Source: an optimization exercise on an open RTL-to-GDS flow (aim: small area). Production flows keep margins and buffers that such runs may drop. In this exercise RTL edits were held to simulation tests only and were not proved equivalent to the original. The series may have gaps, and a smaller design here may also do less where the tests do not look. No driver is modelled on the clock port, so clocking that relies on it looks cheaper here than on a real chip. Power is estimated from default activity; no workload was simulated.

`flow/config.mk`:
```
export PLATFORM = sky130hd
export DESIGN_NAME = projeto
export DESIGN_NICKNAME = projeto
export VERILOG_FILES = /design/flow/design.v
export SDC_FILE = /design/flow/constraint.sdc
export NUM_CORES = 4
export LEC_CHECK = 0
export CAP_MARGIN = 20
export CORE_MARGIN = 2
export CORE_UTILIZATION = 40
export SLEW_MARGIN = 20
```
`flow/constraint.sdc`:
```
create_clock -name core_clock -period 20.0 [get_ports {clock}]
set_input_delay 4.0000 -clock core_clock [delete_from_list [all_inputs] [get_ports {clock}]]
set_output_delay 4.0000 -clock core_clock [all_outputs]
set_load 0.01 [all_outputs]
```
`flow/design.v`:
```
module projeto (sec_out, milsec_out, curr_state, clock, HEX7, HEX6, HEX5, HEX4, HEX3, HEX2, HEX1, HEX0,
					 colunas, linhas, number, pressed, ledA, ledB, ledC, ledD, negative_led, rst);
output reg[9:0] sec_out;
output reg[3:0] milsec_out;
reg[31:0] pulsos;
reg[31:0] pulsos_aux;
output reg[1:0] curr_state;
output reg[6:0] HEX7;
output reg[6:0] HEX6;
output reg[6:0] HEX5;
output reg[6:0] HEX4;
output reg[6:0] HEX3;
output reg[6:0] HEX2;
output reg[6:0] HEX1;
output reg[6:0] HEX0;
output reg [3:0] colunas;
input [3:0] linhas;
output reg [3:0] number;
output pressed;
parameter frequence = 100;
parameter delay_debounce = frequence / 10;
reg[31:0] pulsos_debounce;
reg[31:0] pulsos_debounce_aux;
reg A;
reg B;
reg C;
reg D;
reg calcMode;
reg soma_flag;
reg sub_flag;
reg mult_flag;
reg negative_flag;
reg [1:0] currInput;
reg [1:0] curr_state_calc;
reg [6:0] ln1;
reg [6:0] ln2;
reg [3:0] dezena1, dezena2;
reg [3:0] unidade1, unidade2;
reg [31:0] result;
output reg ledA;
output reg ledB;
output reg ledC;
output reg ledD;
output reg negative_led;
input clock;
input rst;
parameter reset = 0, contar = 1, pausar = 2, parar = 3;
parameter input0 = 0, input1 = 1, input2 = 2, input3 = 3;
parameter soma = 1, sub = 2, mult = 3;
assign pressed = 1'b0;
function [6:0] HEX (input [3:0] n); begin
	case(n)
		4'b0000: HEX=7'b1000000;
		4'b0001: HEX=7'b1111001;
		4'b0010: HEX=7'b0100100;
		4'b0011: HEX=7'b0110000;
		4'b0100: HEX=7'b0011001;
		4'b0101: HEX=7'b0010010;
		4'b0110: HEX=7'b0000010;
		4'b0111: HEX=7'b1111000;
		4'b1000: HEX=7'b0000000;
		4'b1001: HEX=7'b0011000;
		default: HEX=7'b1111111;
	endcase
end
endfunction
always @(posedge clock) begin
	if (rst) begin
		sec_out <= 0; milsec_out <= 0; pulsos <= 0; pulsos_aux <= 0;
	end else begin
	if (sec_out == 999 && milsec_out == 9) begin
		sec_out <= 0;
		milsec_out <= 0;
	end
	case (curr_state)
		reset: begin
			sec_out <= 0; milsec_out <= 0; pulsos <= 0; pulsos_aux <= 0;
		end
		contar: begin
			pulsos <= pulsos + 1;
			pulsos_aux <= pulsos_aux + 1;
			if(pulsos_aux == frequence / 10)begin
				pulsos_aux <= 0;
				if(milsec_out == 9) begin
					milsec_out <= 0;
				end else milsec_out <= milsec_out + 1'b1;
			end
			if(pulsos == frequence) begin
				sec_out <= sec_out + 1'b1;
				pulsos <= 0;
			end
		end
		pausar: begin
			pulsos <= pulsos + 1;
			pulsos_aux <= pulsos_aux + 1;
			if(pulsos_aux == frequence / 10)begin
					pulsos_aux <= 0;
					if(milsec_out == 9) begin
						milsec_out <= 0;
					end else milsec_out <= milsec_out + 1'b1;
			end
			if(pulsos == frequence) begin
				sec_out <= sec_out + 1'b1;
				pulsos <= 0;
			end
		end
		parar: begin
		end
	endcase
	end
end
always @ (posedge clock) begin
	if (rst) curr_state <= parar;
	else
	case (curr_state)
		reset: begin
			if (B == 1) begin
				curr_state <= contar;
			end else if (C == 1) begin
				curr_state <= pausar;
			end else if (D == 1) curr_state <= parar;
		end
		contar: begin
			if (A == 1) begin
				curr_state <= reset;
			end else if (C == 1) begin
				curr_state <= pausar;
			end else if (D == 1) begin
				curr_state <= parar;
			end
		end
		pausar: begin
			if (A == 1) begin
				curr_state <= reset;
			end else if (B == 1) begin
				curr_state <= contar;
			end else if (D == 1) begin
				curr_state <= parar;
			end
		end
		parar: begin
			if (B == 1) begin
				curr_state <= contar;
			end
		end
	endcase
end
always @ (posedge clock) begin
	if (rst) curr_state_calc <= 0;
	else if (soma_flag) curr_state_calc <= soma;
	else if (sub_flag) curr_state_calc <= sub;
	else if (mult_flag) curr_state_calc <= mult;
	else curr_state_calc <= 0;
end
always @ (posedge clock) begin
	if (rst) begin
		HEX7 <= 7'b1111111; HEX6 <= 7'b1111111; HEX5 <= 7'b1111111; HEX4 <= 7'b1111111;
		HEX3 <= 7'b1111111; HEX2 <= 7'b1111111; HEX1 <= 7'b1111111; HEX0 <= 7'b1111111;
		ledA <= 0; ledB <= 0; ledC <= 0; ledD <= 0; negative_led <= 0; negative_flag <= 0;
		ln1 <= 0; ln2 <= 0; dezena1 <= 0; unidade1 <= 0; dezena2 <= 0; unidade2 <= 0;
		result <= 0;
	end else if (calcMode) begin
		HEX3 <= 7'b1111111;
		HEX2 <= 7'b1111111;
		HEX1 <= 7'b1111111;
		HEX0 <= 7'b1111111;
		case (currInput)
			input0: begin
				HEX7 <= HEX(number);
				dezena1 <= number;
				ledA <= 1;
				ledB <= 0;
				ledC <= 0;
				ledD <= 0;
			end
			input1: begin
				HEX6 <= HEX(number);
				unidade1 <= number;
				ledA <= 0;
				ledB <= 1;
				ledC <= 0;
				ledD <= 0;
			end
			input2: begin
				HEX5 <= HEX(number);
				dezena2 <= number;
				ledA <= 0;
				ledB <= 0;
				ledC <= 1;
				ledD <= 0;
			end
			input3: begin
				HEX4 <= HEX(number);
				unidade2 <= number;
				ledA <= 0;
				ledB <= 0;
				ledC <= 0;
				ledD <= 1;
			end
		endcase
		ln1 <= unidade1 + (dezena1 * 10);
		ln2 <= unidade2 + (dezena2 * 10);
		case (curr_state_calc) 
			soma: begin
				result <= ln1 + ln2;
			end
			sub: begin
				if (ln1 > ln2) result <= ln1 - ln2;
				else begin
					result <= ln2 - ln1;
					negative_flag <= 1;
				end
			end
			mult: begin
				result <= ln1 * ln2;
			end
		endcase
		negative_flag <= 0;
		if (result != 0) begin
			HEX3 <= HEX(result / 1000);
			HEX2 <= HEX(((result % 1000)/100));
			HEX1 <= HEX((result % 100) / 10);
			HEX0 <= HEX(result % 10);
			if (ln2 > ln1 && sub_flag) negative_led <= 1;
			else negative_led <= 0;
		end else begin
			HEX3 <= HEX(0);
			HEX2 <= HEX(0);
			HEX1 <= HEX(0);
			HEX0 <= HEX(0);
		end
	end else begin
		HEX7 <= 7'b1111111;
		HEX6 <= 7'b1111111;
		HEX5 <= 7'b1111111;
		HEX4 <= 7'b1111111;
		ledA <= 0;
		ledB <= 0;
		ledC <= 0;
		ledD <= 0;
		ln1 <= 0;
		ln1 <= 0;
		dezena1 <= 0;
		unidade1 <= 0;
		dezena2 <= 0;
		unidade2 <= 0;
		result <= 0;
		case (curr_state) 
			reset: begin	
				HEX3 <= HEX(4'b0000);
				HEX2 <= HEX(4'b0000);
				HEX1 <= HEX(4'b0000);
				HEX0 <= HEX(4'b0000);
			end
			default: begin
				HEX3 <= HEX(sec_out / 100);
				HEX2 <= HEX(((sec_out % 100)/10));
				HEX1 <= HEX(sec_out % 10);
				HEX0 <= HEX(milsec_out);
			end
		endcase
	end
end
always @ (posedge clock) begin
	if (rst) begin
		pulsos_debounce <= 0; pulsos_debounce_aux <= 0; colunas <= 4'b1111; number <= 0;
		calcMode <= 0; currInput <= input0; A <= 0; B <= 0; C <= 0; D <= 0;
		soma_flag <= 0; sub_flag <= 0; mult_flag <= 0;
	end else if (pulsos_debounce < delay_debounce) begin
		pulsos_debounce <= pulsos_debounce + 1;
	end else begin
		pulsos_debounce <= 0;
		case (pulsos_debounce_aux)
			0: colunas <= 4'b0111;
			1: colunas <= 4'b1011;
			2: colunas <= 4'b1101;
			3: colunas <= 4'b1110;
		endcase
		if (pulsos_debounce_aux >= 3) pulsos_debounce_aux <= 0;
		else pulsos_debounce_aux <= pulsos_debounce_aux + 1;
		if (~&linhas) begin
			if (~colunas[0]) begin
				if (~linhas[0]) number <= 4'd1;
				else if (~linhas[1]) number <= 4'd4;
				else if (~linhas[2]) number <= 4'd7;
				else if (~linhas[3]) calcMode <= 1;
			end
			else if (~colunas[1]) begin
				if (~linhas[0]) number <= 4'd2;
				else if (~linhas[1]) number <= 4'd5;
				else if (~linhas[2]) number <= 4'd8;
				else if (~linhas[3]) number <= 4'd0;
			end
			else if (~colunas[2]) begin
				if (~linhas[0]) number <= 4'd3;
				else if (~linhas[1]) number <= 4'd6;
				else if (~linhas[2]) number <= 4'd9;
				else if (~linhas[3]) begin
					if (currInput >= 3) currInput <= 0;
					else currInput <= currInput + 1;
				end
			end
			else if (~colunas[3]) begin
				if (~linhas[0]) begin
					A <= 1;
					B <= 0;
					C <= 0;
					D <= 0;
					if (calcMode) begin
						soma_flag <= 1;
						sub_flag <= 0;
						mult_flag <= 0;
					end
				end else if (~linhas[1]) begin
					A <= 0;
					B <= 1;
					C <= 0;
					D <= 0;
					if (calcMode) begin
						soma_flag <= 0;
						sub_flag <= 1;
						mult_flag <= 0;
					end
				end else if (~linhas[2]) begin
					A <= 0;
					B <= 0;
					C <= 1;
					D <= 0;
					if (calcMode) begin
						soma_flag <= 0;
						sub_flag <= 0;
						mult_flag <= 1;
					end
				end else if (~linhas[3]) begin
					if (~calcMode) begin
						A <= 0;
						B <= 0;
						C <= 0;
						D <= 1;
					end else calcMode <= 0;
				end
			end
		end
	end
end
endmodule
```
`flow/run.sh`:
```
#!/bin/bash
# synth_recipe.tcl (not shown) runs the flow's synth.tcl, then flattens the netlist and writes it again
# the make line also repeats each setting of config.mk as NAME=value (left out here)
make -C /OpenROAD-flow-scripts/flow DESIGN_CONFIG=/design/flow/config.mk WORK_HOME=/design/flow/orfs CLKGATE_MAP_FILE= SYNTH_SCRIPT=/design/flow/synth_recipe.tcl finish
```
==> reports/results.ini, run 1 <==
[run_status]
status = timing/DRC/antenna clean

[die]
dieArea_um2 = 59000
row_count = 87
io_pins = 92
initial_utilization_pct = 40.5

[hold_path]
hp-class = flop to flop
whs_path_depth = 2

[worst_setup_path]
slowest_delay_ns = 0.75
crit_top_cell = nor2_1
end_kind = flop
cpMaxStageDelayCell = a21oi_1
rr_worst_depth = 28

[power]
powerDensity_nw_per_um2 = 54.1
p_leak_nw = 9.84

[sta]
rsz0062_at_grt = no
worst_slew_pin_slew_ns = 1.08
post-route-worst-setup-slack_ns = 10.79
slew_headroom_pct = 27.5
drv_slew = 0

[placed_design]
post-place-ws_ns = 10.94
place_hpwl_mm = 44.3

[synthesis]
yosys_register_bits = 277
async_flop_share_pct = 0
ys.flop_type = dfxtp_1
ys_seq_area_share_pct = 24.3
synth_top_cell_by_area = dfxtp_1
yosysMostFrequentCell = nor2_1
synthTopCellsByCount = nor2_1 (352), nand2_1 (300), dfxtp_1 (277)
post_synth_inst_count = 3005
synth_area_leaders = dfxtp_1 (24%), ha_1 (7.9%), nor2_1 (5.8%)
synth-edff-count = 0

[layout]
insertedDiodeCount = 0
utilization_pct = 45.2

[routing]
drt_iter0_drc = 1323
antenna_left = 0
dr.pass1.iters = 7

[clock_tree]
tritoncts = done
clockRootBuffer = clkbuf_16
clockBufferDepth = 3

[grt]
grt_max_degree = 68
grt_pass1_vias = 20643

[job]
maxCapViolCount = 0

-- run 1: power by group --
| part | switching [mW] | internal, mW |
|---|---|---|
| clock network | 0.253 | 0.379 |
| registers | 0.0206 | 0.568 |
| logic | 0.103 | 0.0590 |
-- run 1: routing by layer --
layer	vias up	GRT usage [%]	routed length [µm]
met5	-	0	0
met4	0	5.27	1200
met1	10255	26.4	27900
met2	519	34.5	28400
li1	10843	-	-
met3	79	2.84	2990
-- run 1: placed cells by master (no fill, tap or decap), types with 35 or more instances in the layout --
cell and n:
nor2_1 352, nand2_1 300, dfxtp_1 277, a21oi_1 210, o21ai_0 192, inv_1 148
ha_1 144, xnor2_1 104, clkdlybuf4s50_1 89, nor3_1 83, nand3_1 77, mux2i_1 62
xor2_1 51, a31oi_1 46, nand4_1 43, nor4_1 38, buf_4 38, a21o_1 35
-- run 1: per-stage QoR --
stage                     hold WS, ns  instance area, µm²  std cells  power, mW
final                           0.438               25500       3813       1.38
after CTS                       0.444               25500       3813       1.40
after floorplan                 0.413               22900       3033      0.705
after global placement          0.429               24300       3752      0.757
after detailed placement        0.432               24300       3752      0.761
after global routing            0.459               25500       3813       1.45
-- run 1: worst max-delay path: cells and delay by family, from the launching register on --
family	cells	cell delay, ns
compound gates	16	5.10
simple gates	7	2.21
buf+inv	3	0.88
flops	1	0.31
fa+ha+maj	1	0.31
mux	1	0.30
-- run 1: final cells by class --
| cell class | instances | area (µm²) |
|---|---|---|
| timing repair buffer | 128 | 1180 |
| tap | 756 | 946 |
| multi-input combinational | 2435 | 16100 |
| clock buffer | 43 | 945 |
| sequential | 277 | 5550 |
| inverter | 156 | 586 |
| clock inverter | 18 | 218 |
| fill | 5678 | 30900 |
-- run 1: flip-flops by register name (all words and copies together) (netlist names), 7 cells and up, named ones only --
signal,count
HEX5,7
HEX4,7
pulsos_debounce_aux,32
HEX2,7
result,15
HEX7,7
HEX3,7
ln1,7
HEX1,7
pulsos_aux,32
HEX0,7
HEX6,7
sec_out,10
pulsos,32
pulsos_debounce,32
ln2,7
-- run 1: cells by family (layout without fill, tap and decap cells) --
logic type      after synthesis  count (layout)  synth area share, %
compound gates              845             845                 25.0
buf+inv                     321             345                 5.74
flops                       277             277                 24.3
fa+ha+maj                   186             186                 11.1
simple gates               1131            1131                 23.6
other cells                   1              29               0.0164
mux                          86              86                 4.11
xor+xnor                    158             158                 6.16
-- run 1: worst max path at each step --
| stage | startpoint | to | slack [ns] |
|---|---|---|---|
| final | result[10] | HEX2[3] | 10.79 |
| after global routing | result[10] | HEX2[3] | 9.93 |
| after CTS | result[10] | HEX2[3] | 10.92 |
| after detailed placement | result[10] | HEX2[3] | 10.94 |
| after global placement | result[10] | HEX2[3] | 11.16 |
| after floorplan | result[10] | HEX2[3] | 12.64 |
run_1/io_placement.png
Pins as bars across the die edge, other pins in grey.
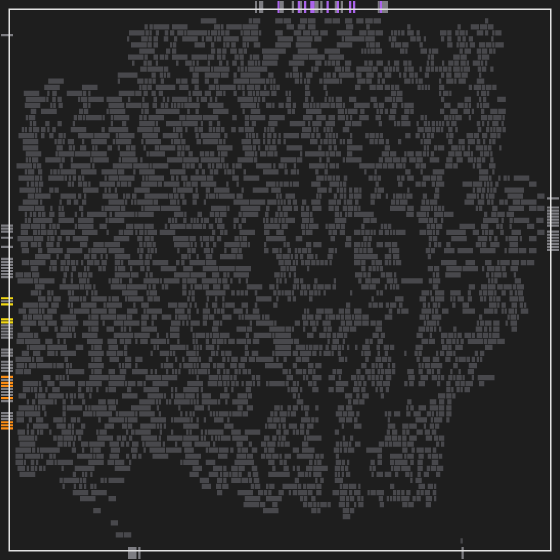
Key: yellow = `number` [pins 4, direction output, edge left]; orange = `HEX5` [pins 7, direction output, edge left]; purple = `sec_out` [pins 10, direction output, edge top]
PortBufs: 90
Die Span Y: 243 µm
Die Wd: 243 µm

run_1/wires.png
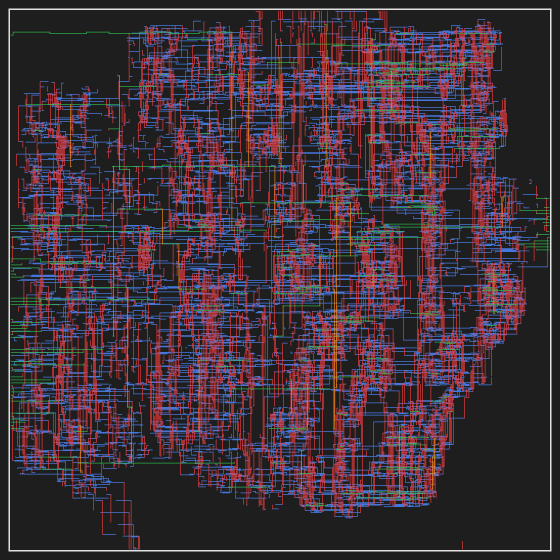
Key: red = metal 2 [wire length 28.4 mm]; green = metal 3 [wire length 2990 µm]; blue = metal 1 [wire length 27.9 mm]; orange = metal 4 [wire length 1200 µm]
drt total wl: 60.5 mm
drt wl/cell: 15.9 µm
gr usage total: 20.1%
via count: 21696

run_1/clk_routes.png
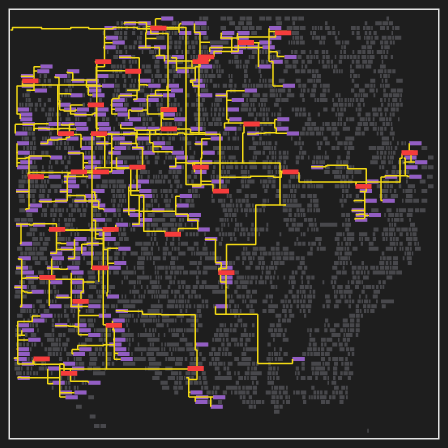
Key: purple = flip-flops [count 277]; red = clock drivers [count 34]; yellow = clock wires [length 4040 µm]
There are 35 routed clock nets.
worst skew pair latency: 0.55 ns
Power Clock: 631 µW
Clock Power Share: 45.7%
Worst Skew: 0.0261 ns

run_1/io_fan.png
Bar = 50 µm.
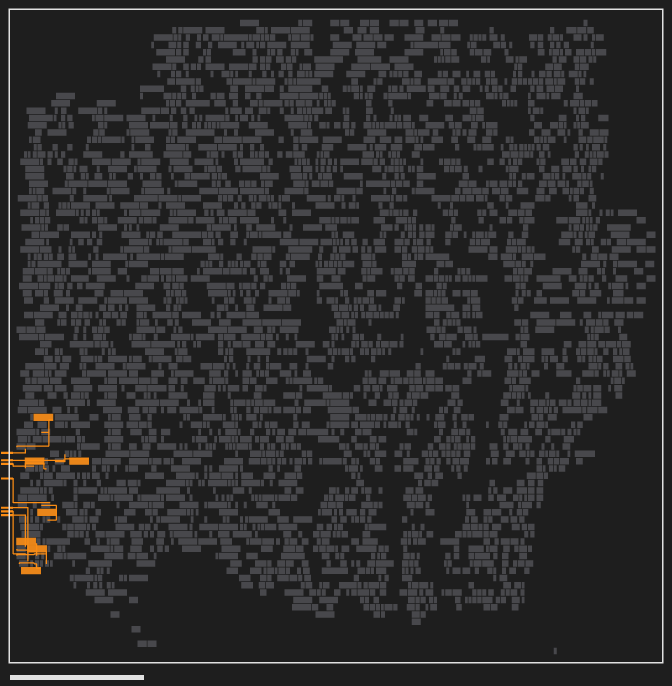

==> run 2: a larger rewrite; changed files in full <==
==> flow/design.v <==
module projeto (sec_out, milsec_out, curr_state, clock, HEX7, HEX6, HEX5, HEX4, HEX3, HEX2, HEX1, HEX0,
					 colunas, linhas, number, pressed, ledA, ledB, ledC, ledD, negative_led, rst);
output reg [9:0] sec_out;
output reg [3:0] milsec_out;
output reg [1:0] curr_state;
output [6:0] HEX7, HEX6, HEX5, HEX4, HEX3, HEX2, HEX1, HEX0;
output reg [3:0] colunas;
input [3:0] linhas;
output reg [3:0] number;
output pressed;
output reg ledA, ledB, ledC, ledD;
output reg negative_led;
input clock;
input rst;
assign pressed = 1'b0;
function [6:0] seg (input [3:0] k); begin
	seg[0] = (k[2]&~k[1]&~k[0]) | (~k[3]&~k[2]&~k[1]&k[0]) | (k[3]&k[1]);
	seg[1] = k[2] & ~(~k[3]&k[1]&k[0]) & ~(~k[1]&~k[0]);
	seg[2] = (k[3]&k[1]) | (~k[2]&k[1]&~k[0]);
	seg[3] = (k[2]&~k[1]&~k[0]) | (~k[2]&~k[1]&k[0]) | (k[2]&k[1]&k[0]);
	seg[4] = k[0] | (k[2]&~k[1]);
	seg[5] = (~k[2]&k[1]) | (k[1]&k[0]) | (~k[3]&~k[2]&k[0]);
	seg[6] = (k[2]&k[1]&k[0]) | (~k[3]&~k[2]&~k[1]);
end
endfunction
function [3:0] add3 (input [3:0] x); begin
	add3[3] = x[3] | (x[2]&x[1]) | (x[2]&x[0]);
	add3[2] = (x[2]&~x[1]&~x[0]) | (x[3]&x[0]);
	add3[1] = (~x[2]&x[1]) | (x[1]&x[0]) | (x[3]&~x[0]);
	add3[0] = (x[2]&x[1]&~x[0]) | (x[3]&~x[0]) | (~x[3]&~x[2]&x[0]);
end
endfunction
function [15:0] bcd (input [13:0] b);
	integer i;
	reg [29:0] s;
	begin
		s = {16'd0, b};
		for (i = 0; i < 14; i = i + 1) begin
			s[17:14] = add3(s[17:14]);
			s[21:18] = add3(s[21:18]);
			s[25:22] = add3(s[25:22]);
			s = s << 1;
		end
		bcd = s[29:14];
	end
endfunction
reg [3:0] pd;           
wire tick = pd[3] & pd[1];
reg calcMode;
reg [1:0] currInput;
reg [1:0] target;       
reg [1:0] op;           
reg [1:0] csc;
wire any = ~&linhas;
wire r0 = ~linhas[0];
wire r1 = linhas[0] & ~linhas[1];
wire r2 = linhas[0] & linhas[1] & ~linhas[2];
wire r3 = linhas[0] & linhas[1] & linhas[2] & ~linhas[3];
wire c0 = ~colunas[0], c1 = ~colunas[1], c2 = ~colunas[2], c3 = ~colunas[3];
wire t3 = target[1] & target[0];
always @(posedge clock) begin
	if (rst) begin
		pd <= 0; colunas <= 4'b1111; number <= 0; calcMode <= 0; currInput <= 0;
		target <= 2'd3; op <= 0;
	end else if (!tick) begin
		pd <= pd + 1'b1;
	end else begin
		pd <= 0;
		colunas <= {~(colunas[3] & colunas[2] & colunas[1]), colunas[3], colunas[2], colunas[1]};
		if (c0) begin
			if (r0) number <= 4'd1;
			else if (r1) number <= 4'd4;
			else if (r2) number <= 4'd7;
			else if (r3) calcMode <= 1'b1;
		end else if (c1) begin
			if (r0) number <= 4'd2;
			else if (r1) number <= 4'd5;
			else if (r2) number <= 4'd8;
			else if (r3) number <= 4'd0;
		end else if (c2) begin
			if (r0) number <= 4'd3;
			else if (r1) number <= 4'd6;
			else if (r2) number <= 4'd9;
			else if (r3) currInput <= currInput + 1'b1;
		end else if (c3) begin
			if (r0) begin
				target <= {t3, t3};
				if (calcMode) op <= 2'd1;
			end else if (r1) begin
				target <= 2'd1;
				if (calcMode) op <= 2'd2;
			end else if (r2) begin
				target <= {1'b1, t3};
				if (calcMode) op <= 2'd3;
			end else if (r3) begin
				if (!calcMode) target <= 2'd3;
				else calcMode <= 1'b0;
			end
		end
	end
end
always @(posedge clock) begin
	if (rst) curr_state <= 2'd3;
	else curr_state <= target;
	csc <= op;
end
reg [6:0] pulsos;       
reg [3:0] pulsos_aux;   
wire p_end = pulsos[6] & pulsos[5] & pulsos[2];
wire pa_end = pulsos_aux[3] & pulsos_aux[1];
wire ms9 = milsec_out[3] & milsec_out[0];
wire counting = curr_state == 2'd1 || curr_state == 2'd2;
always @(posedge clock) begin
	if (rst || curr_state == 2'd0) begin
		sec_out <= 0; milsec_out <= 0; pulsos <= 0; pulsos_aux <= 0;
	end else begin
		if (sec_out == 10'd999 && ms9) begin
			sec_out <= 0; milsec_out <= 0;
		end
		if (counting) begin
			pulsos <= p_end ? 7'd0 : pulsos + 1'b1;
			pulsos_aux <= pa_end ? 4'd0 : pulsos_aux + 1'b1;
			if (pa_end) milsec_out <= ms9 ? 4'd0 : milsec_out + 1'b1;
			if (p_end) sec_out <= sec_out + 1'b1;
		end
	end
end
reg [3:0] k7, k6, k5, k4, k3, k2, k1, k0;    
reg [6:0] ln1, ln2;
reg [13:0] result;
function [3:0] dig (input [3:0] k); dig = (k[3] & k[2]) ? 4'd0 : k; endfunction
wire [7:0] diff = {1'b0, ln1} - {1'b0, ln2};
wire ln2_gt = diff[7];
wire [6:0] absd = ln2_gt ? (ln2 - ln1) : diff[6:0];
wire [13:0] conv_in = calcMode ? result : (curr_state == 2'd0 ? 14'd0 : {4'd0, sec_out});
wire [15:0] b = bcd(conv_in);
always @(posedge clock) begin
	if (rst) begin
		k7 <= 4'hf; k6 <= 4'hf; k5 <= 4'hf; k4 <= 4'hf;
		k3 <= 4'hf; k2 <= 4'hf; k1 <= 4'hf; k0 <= 4'hf;
		ledA <= 0; ledB <= 0; ledC <= 0; ledD <= 0; negative_led <= 0;
		ln2 <= 0;
	end else if (calcMode) begin
		case (currInput)
			2'd0: k7 <= number;
			2'd1: k6 <= number;
			2'd2: k5 <= number;
			2'd3: k4 <= number;
		endcase
		ledA <= currInput == 2'd0;
		ledB <= currInput == 2'd1;
		ledC <= currInput == 2'd2;
		ledD <= currInput == 2'd3;
		ln2 <= dig(k4) + dig(k5) * 4'd10;
		{k3, k2, k1, k0} <= b;
		if (result != 0) negative_led <= ln2_gt & (op == 2'd2);
	end else begin
		k7 <= 4'hf; k6 <= 4'hf; k5 <= 4'hf; k4 <= 4'hf;
		ledA <= 0; ledB <= 0; ledC <= 0; ledD <= 0;
		k3 <= b[11:8] | {4{b[12]}};
		k2 <= b[7:4];
		k1 <= b[3:0];
		k0 <= curr_state == 2'd0 ? 4'd0 : milsec_out;
	end
end
always @(posedge clock) begin
	if (!calcMode) begin
		ln1 <= 0; result <= 0;
	end else begin
		ln1 <= dig(k6) + dig(k7) * 4'd10;
		case (csc)
			2'd1: result <= ln1 + ln2;
			2'd2: result <= absd;
			2'd3: result <= ln1 * ln2;
			default: ;
		endcase
	end
end
assign HEX7 = seg(k7);
assign HEX6 = seg(k6);
assign HEX5 = seg(k5);
assign HEX4 = seg(k4);
assign HEX3 = seg(k3);
assign HEX2 = seg(k2);
assign HEX1 = seg(k1);
assign HEX0 = seg(k0);
endmodule
==> flow/config.mk <==
export PLATFORM = sky130hd
export DESIGN_NAME = projeto
export DESIGN_NICKNAME = projeto
export VERILOG_FILES = /design/flow/design.v
export SDC_FILE = /design/flow/constraint.sdc
export NUM_CORES = 4
export LEC_CHECK = 0
export ABC_AREA = 1
export CAP_MARGIN = 20
export CORE_MARGIN = 2
export CORE_UTILIZATION = 40
export SLEW_MARGIN = 20
run_2/io_fan.png
Bar = 50 µm.
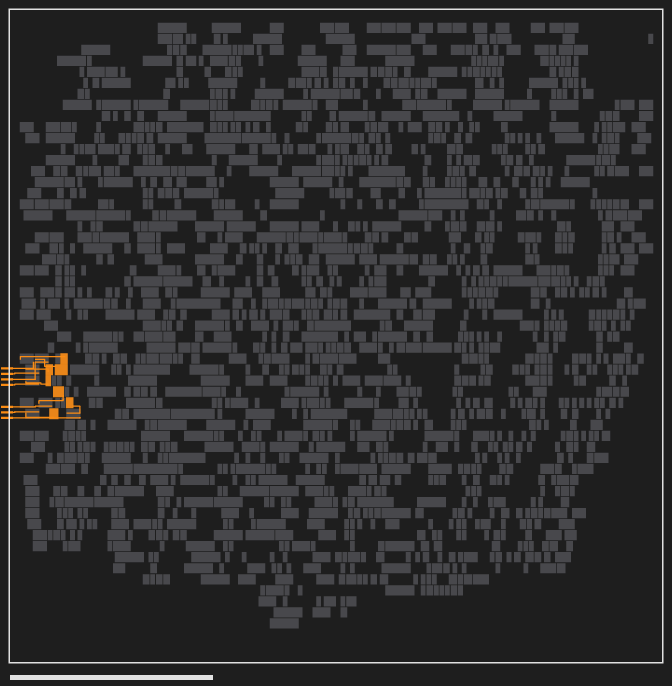
Key: orange = `HEX5` [direction output, end cells 7, buffers 7, wire 121 µm]
number of I/O pins: 92

run_2/placement.png
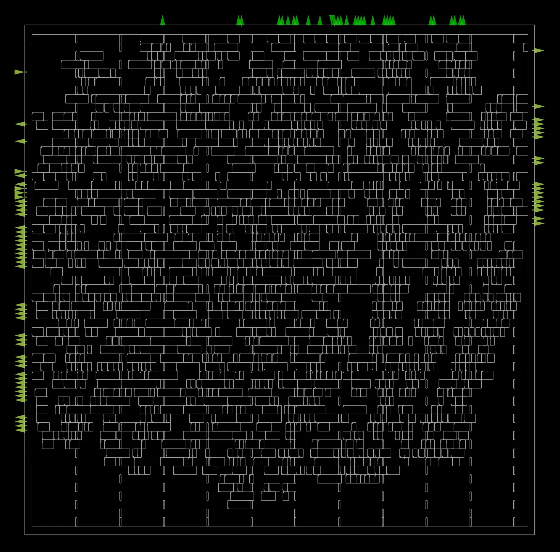
fill cell count: 2531
Site Rows: 57
core box area: 24200 µm²

==> reports/results.ini, run 2 <==
[run_status]
status = timing/DRC/antenna clean  ; unchanged

[sta]
rsz0062_at_grt = no  ; unchanged
timing.final.crit_share_pct = 34.3  ; was 46.0%
worst_slew_pin_slew_ns = 1.04  ; was 1.08 ns
slew_headroom_pct = 30.1  ; was 27.5%
fin_skew_ns = 0.0103  ; was 0.0261 ns
drv_slew = 0  ; unchanged

[grt]
grt_pass1_vias = 9481  ; was 20643
track_usage_pct = 20.5  ; was 20.1%
grt_max_degree = 32  ; was 68

[synthesis]
synth-edff-count = 0  ; unchanged
async_flop_share_pct = 0  ; unchanged
synthTopCellsByCount = nand2_1 (328), inv_1 (258), nor2_1 (142)  ; was nor2_1 (352), nand2_1 (300), dfxtp_1 (277)
post_synth_inst_count = 1512  ; was 3005
yosysMostFrequentCell = nand2_1  ; was nor2_1
synth_area_per_cell_um2 = 6.50  ; was 7.59 µm²
ys_seq_area_share_pct = 23.0  ; was 24.3%
yosys_register_bits = 113  ; was 277
synth_area_leaders = dfxtp_1 (23%), nand2_1 (13%), inv_1 (9.8%)  ; was dfxtp_1 (24%), ha_1 (7.9%), nor2_1 (5.8%)
ys.flop_type = dfxtp_1  ; unchanged
synth_top_cell_by_area = dfxtp_1  ; unchanged
synth_top_area_share_pct = 23.0  ; was 24.3%

[layout]
fin_area_um2 = 11600  ; was 25500 µm²
insertedDiodeCount = 0  ; unchanged
nets = 1709  ; was 3213
final_cell_mix = nand2_1 (328), inv_1 (257), nor2_1 (142), nand3_1 (132), dfxtp_1 (113)  ; was nor2_1 (352), nand2_1 (300), dfxtp_1 (277), a21oi_1 (210), o21ai_0 (192)
mostFrequentLayoutCell = nand2_1  ; was nor2_1
syn2layout_area_growth_pct = 18.5  ; was 11.8%
regMostFlops = result
largest_reg_flops = 14
reg_top3 = result x14, sec_out x10

[die]
die_h_um = 161  ; was 243 µm
dieArea_um2 = 25900  ; was 59000 µm²
initial_utilization_pct = 40.5  ; about the same

[placed_design]
place_hpwl_mm = 19.8  ; was 44.3 mm
dpl_cell_area_um2 = 11000  ; was 24300 µm²
io_buffers = 90  ; unchanged

[worst_setup_path]
end_kind = flop  ; unchanged
critPathLaunch = rst  ; was result[10]
arrival_ns = 7.17  ; was 9.63 ns

[power]
p_comb_share_pct = 4.7  ; was 11.7%
intPower_uw = 449  ; was 1.01 mW
powerDensity_nw_per_um2 = 49.9  ; was 54.1 nW/µm²
seqPwrFrac_pct = 39.5  ; was 42.6%
p_sw_uw = 133  ; was 376 µW
p_sw_share_pct = 22.8  ; was 27.2%
p_leak_nw = 5.69  ; was 9.84 nW

[clock_tree]
clock_latency_ns = 0.42  ; was 0.55 ns
htree_levels = 4  ; was 2
clockRootBuffer = clkbuf_16  ; unchanged
tritoncts = done  ; unchanged

[routing]
wl_per_cell_um = 13.3  ; was 15.9 µm
antenna_left = 0  ; unchanged
dr.pass1.iters = 5  ; was 7
vias = 9829  ; was 21696
drc = 0  ; unchanged
drt-total-wl_mm = 25.8  ; was 60.5 mm

[hold_path]
hp-class = flop to flop  ; unchanged

[job]
maxCapViolCount = 0  ; unchanged

==> run 2: routing by layer <==
layer  track usage (%)  routed length (µm)  up-vias
met5                 0                   0        -
met4              5.97                 546        0
met3              3.18                1040       34
met2              34.9               11800      223
met1              26.9               12400     4456
li1                  -                   -     5116
==> run 2: per-stage QoR <==
stage	total power, mW	utilization (%)	hold slack (ns)	worst slack [ns]	instances
floorplan	0.249	-	0.331	14.90	1512
global placement	0.262	45.5	0.333	13.31	1903
detailed placement	0.262	45.5	0.353	13.20	1903
CTS	0.584	48.0	0.364	13.62	1934
global route	0.597	48.0	0.371	12.97	1934
finish	0.581	48.0	0.358	13.13	1934
==> run 2: path summary, 6_finish.rpt <==
path           endpoint  slack [ns]  cells past startpoint
max               k3[2]       13.13                      5
min              csc[0]        0.36                      0
max reg2reg  result[12]       14.89                     26
min reg2reg      csc[0]        0.36                      0
==> run 2: final cells by class <==
| type | count | area [µm²] |
|---|---|---|
| fillers | 2531 | 12600 |
| multi-input cells | 1100 | 6420 |
| flip-flops and latches | 113 | 2260 |
| inverters | 275 | 1040 |
| repair buffers | 91 | 908 |
| clock buffers | 18 | 429 |
| well taps | 324 | 405 |
| clock inverters | 13 | 188 |
==> run 2: cell families after synthesis <==
kind of cell,after synthesis,synth area share (%)
XOR/XNOR,12,1.07
other,1,0.0381
AND/OR/NAND/NOR,697,31.2
buffers and inverters,299,11.7
flip-flops,113,23.0
AO/OA/AOI/OAI,285,17.2
adder cells (fa/ha/maj),105,15.7
==> run 2: critical path, cell delays in order <==
cell	delay, ns
clkdlybuf4s50_1	0.71
nor2_1	0.78
clkinv_1	1.08
a211oi_1	0.51
nor2_1	0.08
==> run 2: power groups by stage <==
stage	sequential, mW	combinational [mW]	clock (mW)
2_1_floorplan	0.234	0.0144	0
3_3_place_gp	0.235	0.0272	0
3_5_place_dp	0.235	0.0273	0
4_1_cts	0.230	0.0275	0.327
5_1_grt	0.230	0.0303	0.337
6_report	0.230	0.0274	0.324
run_2/io_placement.png
Pins as bars across the die edge, other pins in grey.
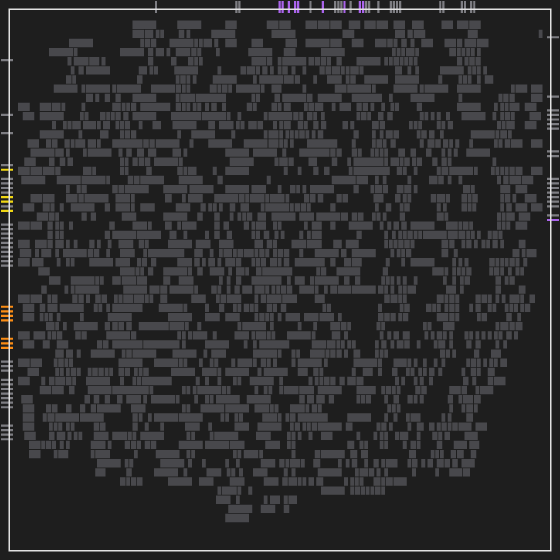

==> run 3, diff against run 2 <==
--- a/flow/design.v
+++ b/flow/design.v
@@ -133,3 +133,3 @@
 wire ln2_gt = diff[7];
-wire [6:0] absd = ln2_gt ? (ln2 - ln1) : diff[6:0];
+wire [6:0] absd = (diff[6:0] ^ {7{ln2_gt}}) + ln2_gt;
 wire [13:0] conv_in = calcMode ? result : (curr_state == 2'd0 ? 14'd0 : {4'd0, sec_out});
@@ -174,3 +174,3 @@
 			2'd3: result <= ln1 * ln2;
-			default: ;
+			default: result <= 0;
 		endcase
==> flow/flow/run.sh (new file) <==
#!/bin/bash
# Own layout flow: the standard synthesis, then an area re-mapping of the
# combinational logic only (registers untouched), then the standard layout
# with port buffers of the smallest buffer and a clock tree of small buffers.
set -euo pipefail
W=$(pwd)
R=$W/orfs/results/$FLOW_PLATFORM/projeto/base
LIB=$FLOW_HOME/platforms/$FLOW_PLATFORM/lib/sky130_fd_sc_hd__tt_025C_1v80.lib
YOSYS=$FLOW_HOME/../tools/install/yosys/bin/yosys
command -v yosys >/dev/null 2>&1 && YOSYS=$(command -v yosys)

bash standard.sh synth > $W/log_1_standard_synth.txt 2>&1
cp $R/1_2_yosys.v $W/std_synth.v

sed "s#@LIB@#$LIB#g" flow/reopt.ys > $W/reopt_run.ys
$YOSYS -s $W/reopt_run.ys > $W/log_2_reopt_yosys.txt 2>&1
cp $W/reopt_synth.v $R/1_2_yosys.v
rm -f $R/1_synth.odb $R/1_synth.sdc

bash standard.sh \
  "BUFFER_PORTS_ARGS=-buffer_cell sky130_fd_sc_hd__buf_1" \
  "CTS_ARGS=-sink_clustering_enable -repair_clock_nets -dont_use_dummy_load -buf_list sky130_fd_sc_hd__clkbuf_4 -sink_clustering_size 16 -sink_clustering_max_diameter 60" \
  finish > $W/log_3_standard_layout.txt 2>&1
==> flow/flow/area.abc (new file) <==
strash
&get -n
&deepsyn -T 60
&put
dch -f
amap
topo
==> flow/flow/reopt.ys (new file) <==
# Re-map the combinational logic of the standard synthesis netlist for area.
# Flip-flop instances are kept as they are (same cells, same names).
read_liberty -ignore_miss_func @LIB@
read_verilog std_synth.v
hierarchy -top projeto
setattr -mod -set keep_hierarchy 1 sky130_fd_sc_hd__df* sky130_fd_sc_hd__edf* sky130_fd_sc_hd__sdf* sky130_fd_sc_hd__dl*
flatten
opt_clean
abc -liberty @LIB@ -dont_use *probe* -dont_use *lpflow* -script flow/area.abc
opt_clean -purge
hilomap -singleton -hicell sky130_fd_sc_hd__conb_1 HI -locell sky130_fd_sc_hd__conb_1 LO
splitnets
opt_clean -purge
select projeto
write_verilog -selected -noattr -noexpr -nohex -nodec reopt_synth.v
select -clear
read_liberty -lib -overwrite @LIB@
tee -o reopt_stat.txt stat -liberty @LIB@ -top projeto
==> flow/standard.sh (new file) <==
#!/bin/bash
# synth_recipe.tcl (not shown) runs the flow's synth.tcl, then flattens the netlist and writes it again
# the make line also repeats each setting of config.mk as NAME=value (left out here)
make -C /OpenROAD-flow-scripts/flow DESIGN_CONFIG=/design/flow/config.mk WORK_HOME=/design/flow/orfs CLKGATE_MAP_FILE= SYNTH_SCRIPT=/design/flow/synth_recipe.tcl "${@:-finish}"
removed: flow/run.sh
run_3/io_placement.png
Pins as bars across the die edge, other pins in grey.
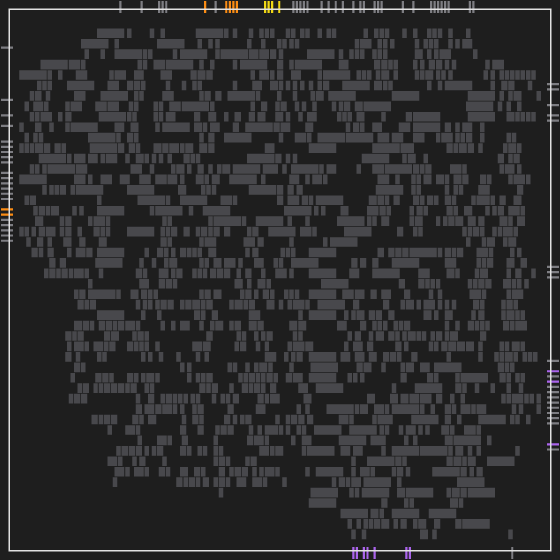
Key: orange = `HEX5` [pins 7, direction output, edge 5 top, 2 left]; purple = `sec_out` [pins 10, direction output, edge 7 bottom, 3 right]; yellow = `number` [pins 4, direction output, edge top]
All pins by edge: 40 top, 22 right, 22 left, 8 bottom.
Die Wd: 141 µm
Die Span Y: 141 µm

run_3/io_fan.png
Bar = 50 µm.
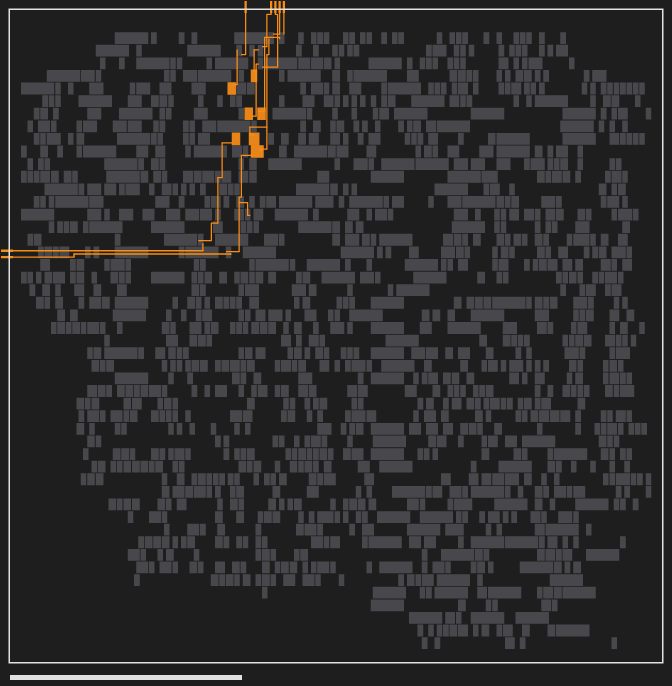

==> reports/results.ini, run 3 <==
[die]
dieArea_um2 = 19800  ; was 25900 µm²
io_pins = 92  ; unchanged
core_um2 = 18100  ; was 24200 µm²
initial_utilization_pct = 41.2  ; was 40.5%
row_count = 49  ; was 57

[layout]
mostFrequentLayoutCell = nor2_1  ; was nand2_1
fin_area_um2 = 8260  ; was 11600 µm²
syn2layout_area_growth_pct = 10.5  ; was 18.5%
regMostFlops = result  ; unchanged
final_cell_mix = nor2_1 (322), clkinv_1 (153), nand2_1 (128), o21ai_0 (121), dfxtp_1 (113)  ; was nand2_1 (328), inv_1 (257), nor2_1 (142), nand3_1 (132), dfxtp_1 (113)
largest_reg_flops = 14  ; unchanged
reg_top3 = result x14, sec_out x10  ; unchanged

[routing]
wl_per_cell_um = 13.4  ; was 13.3 µm
drt_iter0_drc = 573  ; was 576
drc = 0  ; unchanged
antenna_left = 0  ; unchanged
vias = 8299  ; was 9829
dr.pass1.iters = 5  ; unchanged

[sta]
fin_skew_ns = 0.0397  ; was 0.0103 ns
timing.final.crit_share_pct = 45.9  ; was 34.3%
worst_slew_pin_slew_ns = 0.677  ; was 1.04 ns
drv_slew = 0  ; unchanged
post-route-worst-setup-slack_ns = 10.81  ; was 13.13 ns
rsz0062_at_grt = no  ; unchanged

[grt]
grt_max_degree = 28  ; was 32
track_usage_pct = 21.3  ; was 20.5%
grt_pass1_vias = 7381  ; was 9481

[worst_setup_path]
end_kind = flop  ; unchanged
cpMaxStageDelayCell = clkinv_1  ; unchanged
ff2ff_setup_slack_ns = 10.81  ; was 14.89 ns
crit_top_cell = o21ai_0  ; was nor2_1
slowest_delay_ns = 0.54  ; was 1.08 ns

[clock_tree]
tritoncts = done  ; unchanged
clockBufferDepth = 2  ; unchanged
clockRootBuffer = clkbuf_4  ; was clkbuf_16
clock_latency_ns = 0.54  ; was 0.42 ns
htree_levels = 4  ; unchanged
cts_resized = 0  ; unchanged

[power]
p_leak_nw = 2.73  ; was 5.69 nW
powerDensity_nw_per_um2 = 43.9  ; was 49.9 nW/µm²

[run_status]
status = timing/DRC/antenna clean  ; unchanged

[hold_path]
hp-class = flop to flop  ; unchanged

[placed_design]
place_hpwl_mm = 16.7  ; was 19.8 mm
io_buffers = 90  ; unchanged
post-place-ws_ns = 10.92  ; was 13.20 ns
dpl_cell_area_um2 = 8130  ; was 11000 µm²

[job]
maxCapViolCount = 0  ; unchanged

[synthesis]
post_synth_inst_count = 1201  ; was 1512
synth_area_per_cell_um2 = 6.22  ; was 6.50 µm²

## run 3: power breakdown
part / internal (mW) / total (mW) / switching, mW
logic: 0.00662 / 0.0197 / 0.0131
registers: 0.227 / 0.229 / 0.00216
clock network: 0.0386 / 0.114 / 0.0751
## run 3: stage by stage
stage	hold WS [ns]	util, %	std cells	power [mW]
global placement	0.368	44.8	1524	0.254
global route	0.393	45.5	1542	0.379
CTS	0.382	45.5	1541	0.366
detailed placement	0.376	44.8	1524	0.254
floorplan	0.346	-	1201	0.247
finish	0.380	45.5	1542	0.363
## run 3: worst max-delay path, delay by kind of cell (launching register included)
family                 cells  cell delay [ns]
buffers and inverters      9             1.78
and+or+nand+nor           14             1.75
DFF                        1             0.34
AOI/OAI and AO/OA         23             5.21
## run 3: path summary, 6_finish.rpt
kind                 start      to  depth (start not counted)
setup reg to reg  calcMode   k2[1]                         46
hold reg to reg      op[0]  csc[0]                          0
hold / removal       op[0]  csc[0]                          0
setup / recovery  calcMode   k2[1]                         46
## run 3: layout make-up
| cell class | count | area (µm²) |
|---|---|---|
| fillers | 1996 | 9890 |
| multi-input cells | 935 | 4640 |
| flip-flops and latches | 113 | 2260 |
| inverters | 153 | 574 |
| repair buffers | 94 | 368 |
| well taps | 229 | 287 |
| clock buffers | 17 | 128 |
| diodes | 1 | 2.50 |
## run 3: routing by layer
| layer | share of wire, % | vias up | track usage (%) |
|---|---|---|---|
| met2 | 47 | 155 | 36.3 |
| li1 | - | 4431 | - |
| met3 | 3.7 | 31 | 3.84 |
| met5 | 0 | - | 0 |
| met1 | 48 | 3682 | 27.6 |
| met4 | 1.8 | 0 | 6.05 |
run_3/wires.png
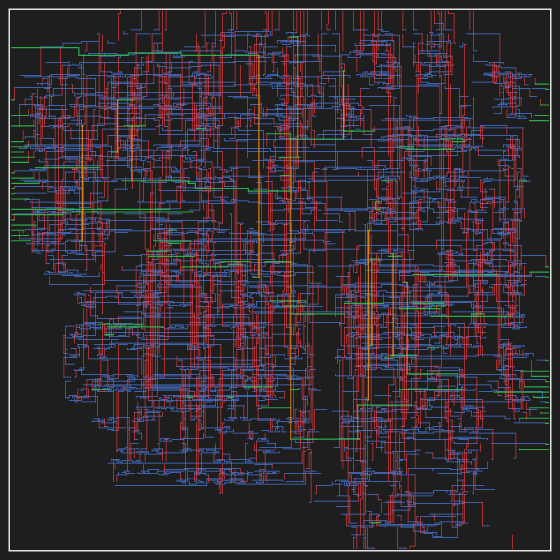

==> run 4, diff against run 3 <==
--- a/flow/design.v
+++ b/flow/design.v
@@ -15,10 +15,24 @@
 assign pressed = 1'b0;
-function [6:0] seg (input [3:0] k); begin
-	seg[0] = (k[2]&~k[1]&~k[0]) | (~k[3]&~k[2]&~k[1]&k[0]) | (k[3]&k[1]);
-	seg[1] = k[2] & ~(~k[3]&k[1]&k[0]) & ~(~k[1]&~k[0]);
-	seg[2] = (k[3]&k[1]) | (~k[2]&k[1]&~k[0]);
-	seg[3] = (k[2]&~k[1]&~k[0]) | (~k[2]&~k[1]&k[0]) | (k[2]&k[1]&k[0]);
-	seg[4] = k[0] | (k[2]&~k[1]);
-	seg[5] = (~k[2]&k[1]) | (k[1]&k[0]) | (~k[3]&~k[2]&k[0]);
-	seg[6] = (k[2]&k[1]&k[0]) | (~k[3]&~k[2]&~k[1]);
+function [6:0] segc (input [3:0] k); begin
+	segc[0] = (~k[3]&k[1]);
+	segc[1] = (k[3]&k[1]&~k[0]) | (~k[3]&~k[2]&k[0]);
+	segc[2] = (~k[2]&k[1]&k[0]);
+	segc[3] = (~k[3]);
+	segc[4] = ~((k[3]&~k[2]));
+	segc[5] = ~((~k[0]) | (~k[2]&~k[1]));
+	segc[6] = ~((~k[0]) | (k[3]&k[1]));
+end
+endfunction
+function [3:0] enc (input [3:0] d); begin
+	enc[0] = (d[1]&d[0]) | (~d[3]&~d[2]);
+	enc[1] = (~d[3]&~d[1]&d[0]) | (~d[2]&d[1]) | (d[2]&~d[0]);
+	enc[2] = (d[0]);
+	enc[3] = ~((d[2]&~d[1]&~d[0]) | (~d[2]&~d[1]&d[0]) | (d[2]&d[1]&d[0]));
+end
+endfunction
+function [3:0] decc (input [3:0] k); begin
+	decc[0] = (k[2]);
+	decc[1] = ~((~k[2]&~k[1]) | (k[2]&~k[0]) | (~k[3]&k[1]));
+	decc[2] = (k[1]&~k[0]) | (k[2]&~k[1]&k[0]);
+	decc[3] = (~k[1]&~k[0]);
 end
@@ -130,3 +144,3 @@
 reg [13:0] result;
-function [3:0] dig (input [3:0] k); dig = (k[3] & k[2]) ? 4'd0 : k; endfunction
+wire [3:0] ncode = enc(number);
 wire [7:0] diff = {1'b0, ln1} - {1'b0, ln2};
@@ -138,4 +152,4 @@
 	if (rst) begin
-		k7 <= 4'hf; k6 <= 4'hf; k5 <= 4'hf; k4 <= 4'hf;
-		k3 <= 4'hf; k2 <= 4'hf; k1 <= 4'hf; k0 <= 4'hf;
+		k7 <= 4'd3; k6 <= 4'd3; k5 <= 4'd3; k4 <= 4'd3;
+		k3 <= 4'd3; k2 <= 4'd3; k1 <= 4'd3; k0 <= 4'd3;
 		ledA <= 0; ledB <= 0; ledC <= 0; ledD <= 0; negative_led <= 0;
@@ -144,6 +158,6 @@
 		case (currInput)
-			2'd0: k7 <= number;
-			2'd1: k6 <= number;
-			2'd2: k5 <= number;
-			2'd3: k4 <= number;
+			2'd0: k7 <= ncode;
+			2'd1: k6 <= ncode;
+			2'd2: k5 <= ncode;
+			2'd3: k4 <= ncode;
 		endcase
@@ -153,12 +167,12 @@
 		ledD <= currInput == 2'd3;
-		ln2 <= dig(k4) + dig(k5) * 4'd10;
-		{k3, k2, k1, k0} <= b;
+		ln2 <= decc(k4) + decc(k5) * 4'd10;
+		k3 <= enc(b[15:12]); k2 <= enc(b[11:8]); k1 <= enc(b[7:4]); k0 <= enc(b[3:0]);
 		if (result != 0) negative_led <= ln2_gt & (op == 2'd2);
 	end else begin
-		k7 <= 4'hf; k6 <= 4'hf; k5 <= 4'hf; k4 <= 4'hf;
+		k7 <= 4'd3; k6 <= 4'd3; k5 <= 4'd3; k4 <= 4'd3;
 		ledA <= 0; ledB <= 0; ledC <= 0; ledD <= 0;
-		k3 <= b[11:8] | {4{b[12]}};
-		k2 <= b[7:4];
-		k1 <= b[3:0];
-		k0 <= curr_state == 2'd0 ? 4'd0 : milsec_out;
+		k3 <= b[12] ? 4'd3 : enc(b[11:8]);
+		k2 <= enc(b[7:4]);
+		k1 <= enc(b[3:0]);
+		k0 <= enc(curr_state == 2'd0 ? 4'd0 : milsec_out);
 	end
@@ -169,3 +183,3 @@
 	end else begin
-		ln1 <= dig(k6) + dig(k7) * 4'd10;
+		ln1 <= decc(k6) + decc(k7) * 4'd10;
 		case (csc)
@@ -178,10 +192,10 @@
 end
-assign HEX7 = seg(k7);
-assign HEX6 = seg(k6);
-assign HEX5 = seg(k5);
-assign HEX4 = seg(k4);
-assign HEX3 = seg(k3);
-assign HEX2 = seg(k2);
-assign HEX1 = seg(k1);
-assign HEX0 = seg(k0);
+assign HEX7 = segc(k7);
+assign HEX6 = segc(k6);
+assign HEX5 = segc(k5);
+assign HEX4 = segc(k4);
+assign HEX3 = segc(k3);
+assign HEX2 = segc(k2);
+assign HEX1 = segc(k1);
+assign HEX0 = segc(k0);
 endmodule
==> flow/flow/area.abc (replaced) <==
strash
&get -n
&deepsyn -T 30
&if -K 4 -a
&mfs
&st
&deepsyn -T 30
&put
dch -f
amap
topo
run_4/wires.png
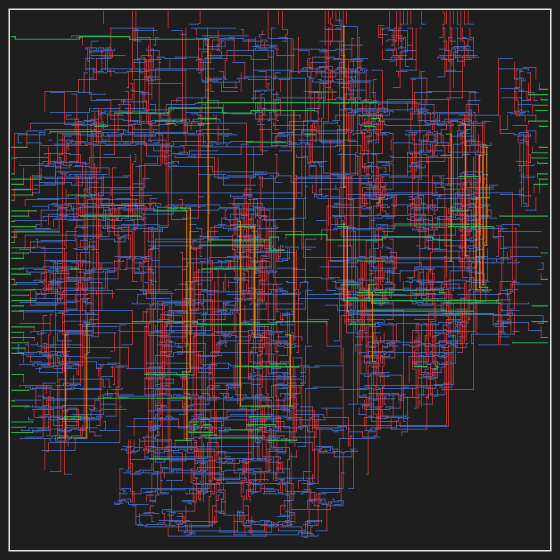
Key: orange = metal 4 [wire length 648 µm]; blue = metal 1 [wire length 9590 µm]; red = metal 2 [wire length 9560 µm]; green = metal 3 [wire length 1060 µm]
drt wl/cell: 14.0 µm
drt total wl: 20.9 mm
gr usage total: 21.5%
via count: 8208

run_4/placement.png
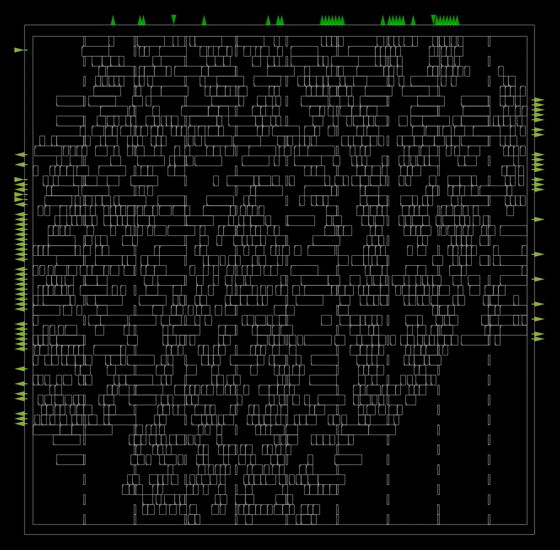
Tap Count: 229
Post-Route Utilization: 44.9%
Seq area share: 28.0%
Site Rows: 49
fin cells: 1490

==> reports/results.ini, run 4 <==
[worst_setup_path]
cpMaxStageDelayCell = o21ai_0  ; was clkinv_1
arrival_ns = 10.52  ; was 9.61 ns
crit_top_cell = nor2_1  ; was o21ai_0
ff2ff_setup_slack_ns = 9.88  ; was 10.81 ns
slowest_delay_ns = 0.65  ; was 0.54 ns
timing.rr.start = calcMode  ; unchanged

[routing]
drc = 0  ; unchanged
drt_iter0_drc = 607  ; was 573
antenna_left = 0  ; unchanged

[layout]
mostFrequentLayoutCell = nor2_1  ; unchanged
regMostFlops = result  ; unchanged
final_cell_mix = nor2_1 (278), clkinv_1 (154), nand2_1 (127), dfxtp_1 (113), o21ai_0 (112)  ; was nor2_1 (322), clkinv_1 (153), nand2_1 (128), o21ai_0 (121), dfxtp_1 (113)
largest_reg_flops = 14  ; unchanged
syn2layout_area_growth_pct = 10.5  ; about the same
seq_area_um2 = 2260  ; unchanged
multi_input_area_um2 = 4460  ; was 4640 µm²

[hold_path]
hold_start = op[1]  ; was op[0]
hp-class = flop to flop  ; unchanged
hold_end = csc[1]  ; was csc[0]

[die]
die_h_um = 139  ; was 141 µm
io_pins = 92  ; unchanged
initial_utilization_pct = 40.6  ; was 41.2%
dieArea_um2 = 19400  ; was 19800 µm²
dieWidth_um = 139  ; was 141 µm
core_um2 = 18000  ; was 18100 µm²

[placed_design]
place_hpwl_mm = 16.3  ; was 16.7 mm
io_buffers = 90  ; unchanged
dpl_cell_area_um2 = 7940  ; was 8130 µm²
place_inst = 1472  ; was 1524

[clock_tree]
clock_latency_ns = 0.54  ; about the same
clockRootBuffer = clkbuf_4  ; unchanged
cts_resized = 0  ; unchanged
htree_levels = 4  ; unchanged

[synthesis]
post_synth_inst_count = 1151  ; was 1201
synth_area_per_cell_um2 = 6.34  ; was 6.22 µm²

[sta]
timing.final.crit_share_pct = 50.6  ; was 45.9%
whs_ns = 0.359  ; was 0.380 ns
worst_slew_pin_slew_ns = 0.829  ; was 0.677 ns
slew_headroom_pct = 43.3  ; was 54.6%
rsz0062_at_grt = no  ; unchanged

[power]
p_leak_nw = 2.76  ; was 2.73 nW
powerDensity_nw_per_um2 = 44.7  ; was 43.9 nW/µm²

[grt]
grt_max_degree = 22  ; was 28

[run_status]
status = timing/DRC/antenna clean  ; unchanged

[run 4: metrics by stage]
| step | power, mW | setup slack [ns] |
|---|---|---|
| floorplan | 0.246 | 11.63 |
| global placement | 0.252 | 10.46 |
| detailed placement | 0.252 | 10.12 |
| CTS | 0.365 | 10.02 |
| global route | 0.378 | 8.31 |
| finish | 0.361 | 9.88 |
[run 4: how the worst max path moves through the flow]
stage / endpoint / slack (ns) / cells past startpoint
3_5_place_dp: k2[0] / 10.12 / 45
6_report: k2[0] / 9.88 / 45
3_3_place_gp: k2[0] / 10.46 / 45
5_1_grt: k3[1] / 8.31 / 46
4_1_cts: k2[0] / 10.02 / 45
2_1_floorplan: k2[0] / 11.63 / 44
[run 4: layer usage]
metal / routed length, µm / global-route usage [%] / part of all wire, % / vias to the layer above
met1: 9590 / 27.4 / 46 / 3661
met4: 648 / 8.77 / 3.1 / 0
li1: - / - / - / 4270
met5: 0 / 0 / 0 / -
met3: 1060 / 3.90 / 5.1 / 43
met2: 9560 / 36.0 / 46 / 234
[run 4: critical path, delay by kind of cell, from the launching register on]
kind            cells  cell delay [ns]
compound gates     17             4.42
simple gates       18             3.18
buf+inv            10             2.04
flops               1             0.33
[run 4: final cells by class]
class	count	share of cell area (%)
multi-input combinational	884	55.3
sequential	113	28.0
inverter	154	7.16
timing repair buffer	92	4.37
tap	229	3.55
clock buffer	17	1.58
antenna	1	0.0310
[run 4: report_power, final]
part | total [mW] | internal (mW) | leakage (nW) | switching (mW)
sequential | 0.230 | 0.228 | 0.915 | 0.00194
combinational | 0.0166 | 0.00563 | 1.76 | 0.0110
clock | 0.115 | 0.0387 | 0.0782 | 0.0758
total | 0.361 | 0.272 | 2.76 | 0.0887
run_4/io_fan.png
Bar = 50 µm.
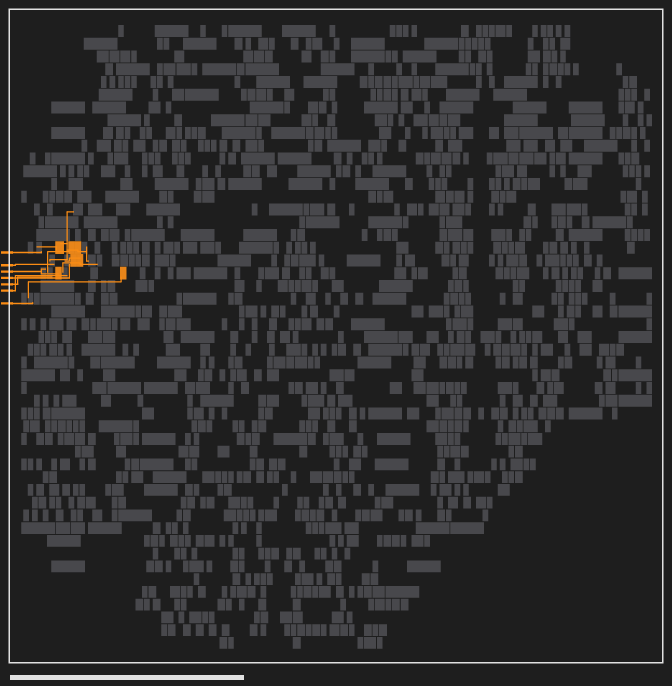

==> run 5, diff against run 4 <==
--- a/flow/flow/run.sh
+++ b/flow/flow/run.sh
@@ -2,4 +2,6 @@
 # Own layout flow: the standard synthesis, then an area re-mapping of the
-# combinational logic only (registers untouched), then the standard layout
-# with port buffers of the smallest buffer and a clock tree of small buffers.
+# combinational logic only (registers untouched; several ABC seeds, the
+# smallest netlist is kept), then the standard layout with port buffers of
+# the smallest buffer and a clock tree of small buffers without dummy loads,
+# where clock buffers driving slow clock edges are upsized (flow/post_cts.tcl).
 set -euo pipefail
@@ -14,4 +16,16 @@
 
-sed "s#@LIB@#$LIB#g" flow/reopt.ys > $W/reopt_run.ys
-$YOSYS -s $W/reopt_run.ys > $W/log_2_reopt_yosys.txt 2>&1
+best=""; best_area=""
+for seed in 1 3 5 11; do
+  sed "s#@SEED@#$seed#g" flow/area.abc > $W/area_$seed.abc
+  sed "s#@LIB@#$LIB#g; s#@ABC@#$W/area_$seed.abc#g; s#@OUT@#reopt_$seed.v#g" flow/reopt.ys > $W/reopt_$seed.ys
+  $YOSYS -s $W/reopt_$seed.ys > $W/log_2_reopt_yosys_$seed.txt 2>&1 &
+done
+wait
+for seed in 1 3 5 11; do
+  a=$(awk '/Chip area/ {print $NF}' $W/reopt_$seed.v.stat)
+  echo "seed $seed area $a" >> $W/reopt_areas.txt
+  if [[ -z "$best" ]] || awk -v a="$a" -v b="$best_area" 'BEGIN {exit !(a < b)}'; then best=$seed; best_area=$a; fi
+done
+echo "kept seed $best area $best_area" >> $W/reopt_areas.txt
+cp $W/reopt_$best.v $W/reopt_synth.v
 cp $W/reopt_synth.v $R/1_2_yosys.v
@@ -22,2 +36,3 @@
   "CTS_ARGS=-sink_clustering_enable -repair_clock_nets -dont_use_dummy_load -buf_list sky130_fd_sc_hd__clkbuf_4 -sink_clustering_size 16 -sink_clustering_max_diameter 60" \
+  "POST_CTS_TCL=$W/flow/post_cts.tcl" \
   finish > $W/log_3_standard_layout.txt 2>&1
==> flow/flow/area.abc (replaced) <==
strash
&get -n
&deepsyn -T 30 -S @SEED@
&if -K 4 -a
&mfs
&st
&deepsyn -T 30 -S @SEED@
&put
dch -f
amap
topo
==> flow/flow/post_cts.tcl (new file) <==
estimate_parasitics -placement
set upsized 0
foreach inst [get_cells clkbuf_*] {
  set m [get_property $inst ref_name]
  if {$m ne "sky130_fd_sc_hd__clkbuf_4"} continue
  set worst 0.0
  foreach pin [get_pins -of_objects [get_nets -of_objects [get_pins [get_name $inst]/X]] -filter "direction == input"] {
    set s [get_property $pin slew_max]
    if {$s > $worst} { set worst $s }
  }
  if {$worst > 0.100} {
    replace_cell $inst sky130_fd_sc_hd__clkbuf_8
    incr upsized
    puts "post-cts: [get_name $inst] clock slew [format %.3f $worst] ns, now clkbuf_8"
  }
}
puts "post-cts: upsized $upsized clock buffers"
if {$upsized > 0} {
  detailed_placement
  check_placement -verbose
  estimate_parasitics -placement
}
--- a/flow/flow/reopt.ys
+++ b/flow/flow/reopt.ys
@@ -8,3 +8,3 @@
 opt_clean
-abc -liberty @LIB@ -dont_use *probe* -dont_use *lpflow* -script flow/area.abc
+abc -liberty @LIB@ -dont_use *probe* -dont_use *lpflow* -script @ABC@
 opt_clean -purge
@@ -14,5 +14,5 @@
 select projeto
-write_verilog -selected -noattr -noexpr -nohex -nodec reopt_synth.v
+write_verilog -selected -noattr -noexpr -nohex -nodec @OUT@
 select -clear
 read_liberty -lib -overwrite @LIB@
-tee -o reopt_stat.txt stat -liberty @LIB@ -top projeto
+tee -o @OUT@.stat stat -liberty @LIB@ -top projeto
run_5/io_fan.png
Bar = 50 µm.
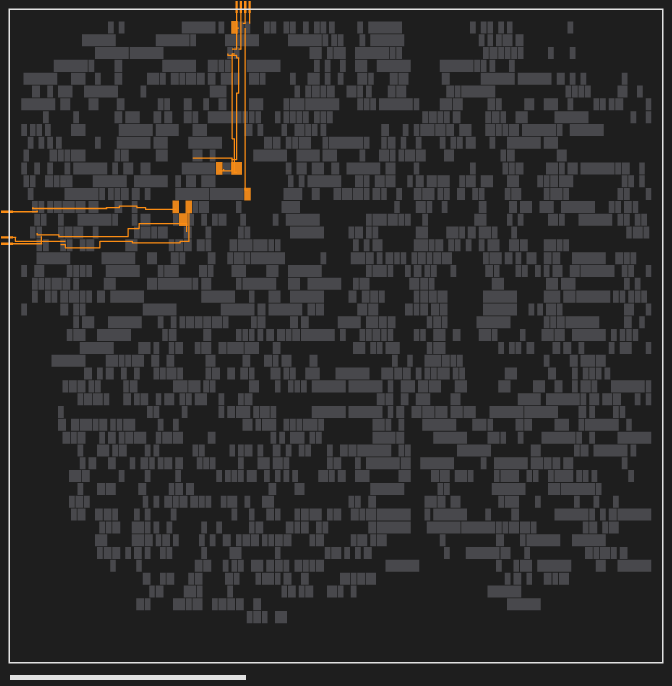
Key: orange = `HEX5` [direction output, end cells 7, buffers 7, wire 255 µm]

run_5/placement.png
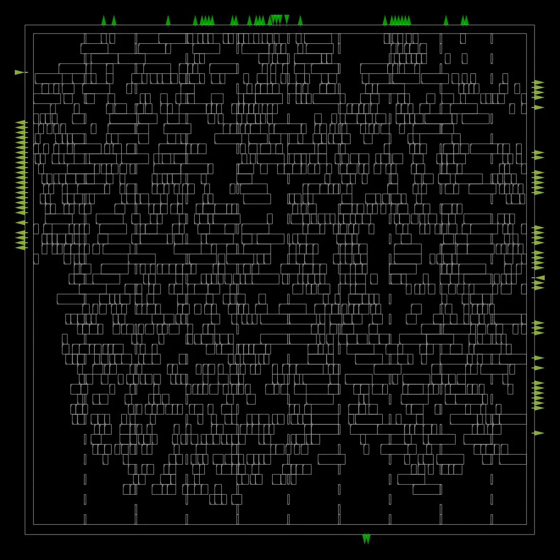
fin cells: 1470
core box area: 17800 µm²
Seq area share: 28.2%
Post-Route Utilization: 44.9%

==> reports/results.ini, run 5 <==
[routing]
drc = 0  ; unchanged
wl_per_cell_um = 13.5  ; was 14.0 µm
dr.pass1.iters = 5  ; unchanged
antenna_left = 0  ; unchanged
drt_iter0_drc = 408  ; was 607

[layout]
insertedDiodeCount = 0  ; was 1
syn2layout_area_growth_pct = 11.0  ; was 10.5%
regMostFlops = result  ; unchanged
final_cell_mix = nor2_1 (274), clkinv_1 (138), nand2_1 (124), o21ai_0 (113), dfxtp_1 (113)  ; was nor2_1 (278), clkinv_1 (154), nand2_1 (127), dfxtp_1 (113), o21ai_0 (112)
nets = 1249  ; was 1268
fin_area_um2 = 8010  ; was 8070 µm²

[power]
p_leak_nw = 2.63  ; was 2.76 nW
design_power_total_uw = 363  ; was 361 µW

[worst_setup_path]
cpMaxStageDelayCell = dfxtp_1  ; was o21ai_0
cp_top_family = compound AO/OA/AOI/OAI gates  ; unchanged
ff2ff_setup_slack_ns = 8.88  ; was 9.88 ns
arrival_ns = 11.42  ; was 10.52 ns
crit_top_cell = nor2_1  ; unchanged
rr_endpoint = k2[0]  ; unchanged
critPathLaunch = calcMode  ; unchanged
timing.rr.start = calcMode  ; unchanged
path_buf_inv = 6  ; was 10
end_kind = flop  ; unchanged

[grt]
grt_pass1_vias = 7174  ; was 7322
grt_max_degree = 24  ; was 22
track_usage_pct = 20.8  ; was 21.5%

[run_status]
status = timing/DRC/antenna clean  ; unchanged

[hold_path]
hold_end = csc[0]  ; was csc[1]
hold_start = op[0]  ; was op[1]

[placed_design]
io_buffers = 90  ; unchanged
place_hpwl_mm = 15.8  ; was 16.3 mm
dpl_cell_area_um2 = 7850  ; was 7940 µm²

[sta]
timing.final.crit_share_pct = 55.6  ; was 50.6%
worst_slew_pin_slew_ns = 0.688  ; was 0.829 ns
rsz0062_at_grt = no  ; unchanged
fin_skew_ns = 0.0251  ; was 0.0476 ns
slew_headroom_pct = 53.9  ; was 43.3%

[synthesis]
post_synth_inst_count = 1133  ; was 1151
synth_area_per_cell_um2 = 6.37  ; was 6.34 µm²

[die]
dieWidth_um = 138  ; was 139 µm
row_count = 49  ; unchanged
dieArea_um2 = 19100  ; was 19400 µm²
initial_utilization_pct = 40.5  ; was 40.6%

[clock_tree]
clock_latency_ns = 0.41  ; was 0.54 ns
tritoncts = done  ; unchanged

[job]
maxCapViolCount = 0  ; unchanged

[run 5: cell count changes in the layout (fill, tap and decap cells not counted), sizes merged, moves of 5 or more]
cell	before	now
a211oi	21	14
a21oi	75	90
a31oi	6	11
and3	11	6
clkinv	154	138
nand3	14	6
nor3	43	37
o221ai	8	3
o32ai	17	12
[run 5: routing by layer]
layer	up-vias	global-route usage [%]	share of wire, %
li1	4211	-	-
met1	3448	27.3	48
met2	205	34.6	45
met3	34	3.22	4.4
met4	0	7.73	2.0
met5	-	0	0
[run 5: cell type report]
| class | count | area [µm²] |
|---|---|---|
| clock buffers | 17 | 159 |
| fillers | 1947 | 9830 |
| inverters | 138 | 518 |
| multi-input cells | 882 | 4440 |
| flip-flops and latches | 113 | 2260 |
| well taps | 229 | 287 |
| repair buffers | 91 | 345 |
[run 5: worst max path at each step]
stage / to / depth (start not counted)
2_1_floorplan: k2[0] / 48
3_3_place_gp: k2[0] / 45
3_5_place_dp: k2[0] / 45
5_1_grt: k2[0] / 46
6_report: k2[0] / 47
[run 5: power by group]
| part | switching (mW) | total (mW) | internal, mW |
|---|---|---|---|
| Combinational | 0.00866 | 0.0125 | 0.00385 |
| Sequential | 0.000903 | 0.227 | 0.226 |
| Clock | 0.0739 | 0.124 | 0.0499 |
| Total | 0.0835 | 0.363 | 0.280 |
[run 5: per-stage QoR]
step	utilization [%]	setup WS, ns
floorplan	-	11.13
global placement	44.0	9.75
detailed placement	44.0	9.15
global route	44.9	7.42
finish	44.9	8.88
run_5/clk_routes.png
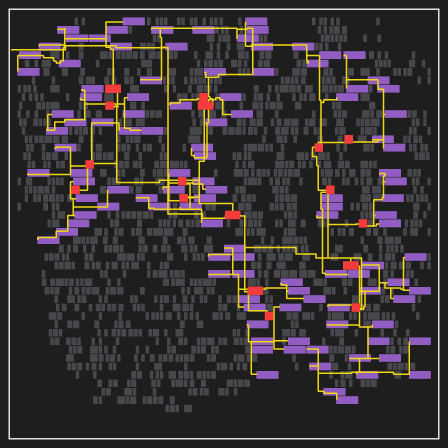

==> run 6, diff against run 5 <==
--- a/flow/design.v
+++ b/flow/design.v
@@ -6,3 +6,3 @@
 output [6:0] HEX7, HEX6, HEX5, HEX4, HEX3, HEX2, HEX1, HEX0;
-output reg [3:0] colunas;
+output [3:0] colunas;
 input [3:0] linhas;
@@ -10,3 +10,3 @@
 output pressed;
-output reg ledA, ledB, ledC, ledD;
+output ledA, ledB, ledC, ledD;
 output reg negative_led;
@@ -72,3 +72,7 @@
 wire r3 = linhas[0] & linhas[1] & linhas[2] & ~linhas[3];
-wire c0 = ~colunas[0], c1 = ~colunas[1], c2 = ~colunas[2], c3 = ~colunas[3];
+reg started;            
+reg [1:0] col;          
+wire c0 = started & (col == 2'd0), c1 = started & (col == 2'd1);
+wire c2 = started & (col == 2'd2), c3 = started & (col == 2'd3);
+assign colunas = ~{c3, c2, c1, c0};
 wire t3 = target[1] & target[0];
@@ -76,3 +80,3 @@
 	if (rst) begin
-		pd <= 0; colunas <= 4'b1111; number <= 0; calcMode <= 0; currInput <= 0;
+		pd <= 0; started <= 0; col <= 0; number <= 0; calcMode <= 0; currInput <= 0;
 		target <= 2'd3; op <= 0;
@@ -82,3 +86,4 @@
 		pd <= 0;
-		colunas <= {~(colunas[3] & colunas[2] & colunas[1]), colunas[3], colunas[2], colunas[1]};
+		started <= 1'b1;
+		col <= started ? col - 1'b1 : 2'd3;
 		if (c0) begin
@@ -154,3 +159,3 @@
 		k3 <= 4'd3; k2 <= 4'd3; k1 <= 4'd3; k0 <= 4'd3;
-		ledA <= 0; ledB <= 0; ledC <= 0; ledD <= 0; negative_led <= 0;
+		negative_led <= 0;
 		ln2 <= 0;
@@ -163,6 +168,2 @@
 		endcase
-		ledA <= currInput == 2'd0;
-		ledB <= currInput == 2'd1;
-		ledC <= currInput == 2'd2;
-		ledD <= currInput == 2'd3;
 		ln2 <= decc(k4) + decc(k5) * 4'd10;
@@ -172,3 +173,2 @@
 		k7 <= 4'd3; k6 <= 4'd3; k5 <= 4'd3; k4 <= 4'd3;
-		ledA <= 0; ledB <= 0; ledC <= 0; ledD <= 0;
 		k3 <= b[12] ? 4'd3 : enc(b[11:8]);
@@ -180,6 +180,6 @@
 always @(posedge clock) begin
+	ln1 <= decc(k6) + decc(k7) * 4'd10;
 	if (!calcMode) begin
-		ln1 <= 0; result <= 0;
-	end else begin
-		ln1 <= decc(k6) + decc(k7) * 4'd10;
+		result <= 0;
+	end else begin
 		case (csc)
@@ -192,2 +192,12 @@
 end
+reg cm_d;
+reg [1:0] ci_d;
+always @(posedge clock) begin
+	cm_d <= calcMode & ~rst;
+	ci_d <= currInput;
+end
+assign ledA = cm_d & (ci_d == 2'd0);
+assign ledB = cm_d & (ci_d == 2'd1);
+assign ledC = cm_d & (ci_d == 2'd2);
+assign ledD = cm_d & (ci_d == 2'd3);
 assign HEX7 = segc(k7);
--- a/flow/flow/run.sh
+++ b/flow/flow/run.sh
@@ -17,11 +17,21 @@
 best=""; best_area=""
-for seed in 1 3 5 11; do
+SEEDS="1 3 5 7 9 11 13 15"
+run_seed() {
+  local seed=$1
   sed "s#@SEED@#$seed#g" flow/area.abc > $W/area_$seed.abc
   sed "s#@LIB@#$LIB#g; s#@ABC@#$W/area_$seed.abc#g; s#@OUT@#reopt_$seed.v#g" flow/reopt.ys > $W/reopt_$seed.ys
-  $YOSYS -s $W/reopt_$seed.ys > $W/log_2_reopt_yosys_$seed.txt 2>&1 &
+  $YOSYS -s $W/reopt_$seed.ys > $W/log_2_reopt_yosys_$seed.txt 2>&1
+}
+# four at a time (the flow has 4 CPUs)
+n=0
+for seed in $SEEDS; do
+  run_seed $seed &
+  n=$((n + 1))
+  if (( n % 4 == 0 )); then wait; fi
 done
 wait
-for seed in 1 3 5 11; do
-  a=$(awk '/Chip area/ {print $NF}' $W/reopt_$seed.v.stat)
+for seed in $SEEDS; do
+  a=$(awk '/Chip area/ {print $NF}' $W/reopt_$seed.v.stat 2>/dev/null || true)
   echo "seed $seed area $a" >> $W/reopt_areas.txt
+  [[ -n "$a" ]] || continue
   if [[ -z "$best" ]] || awk -v a="$a" -v b="$best_area" 'BEGIN {exit !(a < b)}'; then best=$seed; best_area=$a; fi
run_6/clk_routes.png
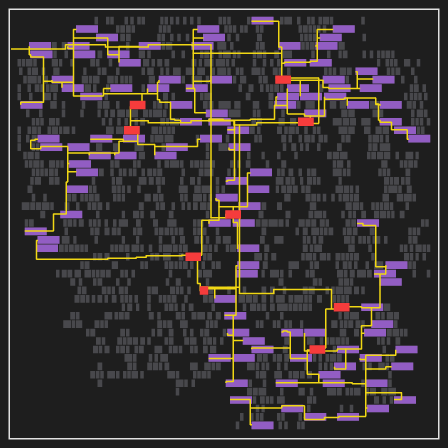
Power Clock: 110 µW
Clock Power Share: 31.7%
Worst Skew: 0.0348 ns
worst skew pair latency: 0.39 ns

run_6/wires.png
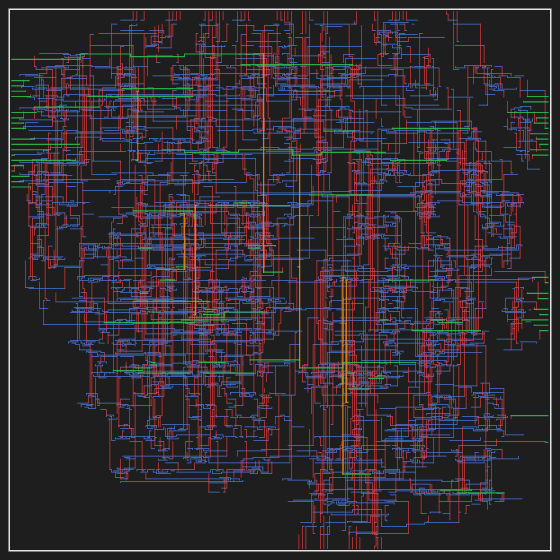
Key: red = metal 2 [wire length 9510 µm]; blue = metal 1 [wire length 9190 µm]; green = metal 3 [wire length 815 µm]; orange = metal 4 [wire length 252 µm]
gr usage total: 20.0%
drt wl/cell: 13.3 µm

==> reports/results.ini, run 6 <==
[grt]
grt_pass1_vias = 6860  ; was 7174
grt_max_degree = 30  ; was 24

[layout]
nFillCells = 1952  ; was 1947
insertedDiodeCount = 0  ; unchanged
reg_top3 = result x14, sec_out x10  ; unchanged
syn2layout_area_growth_pct = 10.5  ; was 11.0%
nets = 1270  ; was 1249
regMostFlops = result  ; unchanged

[die]
core_um2 = 17800  ; about the same
dieArea_um2 = 19100  ; about the same
row_count = 49  ; unchanged

[worst_setup_path]
rr_worst_depth = 49  ; was 47
cpMaxStageDelayCell = a311oi_1  ; was dfxtp_1
slowest_delay_ns = 0.79  ; was 0.75 ns
cp_top_family = compound AO/OA/AOI/OAI gates  ; unchanged
ff2ff_setup_slack_ns = 9.02  ; was 8.88 ns

[power]
powerDensity_nw_per_um2 = 43.5  ; was 45.4 nW/µm²
design_power_total_uw = 346  ; was 363 µW

[synthesis]
synth_area_per_cell_um2 = 6.19  ; was 6.37 µm²

[routing]
antenna_left = 0  ; unchanged
dr.pass1.iters = 7  ; was 5
drt_iter0_drc = 485  ; was 408
drt-total-wl_mm = 19.8  ; was 19.9 mm

[job]
maxCapViolCount = 0  ; unchanged

[run_status]
status = timing/DRC/antenna clean  ; unchanged

[sta]
drv_slew = 0  ; unchanged
timing.final.crit_share_pct = 54.9  ; was 55.6%

[placed_design]
place_hpwl_mm = 15.6  ; was 15.8 mm
io_buffers = 90  ; unchanged

## run 6: cell count changes in the layout (fill, tap and decap cells not counted), moves of 7 or more
cell,change
nor2_1,+21
nand3_1,+8
a22oi_1,-14
clkbuf_4,-11
a21oi_1,+19
o22a_1,-8
clkinv_1,+7
## run 6: layout make-up
cell class              count  share of cell area [%]
repair buffers             92                    4.44
clock buffers               9                    1.48
multi-input cells         905                    55.7
well taps                 229                    3.61
inverters                 145                    6.85
flip-flops and latches    111                    28.0
## run 6: worst register-to-register path, delay by kind of cell (launching register included)
kind | cells | cell delay, ns
buffers and inverters | 9 | 1.73
AOI/OAI and AO/OA | 24 | 6.18
and+or+nand+nor | 16 | 2.27
DFF | 1 | 0.65
## run 6: worst max-delay path by stage
| stage | from | to | slack [ns] | cells after the start |
|---|---|---|---|---|
| after floorplan | calcMode | k2[1] | 11.13 | 54 |
| final | calcMode | k2[3] | 9.02 | 49 |
| after global placement | calcMode | k1[3] | 9.85 | 55 |
| after global routing | calcMode | k1[3] | 7.75 | 49 |
| after detailed placement | calcMode | k1[3] | 9.29 | 49 |
## run 6: per-layer routing
layer,global-route usage [%],vias up,wire length (µm)
li1,-,4237,-
met1,25.3,3475,9190
met2,35.7,158,9510
met3,3.19,16,815
met4,5.26,0,251
met5,0,-,0
## run 6: stage by stage
step / cell area [µm²] / hold WS, ns / worst slack (ns)
2_1_floorplan: 7190 / 0.351 / 11.13
3_5_place_dp: 7830 / 0.364 / 9.29
5_1_grt: 7950 / 0.386 / 7.75
3_3_place_gp: 7830 / 0.366 / 9.85
6_report: 7950 / 0.378 / 9.02
## run 6: power by group through the flow
stage,sequential (mW),combinational [mW],clock (mW)
6_report,0.223,0.0128,0.110
5_1_grt,0.223,0.0144,0.121
3_5_place_dp,0.228,0.0130,0
3_3_place_gp,0.228,0.0129,0
2_1_floorplan,0.228,0.00781,0
run_6/io_placement.png
Pins as bars across the die edge, other pins in grey.
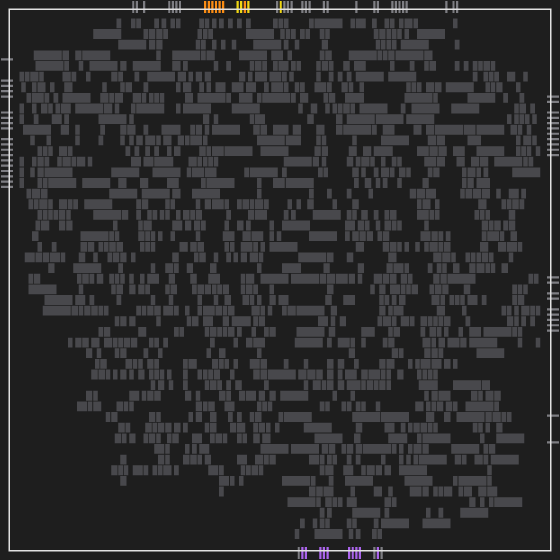

==> run 7, diff against run 6 <==
--- a/flow/flow/run.sh
+++ b/flow/flow/run.sh
@@ -17,3 +17,3 @@
 best=""; best_area=""
-SEEDS="1 3 5 7 9 11 13 15"
+SEEDS="1 2 3 4 5 6 7 8 9 10 11 12 13 14 15 16"
 run_seed() {
run_7/io_placement.png
Pins as bars across the die edge, other pins in grey.
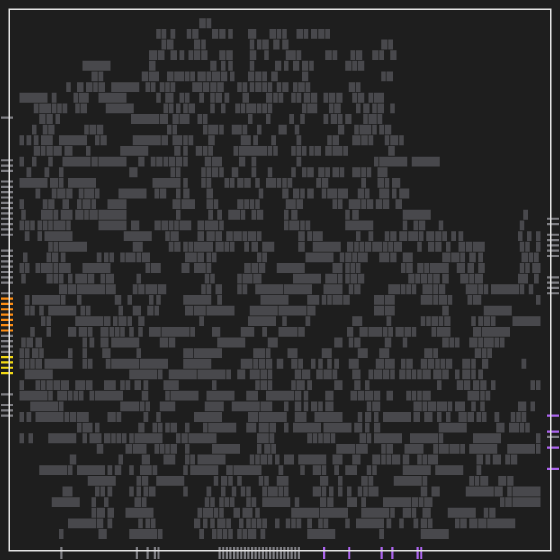
Die Wd: 138 µm
Die Span Y: 138 µm

==> reports/results.ini, run 7 <==
[layout]
multi_input_area_um2 = 4430  ; was 4420 µm²
largest_reg_flops = 14  ; unchanged
insertedDiodeCount = 0  ; unchanged
mostFrequentLayoutCell = nor2_1  ; unchanged
syn2layout_area_growth_pct = 10.6  ; was 10.5%
seq_area_um2 = 2220  ; unchanged
reg_top3 = result x14, sec_out x10  ; unchanged

[worst_setup_path]
end_kind = flop  ; unchanged
arrival_ns = 10.07  ; was 11.21 ns

[placed_design]
place_inst = 1456  ; was 1482
post-place-ws_ns = 10.36  ; was 9.29 ns
place_hpwl_mm = 16.5  ; was 15.6 mm
io_buffers = 90  ; unchanged

[synthesis]
synth_area_per_cell_um2 = 6.33  ; was 6.19 µm²
post_synth_inst_count = 1135  ; was 1161

[clock_tree]
clock_latency_ns = 0.40  ; was 0.39 ns

[power]
power_frac_clock_pct = 32.5  ; was 31.7%
p_sw_share_pct = 23.7  ; was 23.4%
seqPwrFrac_pct = 63.8  ; was 64.6%
powerDensity_nw_per_um2 = 44.0  ; was 43.5 nW/µm²

[die]
dieArea_um2 = 19000  ; was 19100 µm²
io_pins = 92  ; unchanged
row_count = 49  ; unchanged
initial_utilization_pct = 40.4  ; about the same

[grt]
grt_pass1_vias = 6889  ; was 6860
grt-busiest-layer = met2  ; unchanged
grt_max_degree = 23  ; was 30
grt_util_met1_pct = 29.2  ; was 25.3%
met3_usage_pct = 3.39  ; was 3.19%

[routing]
antenna_left = 0  ; unchanged
drt_iter0_drc = 609  ; was 485
drc = 0  ; unchanged
wl_per_cell_um = 14.1  ; was 13.3 µm

[sta]
fin_skew_ns = 0.0384  ; was 0.0348 ns
rsz0062_at_grt = no  ; unchanged
post-route-worst-setup-slack_ns = 10.18  ; was 9.02 ns
slew_headroom_pct = 47.3  ; was 38.9%

[run_status]
status = timing/DRC/antenna clean  ; unchanged

run_7/placement.png
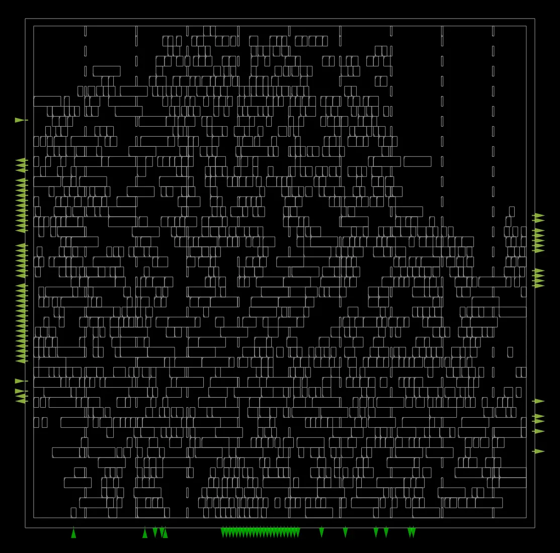
Post-Route Utilization: 44.7%
sequential cell count: 111
Seq area share: 28.0%
fill cell count: 1911
core box area: 17800 µm²

-- run 7: cell count changes in the layout (fill, tap and decap cells not counted), moves of 5 or more --
cell / previous run / this run
o32ai_1: 15 / 5
nor2_1: 295 / 262
nand3_1: 14 / 6
a221oi_1: 1 / 7
o21ai_0: 119 / 113
a22oi_1: 4 / 24
o221ai_1: 1 / 7
or2_0: 15 / 10
a21oi_1: 109 / 95
nor3_1: 41 / 48
and3_1: 5 / 11
-- run 7: final cells by class --
class,count,share of cell area [%]
flip-flops and latches,111,28.0
clock buffers,9,1.56
inverters,143,6.75
multi-input cells,881,55.7
repair buffers,92,4.44
well taps,229,3.61
-- run 7: per-stage QoR --
step / util (%) / hold WS (ns) / power, mW / area [µm²]
floorplan: - / 0.351 / 0.235 / 7180
detailed placement: 44.0 / 0.380 / 0.241 / 7820
global placement: 44.0 / 0.383 / 0.241 / 7820
finish: 44.7 / 0.395 / 0.350 / 7950
global route: 44.7 / 0.415 / 0.363 / 7950
-- run 7: path summary, 6_finish.rpt --
kind / startpoint / end / cells past startpoint
worst min-delay path: op[0] / csc[0] / 0
worst min register to register: op[0] / csc[0] / 0
worst max register to register: calcMode / k1[3] / 46
worst max-delay path: calcMode / k1[3] / 46
-- run 7: critical path: cells and delay by family, from the launching register on --
family          cells  cell delay, ns
compound gates     20            5.43
simple gates       17            2.15
buf+inv             9            1.69
flops               1            0.40
-- run 7: layer usage --
| layer | vias up | part of all wire [%] | routed length, µm |
|---|---|---|---|
| met5 | - | 0 | 0 |
| li1 | 4187 | - | - |
| met1 | 3497 | 49 | 10000 |
| met3 | 32 | 4.8 | 996 |
| met2 | 221 | 45 | 9210 |
| met4 | 0 | 2.1 | 433 |
-- run 7: power groups by stage --
stage	sequential, mW	clock, mW	combinational [mW]
global route	0.224	0.126	0.0142
detailed placement	0.228	0	0.0129
finish	0.223	0.114	0.0127
floorplan	0.228	0	0.00741
global placement	0.229	0	0.0128
run_7/wires.png
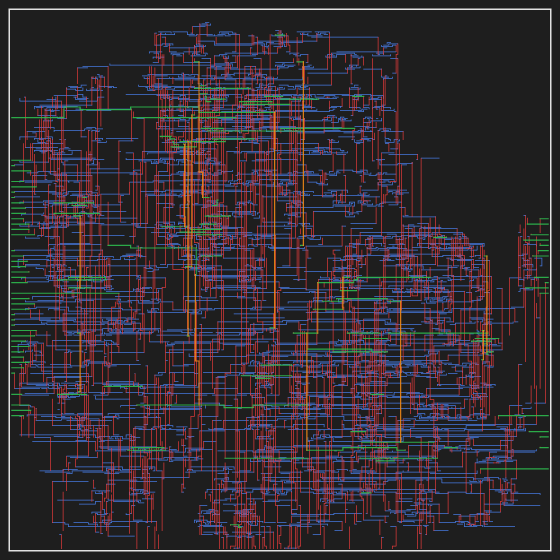

==> run 8, diff against run 7 <==
--- a/flow/flow/run.sh
+++ b/flow/flow/run.sh
@@ -17,3 +17,3 @@
 best=""; best_area=""
-SEEDS="1 2 3 4 5 6 7 8 9 10 11 12 13 14 15 16"
+SEEDS="1 3 5 7 9 11 13 15"
 run_seed() {
--- a/flow/flow/post_cts.tcl
+++ b/flow/flow/post_cts.tcl
@@ -10,3 +10,3 @@
   }
-  if {$worst > 0.100} {
+  if {$worst > 0.085} {
     replace_cell $inst sky130_fd_sc_hd__clkbuf_8
run_8/wires.png
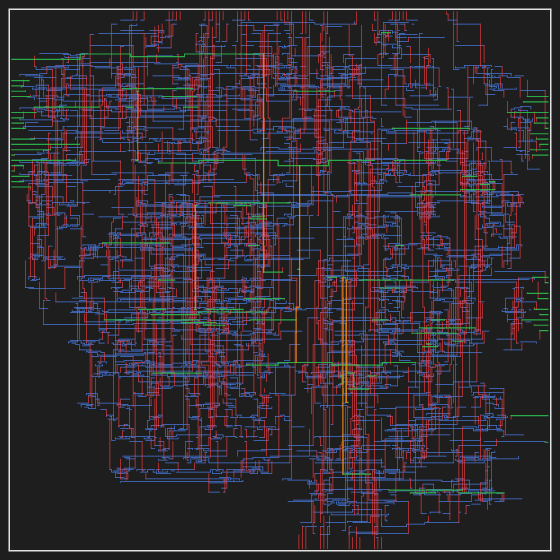
Key: red = metal 2 [wire length 9530 µm]; green = metal 3 [wire length 793 µm]; orange = metal 4 [wire length 233 µm]; blue = metal 1 [wire length 9220 µm]
gr usage total: 20.1%
via count: 7877

==> reports/results.ini, run 8 <==
[routing]
drc = 0  ; unchanged
antenna_left = 0  ; unchanged
drt-total-wl_mm = 19.8  ; was 20.7 mm
dr.pass1.iters = 5  ; was 8
wl_per_cell_um = 13.3  ; was 14.1 µm
drt_iter0_drc = 488  ; was 609

[layout]
largest_reg_flops = 14  ; unchanged
reg_top3 = result x14, sec_out x10  ; unchanged
nets = 1270  ; was 1244
regMostFlops = result  ; unchanged
syn2layout_area_growth_pct = 10.6  ; about the same
final_cells = 1491  ; was 1465
insertedDiodeCount = 0  ; unchanged
final_cell_mix = nor2_1 (295), clkinv_1 (145), nand2_1 (130), o21ai_0 (119), dfxtp_1 (111)  ; was nor2_1 (262), clkinv_1 (143), nand2_1 (128), o21ai_0 (113), dfxtp_1 (111)
mostFrequentLayoutCell = nor2_1  ; unchanged

[sta]
fmax_mhz = 91.3  ; was 102 MHz
timing.final.crit_share_pct = 54.7  ; was 49.1%
slew_headroom_pct = 39.9  ; was 47.3%
drv_slew = 0  ; unchanged
fin_skew_ns = 0.0446  ; was 0.0384 ns
worst_slew_pin_slew_ns = 0.895  ; was 0.788 ns
rsz0062_at_grt = no  ; unchanged

[placed_design]
io_buffers = 90  ; unchanged
place_hpwl_mm = 15.6  ; was 16.5 mm
place_inst = 1482  ; was 1456

[power]
p_sw_uw = 80.4  ; was 83.0 µW
p_sw_share_pct = 23.1  ; was 23.7%
p_comb_share_pct = 3.7  ; was 3.6%
intPower_uw = 267  ; about the same
seqPwrFrac_pct = 64.3  ; was 63.8%
powerDensity_nw_per_um2 = 43.7  ; was 44.0 nW/µm²
p_leak_nw = 2.60  ; was 2.58 nW
power_frac_clock_pct = 32.1  ; was 32.5%

[die]
initial_utilization_pct = 40.4  ; about the same
core_um2 = 17800  ; unchanged
dieWidth_um = 138  ; about the same
dieArea_um2 = 19100  ; was 19000 µm²
die_h_um = 138  ; about the same
row_count = 49  ; unchanged
io_pins = 92  ; unchanged

[worst_setup_path]
end_kind = flop  ; unchanged
cp_top_family = compound AO/OA/AOI/OAI gates  ; unchanged
arrival_ns = 11.18  ; was 10.07 ns
path_buf_inv = 9  ; unchanged
slowest_delay_ns = 0.78  ; was 0.54 ns

[grt]
grt_pass1_vias = 6871  ; was 6889
grt_max_degree = 30  ; was 23

[clock_tree]
tritoncts = done  ; unchanged
clock_latency_ns = 0.39  ; was 0.40 ns

[run_status]
status = timing/DRC/antenna clean  ; unchanged

[hold_path]
hp-class = flop to flop  ; unchanged

[synthesis]
synth_area_per_cell_um2 = 6.19  ; was 6.33 µm²
synth_area_um2 = 7190  ; was 7180 µm²
post_synth_inst_count = 1161  ; was 1135

[job]
maxCapViolCount = 0  ; unchanged

run_8/io_fan.png
Bar = 50 µm.
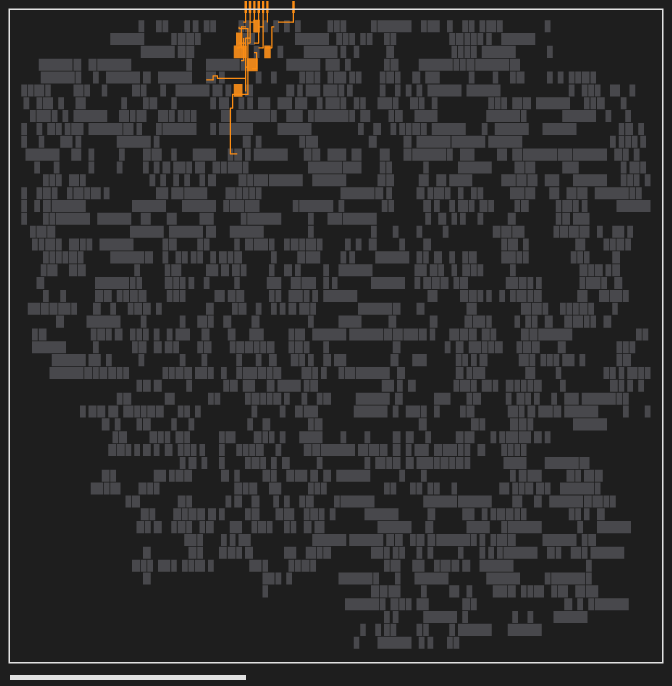

run 8: routing by layer:
layer  share of wire [%]  vias up  track usage, %
met3                 4.0       14            3.19
met4                 1.2        0            5.26
met1                  47     3466            25.3
met2                  48      156            35.7
li1                    -     4241               -
met5                   0        -               0
run 8: path summary, 6_finish.rpt:
kind / start / slack, ns / depth (start not counted) / to
setup / recovery: calcMode / 9.05 / 49 / k2[3]
hold / removal: op[1] / 0.38 / 0 / csc[1]
setup reg to reg: calcMode / 9.05 / 49 / k2[3]
hold reg to reg: op[1] / 0.38 / 0 / csc[1]
run 8: cell type report:
type,count,area (µm²)
timing repair buffer,92,353
inverter,145,544
tap,229,287
sequential,111,2220
clock buffer,9,124
fill,1950,9830
multi-input combinational,905,4420
run 8: stage by stage:
| step | total power [mW] | instance area (µm²) | hold WS [ns] | util (%) | setup WS [ns] |
|---|---|---|---|---|---|
| after detailed placement | 0.241 | 7830 | 0.364 | 44.0 | 9.29 |
| after global placement | 0.241 | 7830 | 0.366 | 44.0 | 9.85 |
| after global routing | 0.361 | 7950 | 0.386 | 44.7 | 7.75 |
| final | 0.347 | 7950 | 0.378 | 44.7 | 9.05 |
| after floorplan | 0.236 | 7190 | 0.351 | - | 11.13 |
run 8: power groups by stage:
stage                     Clock (mW)  Sequential (mW)  Combinational [mW]
final                          0.111            0.223              0.0128
after global routing           0.123            0.223              0.0144
after floorplan                    0            0.228             0.00781
after global placement             0            0.228              0.0129
after detailed placement           0            0.228              0.0130
run 8: worst reg2reg max path: cells and delay by family, from the launching register on:
kind | cells | cell delay (ns)
AOI/OAI and AO/OA | 24 | 6.10
and+or+nand+nor | 16 | 2.28
DFF | 1 | 0.65
buffers and inverters | 9 | 1.74

==> notes/layouts.md <==
Pictures saved along the way, in no particular order.

Clock distribution.
Plate I
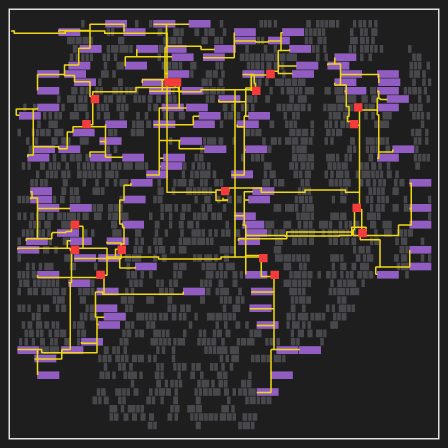
Plate II
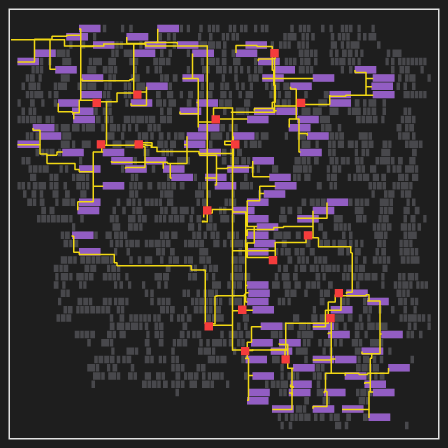
Plate III
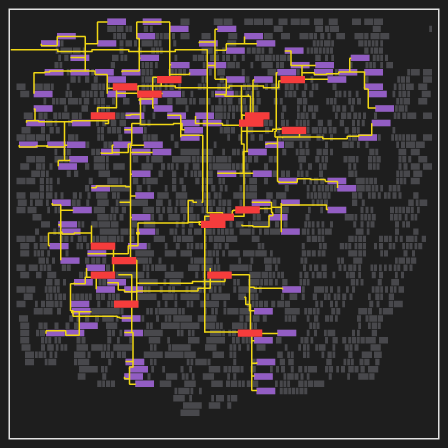
Plate IV
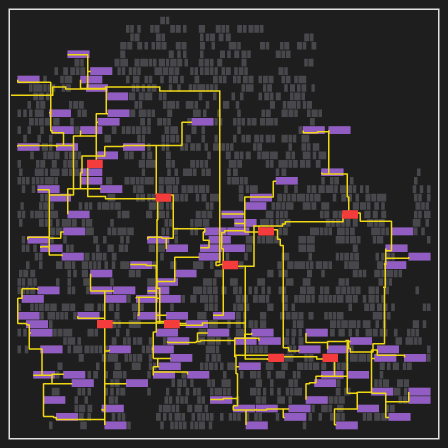
Plate V
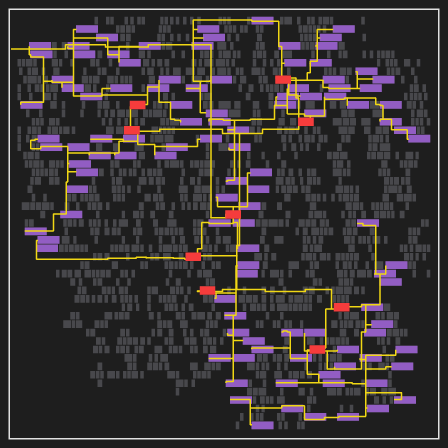
Run 7 is Plate IV.
Run 4 is Plate I.
Run 8 is Plate V.
Run 2 is Plate III.
Run 3 is Plate II.

Key to Plate III:
Key: purple = flip-flops [count 113]; red = clock drivers [count 17]; yellow = clock wires [length 1850 µm]
There are 18 routed clock nets.

## port drivers added, routing unchanged
Ports are ideal in the flow. The routed layouts listed here were re-timed in OpenROAD. Step 1 assumes that a clkbuf_16 drives the clock port and a buf_2 every other input. Step 2 also shifts input and output timing later by t, the mid clock arrival at the registers, as if the neighbouring blocks saw the same clock. Three values: ideal, step 1, step 2; two values: the first two.
run	shift t [ns]	slack for setup (ns)	latest minus earliest clock arrival (ns)	slew at the worst register clock pin (ns)
run 1	0.592	10.793 / 10.793 / 10.793	0.026 / 0.026	0.06 / 0.06
run 2	0.465	13.132 / 13.142 / 12.677	0.010 / 0.010	0.06 / 0.06
run 3	0.561	10.810 / 10.810 / 10.810	0.040 / 0.039	0.11 / 0.11
run 4	0.555	9.877 / 9.877 / 9.877	0.048 / 0.048	0.12 / 0.12
run 5	0.442	8.884 / 8.884 / 8.884	0.026 / 0.026	0.09 / 0.09
run 6	0.413	9.018 / 9.018 / 9.018	0.036 / 0.035	0.12 / 0.12
run 7	0.423	10.177 / 10.177 / 10.177	0.040 / 0.039	0.12 / 0.12
run 8	0.408	9.053 / 9.053 / 9.053	0.045 / 0.046	0.12 / 0.12
After both steps every run listed still meets setup and hold. For run 2, which loses most, drivers alone change the setup slack by +0.010 ns; drivers and shift together by -0.455 ns.
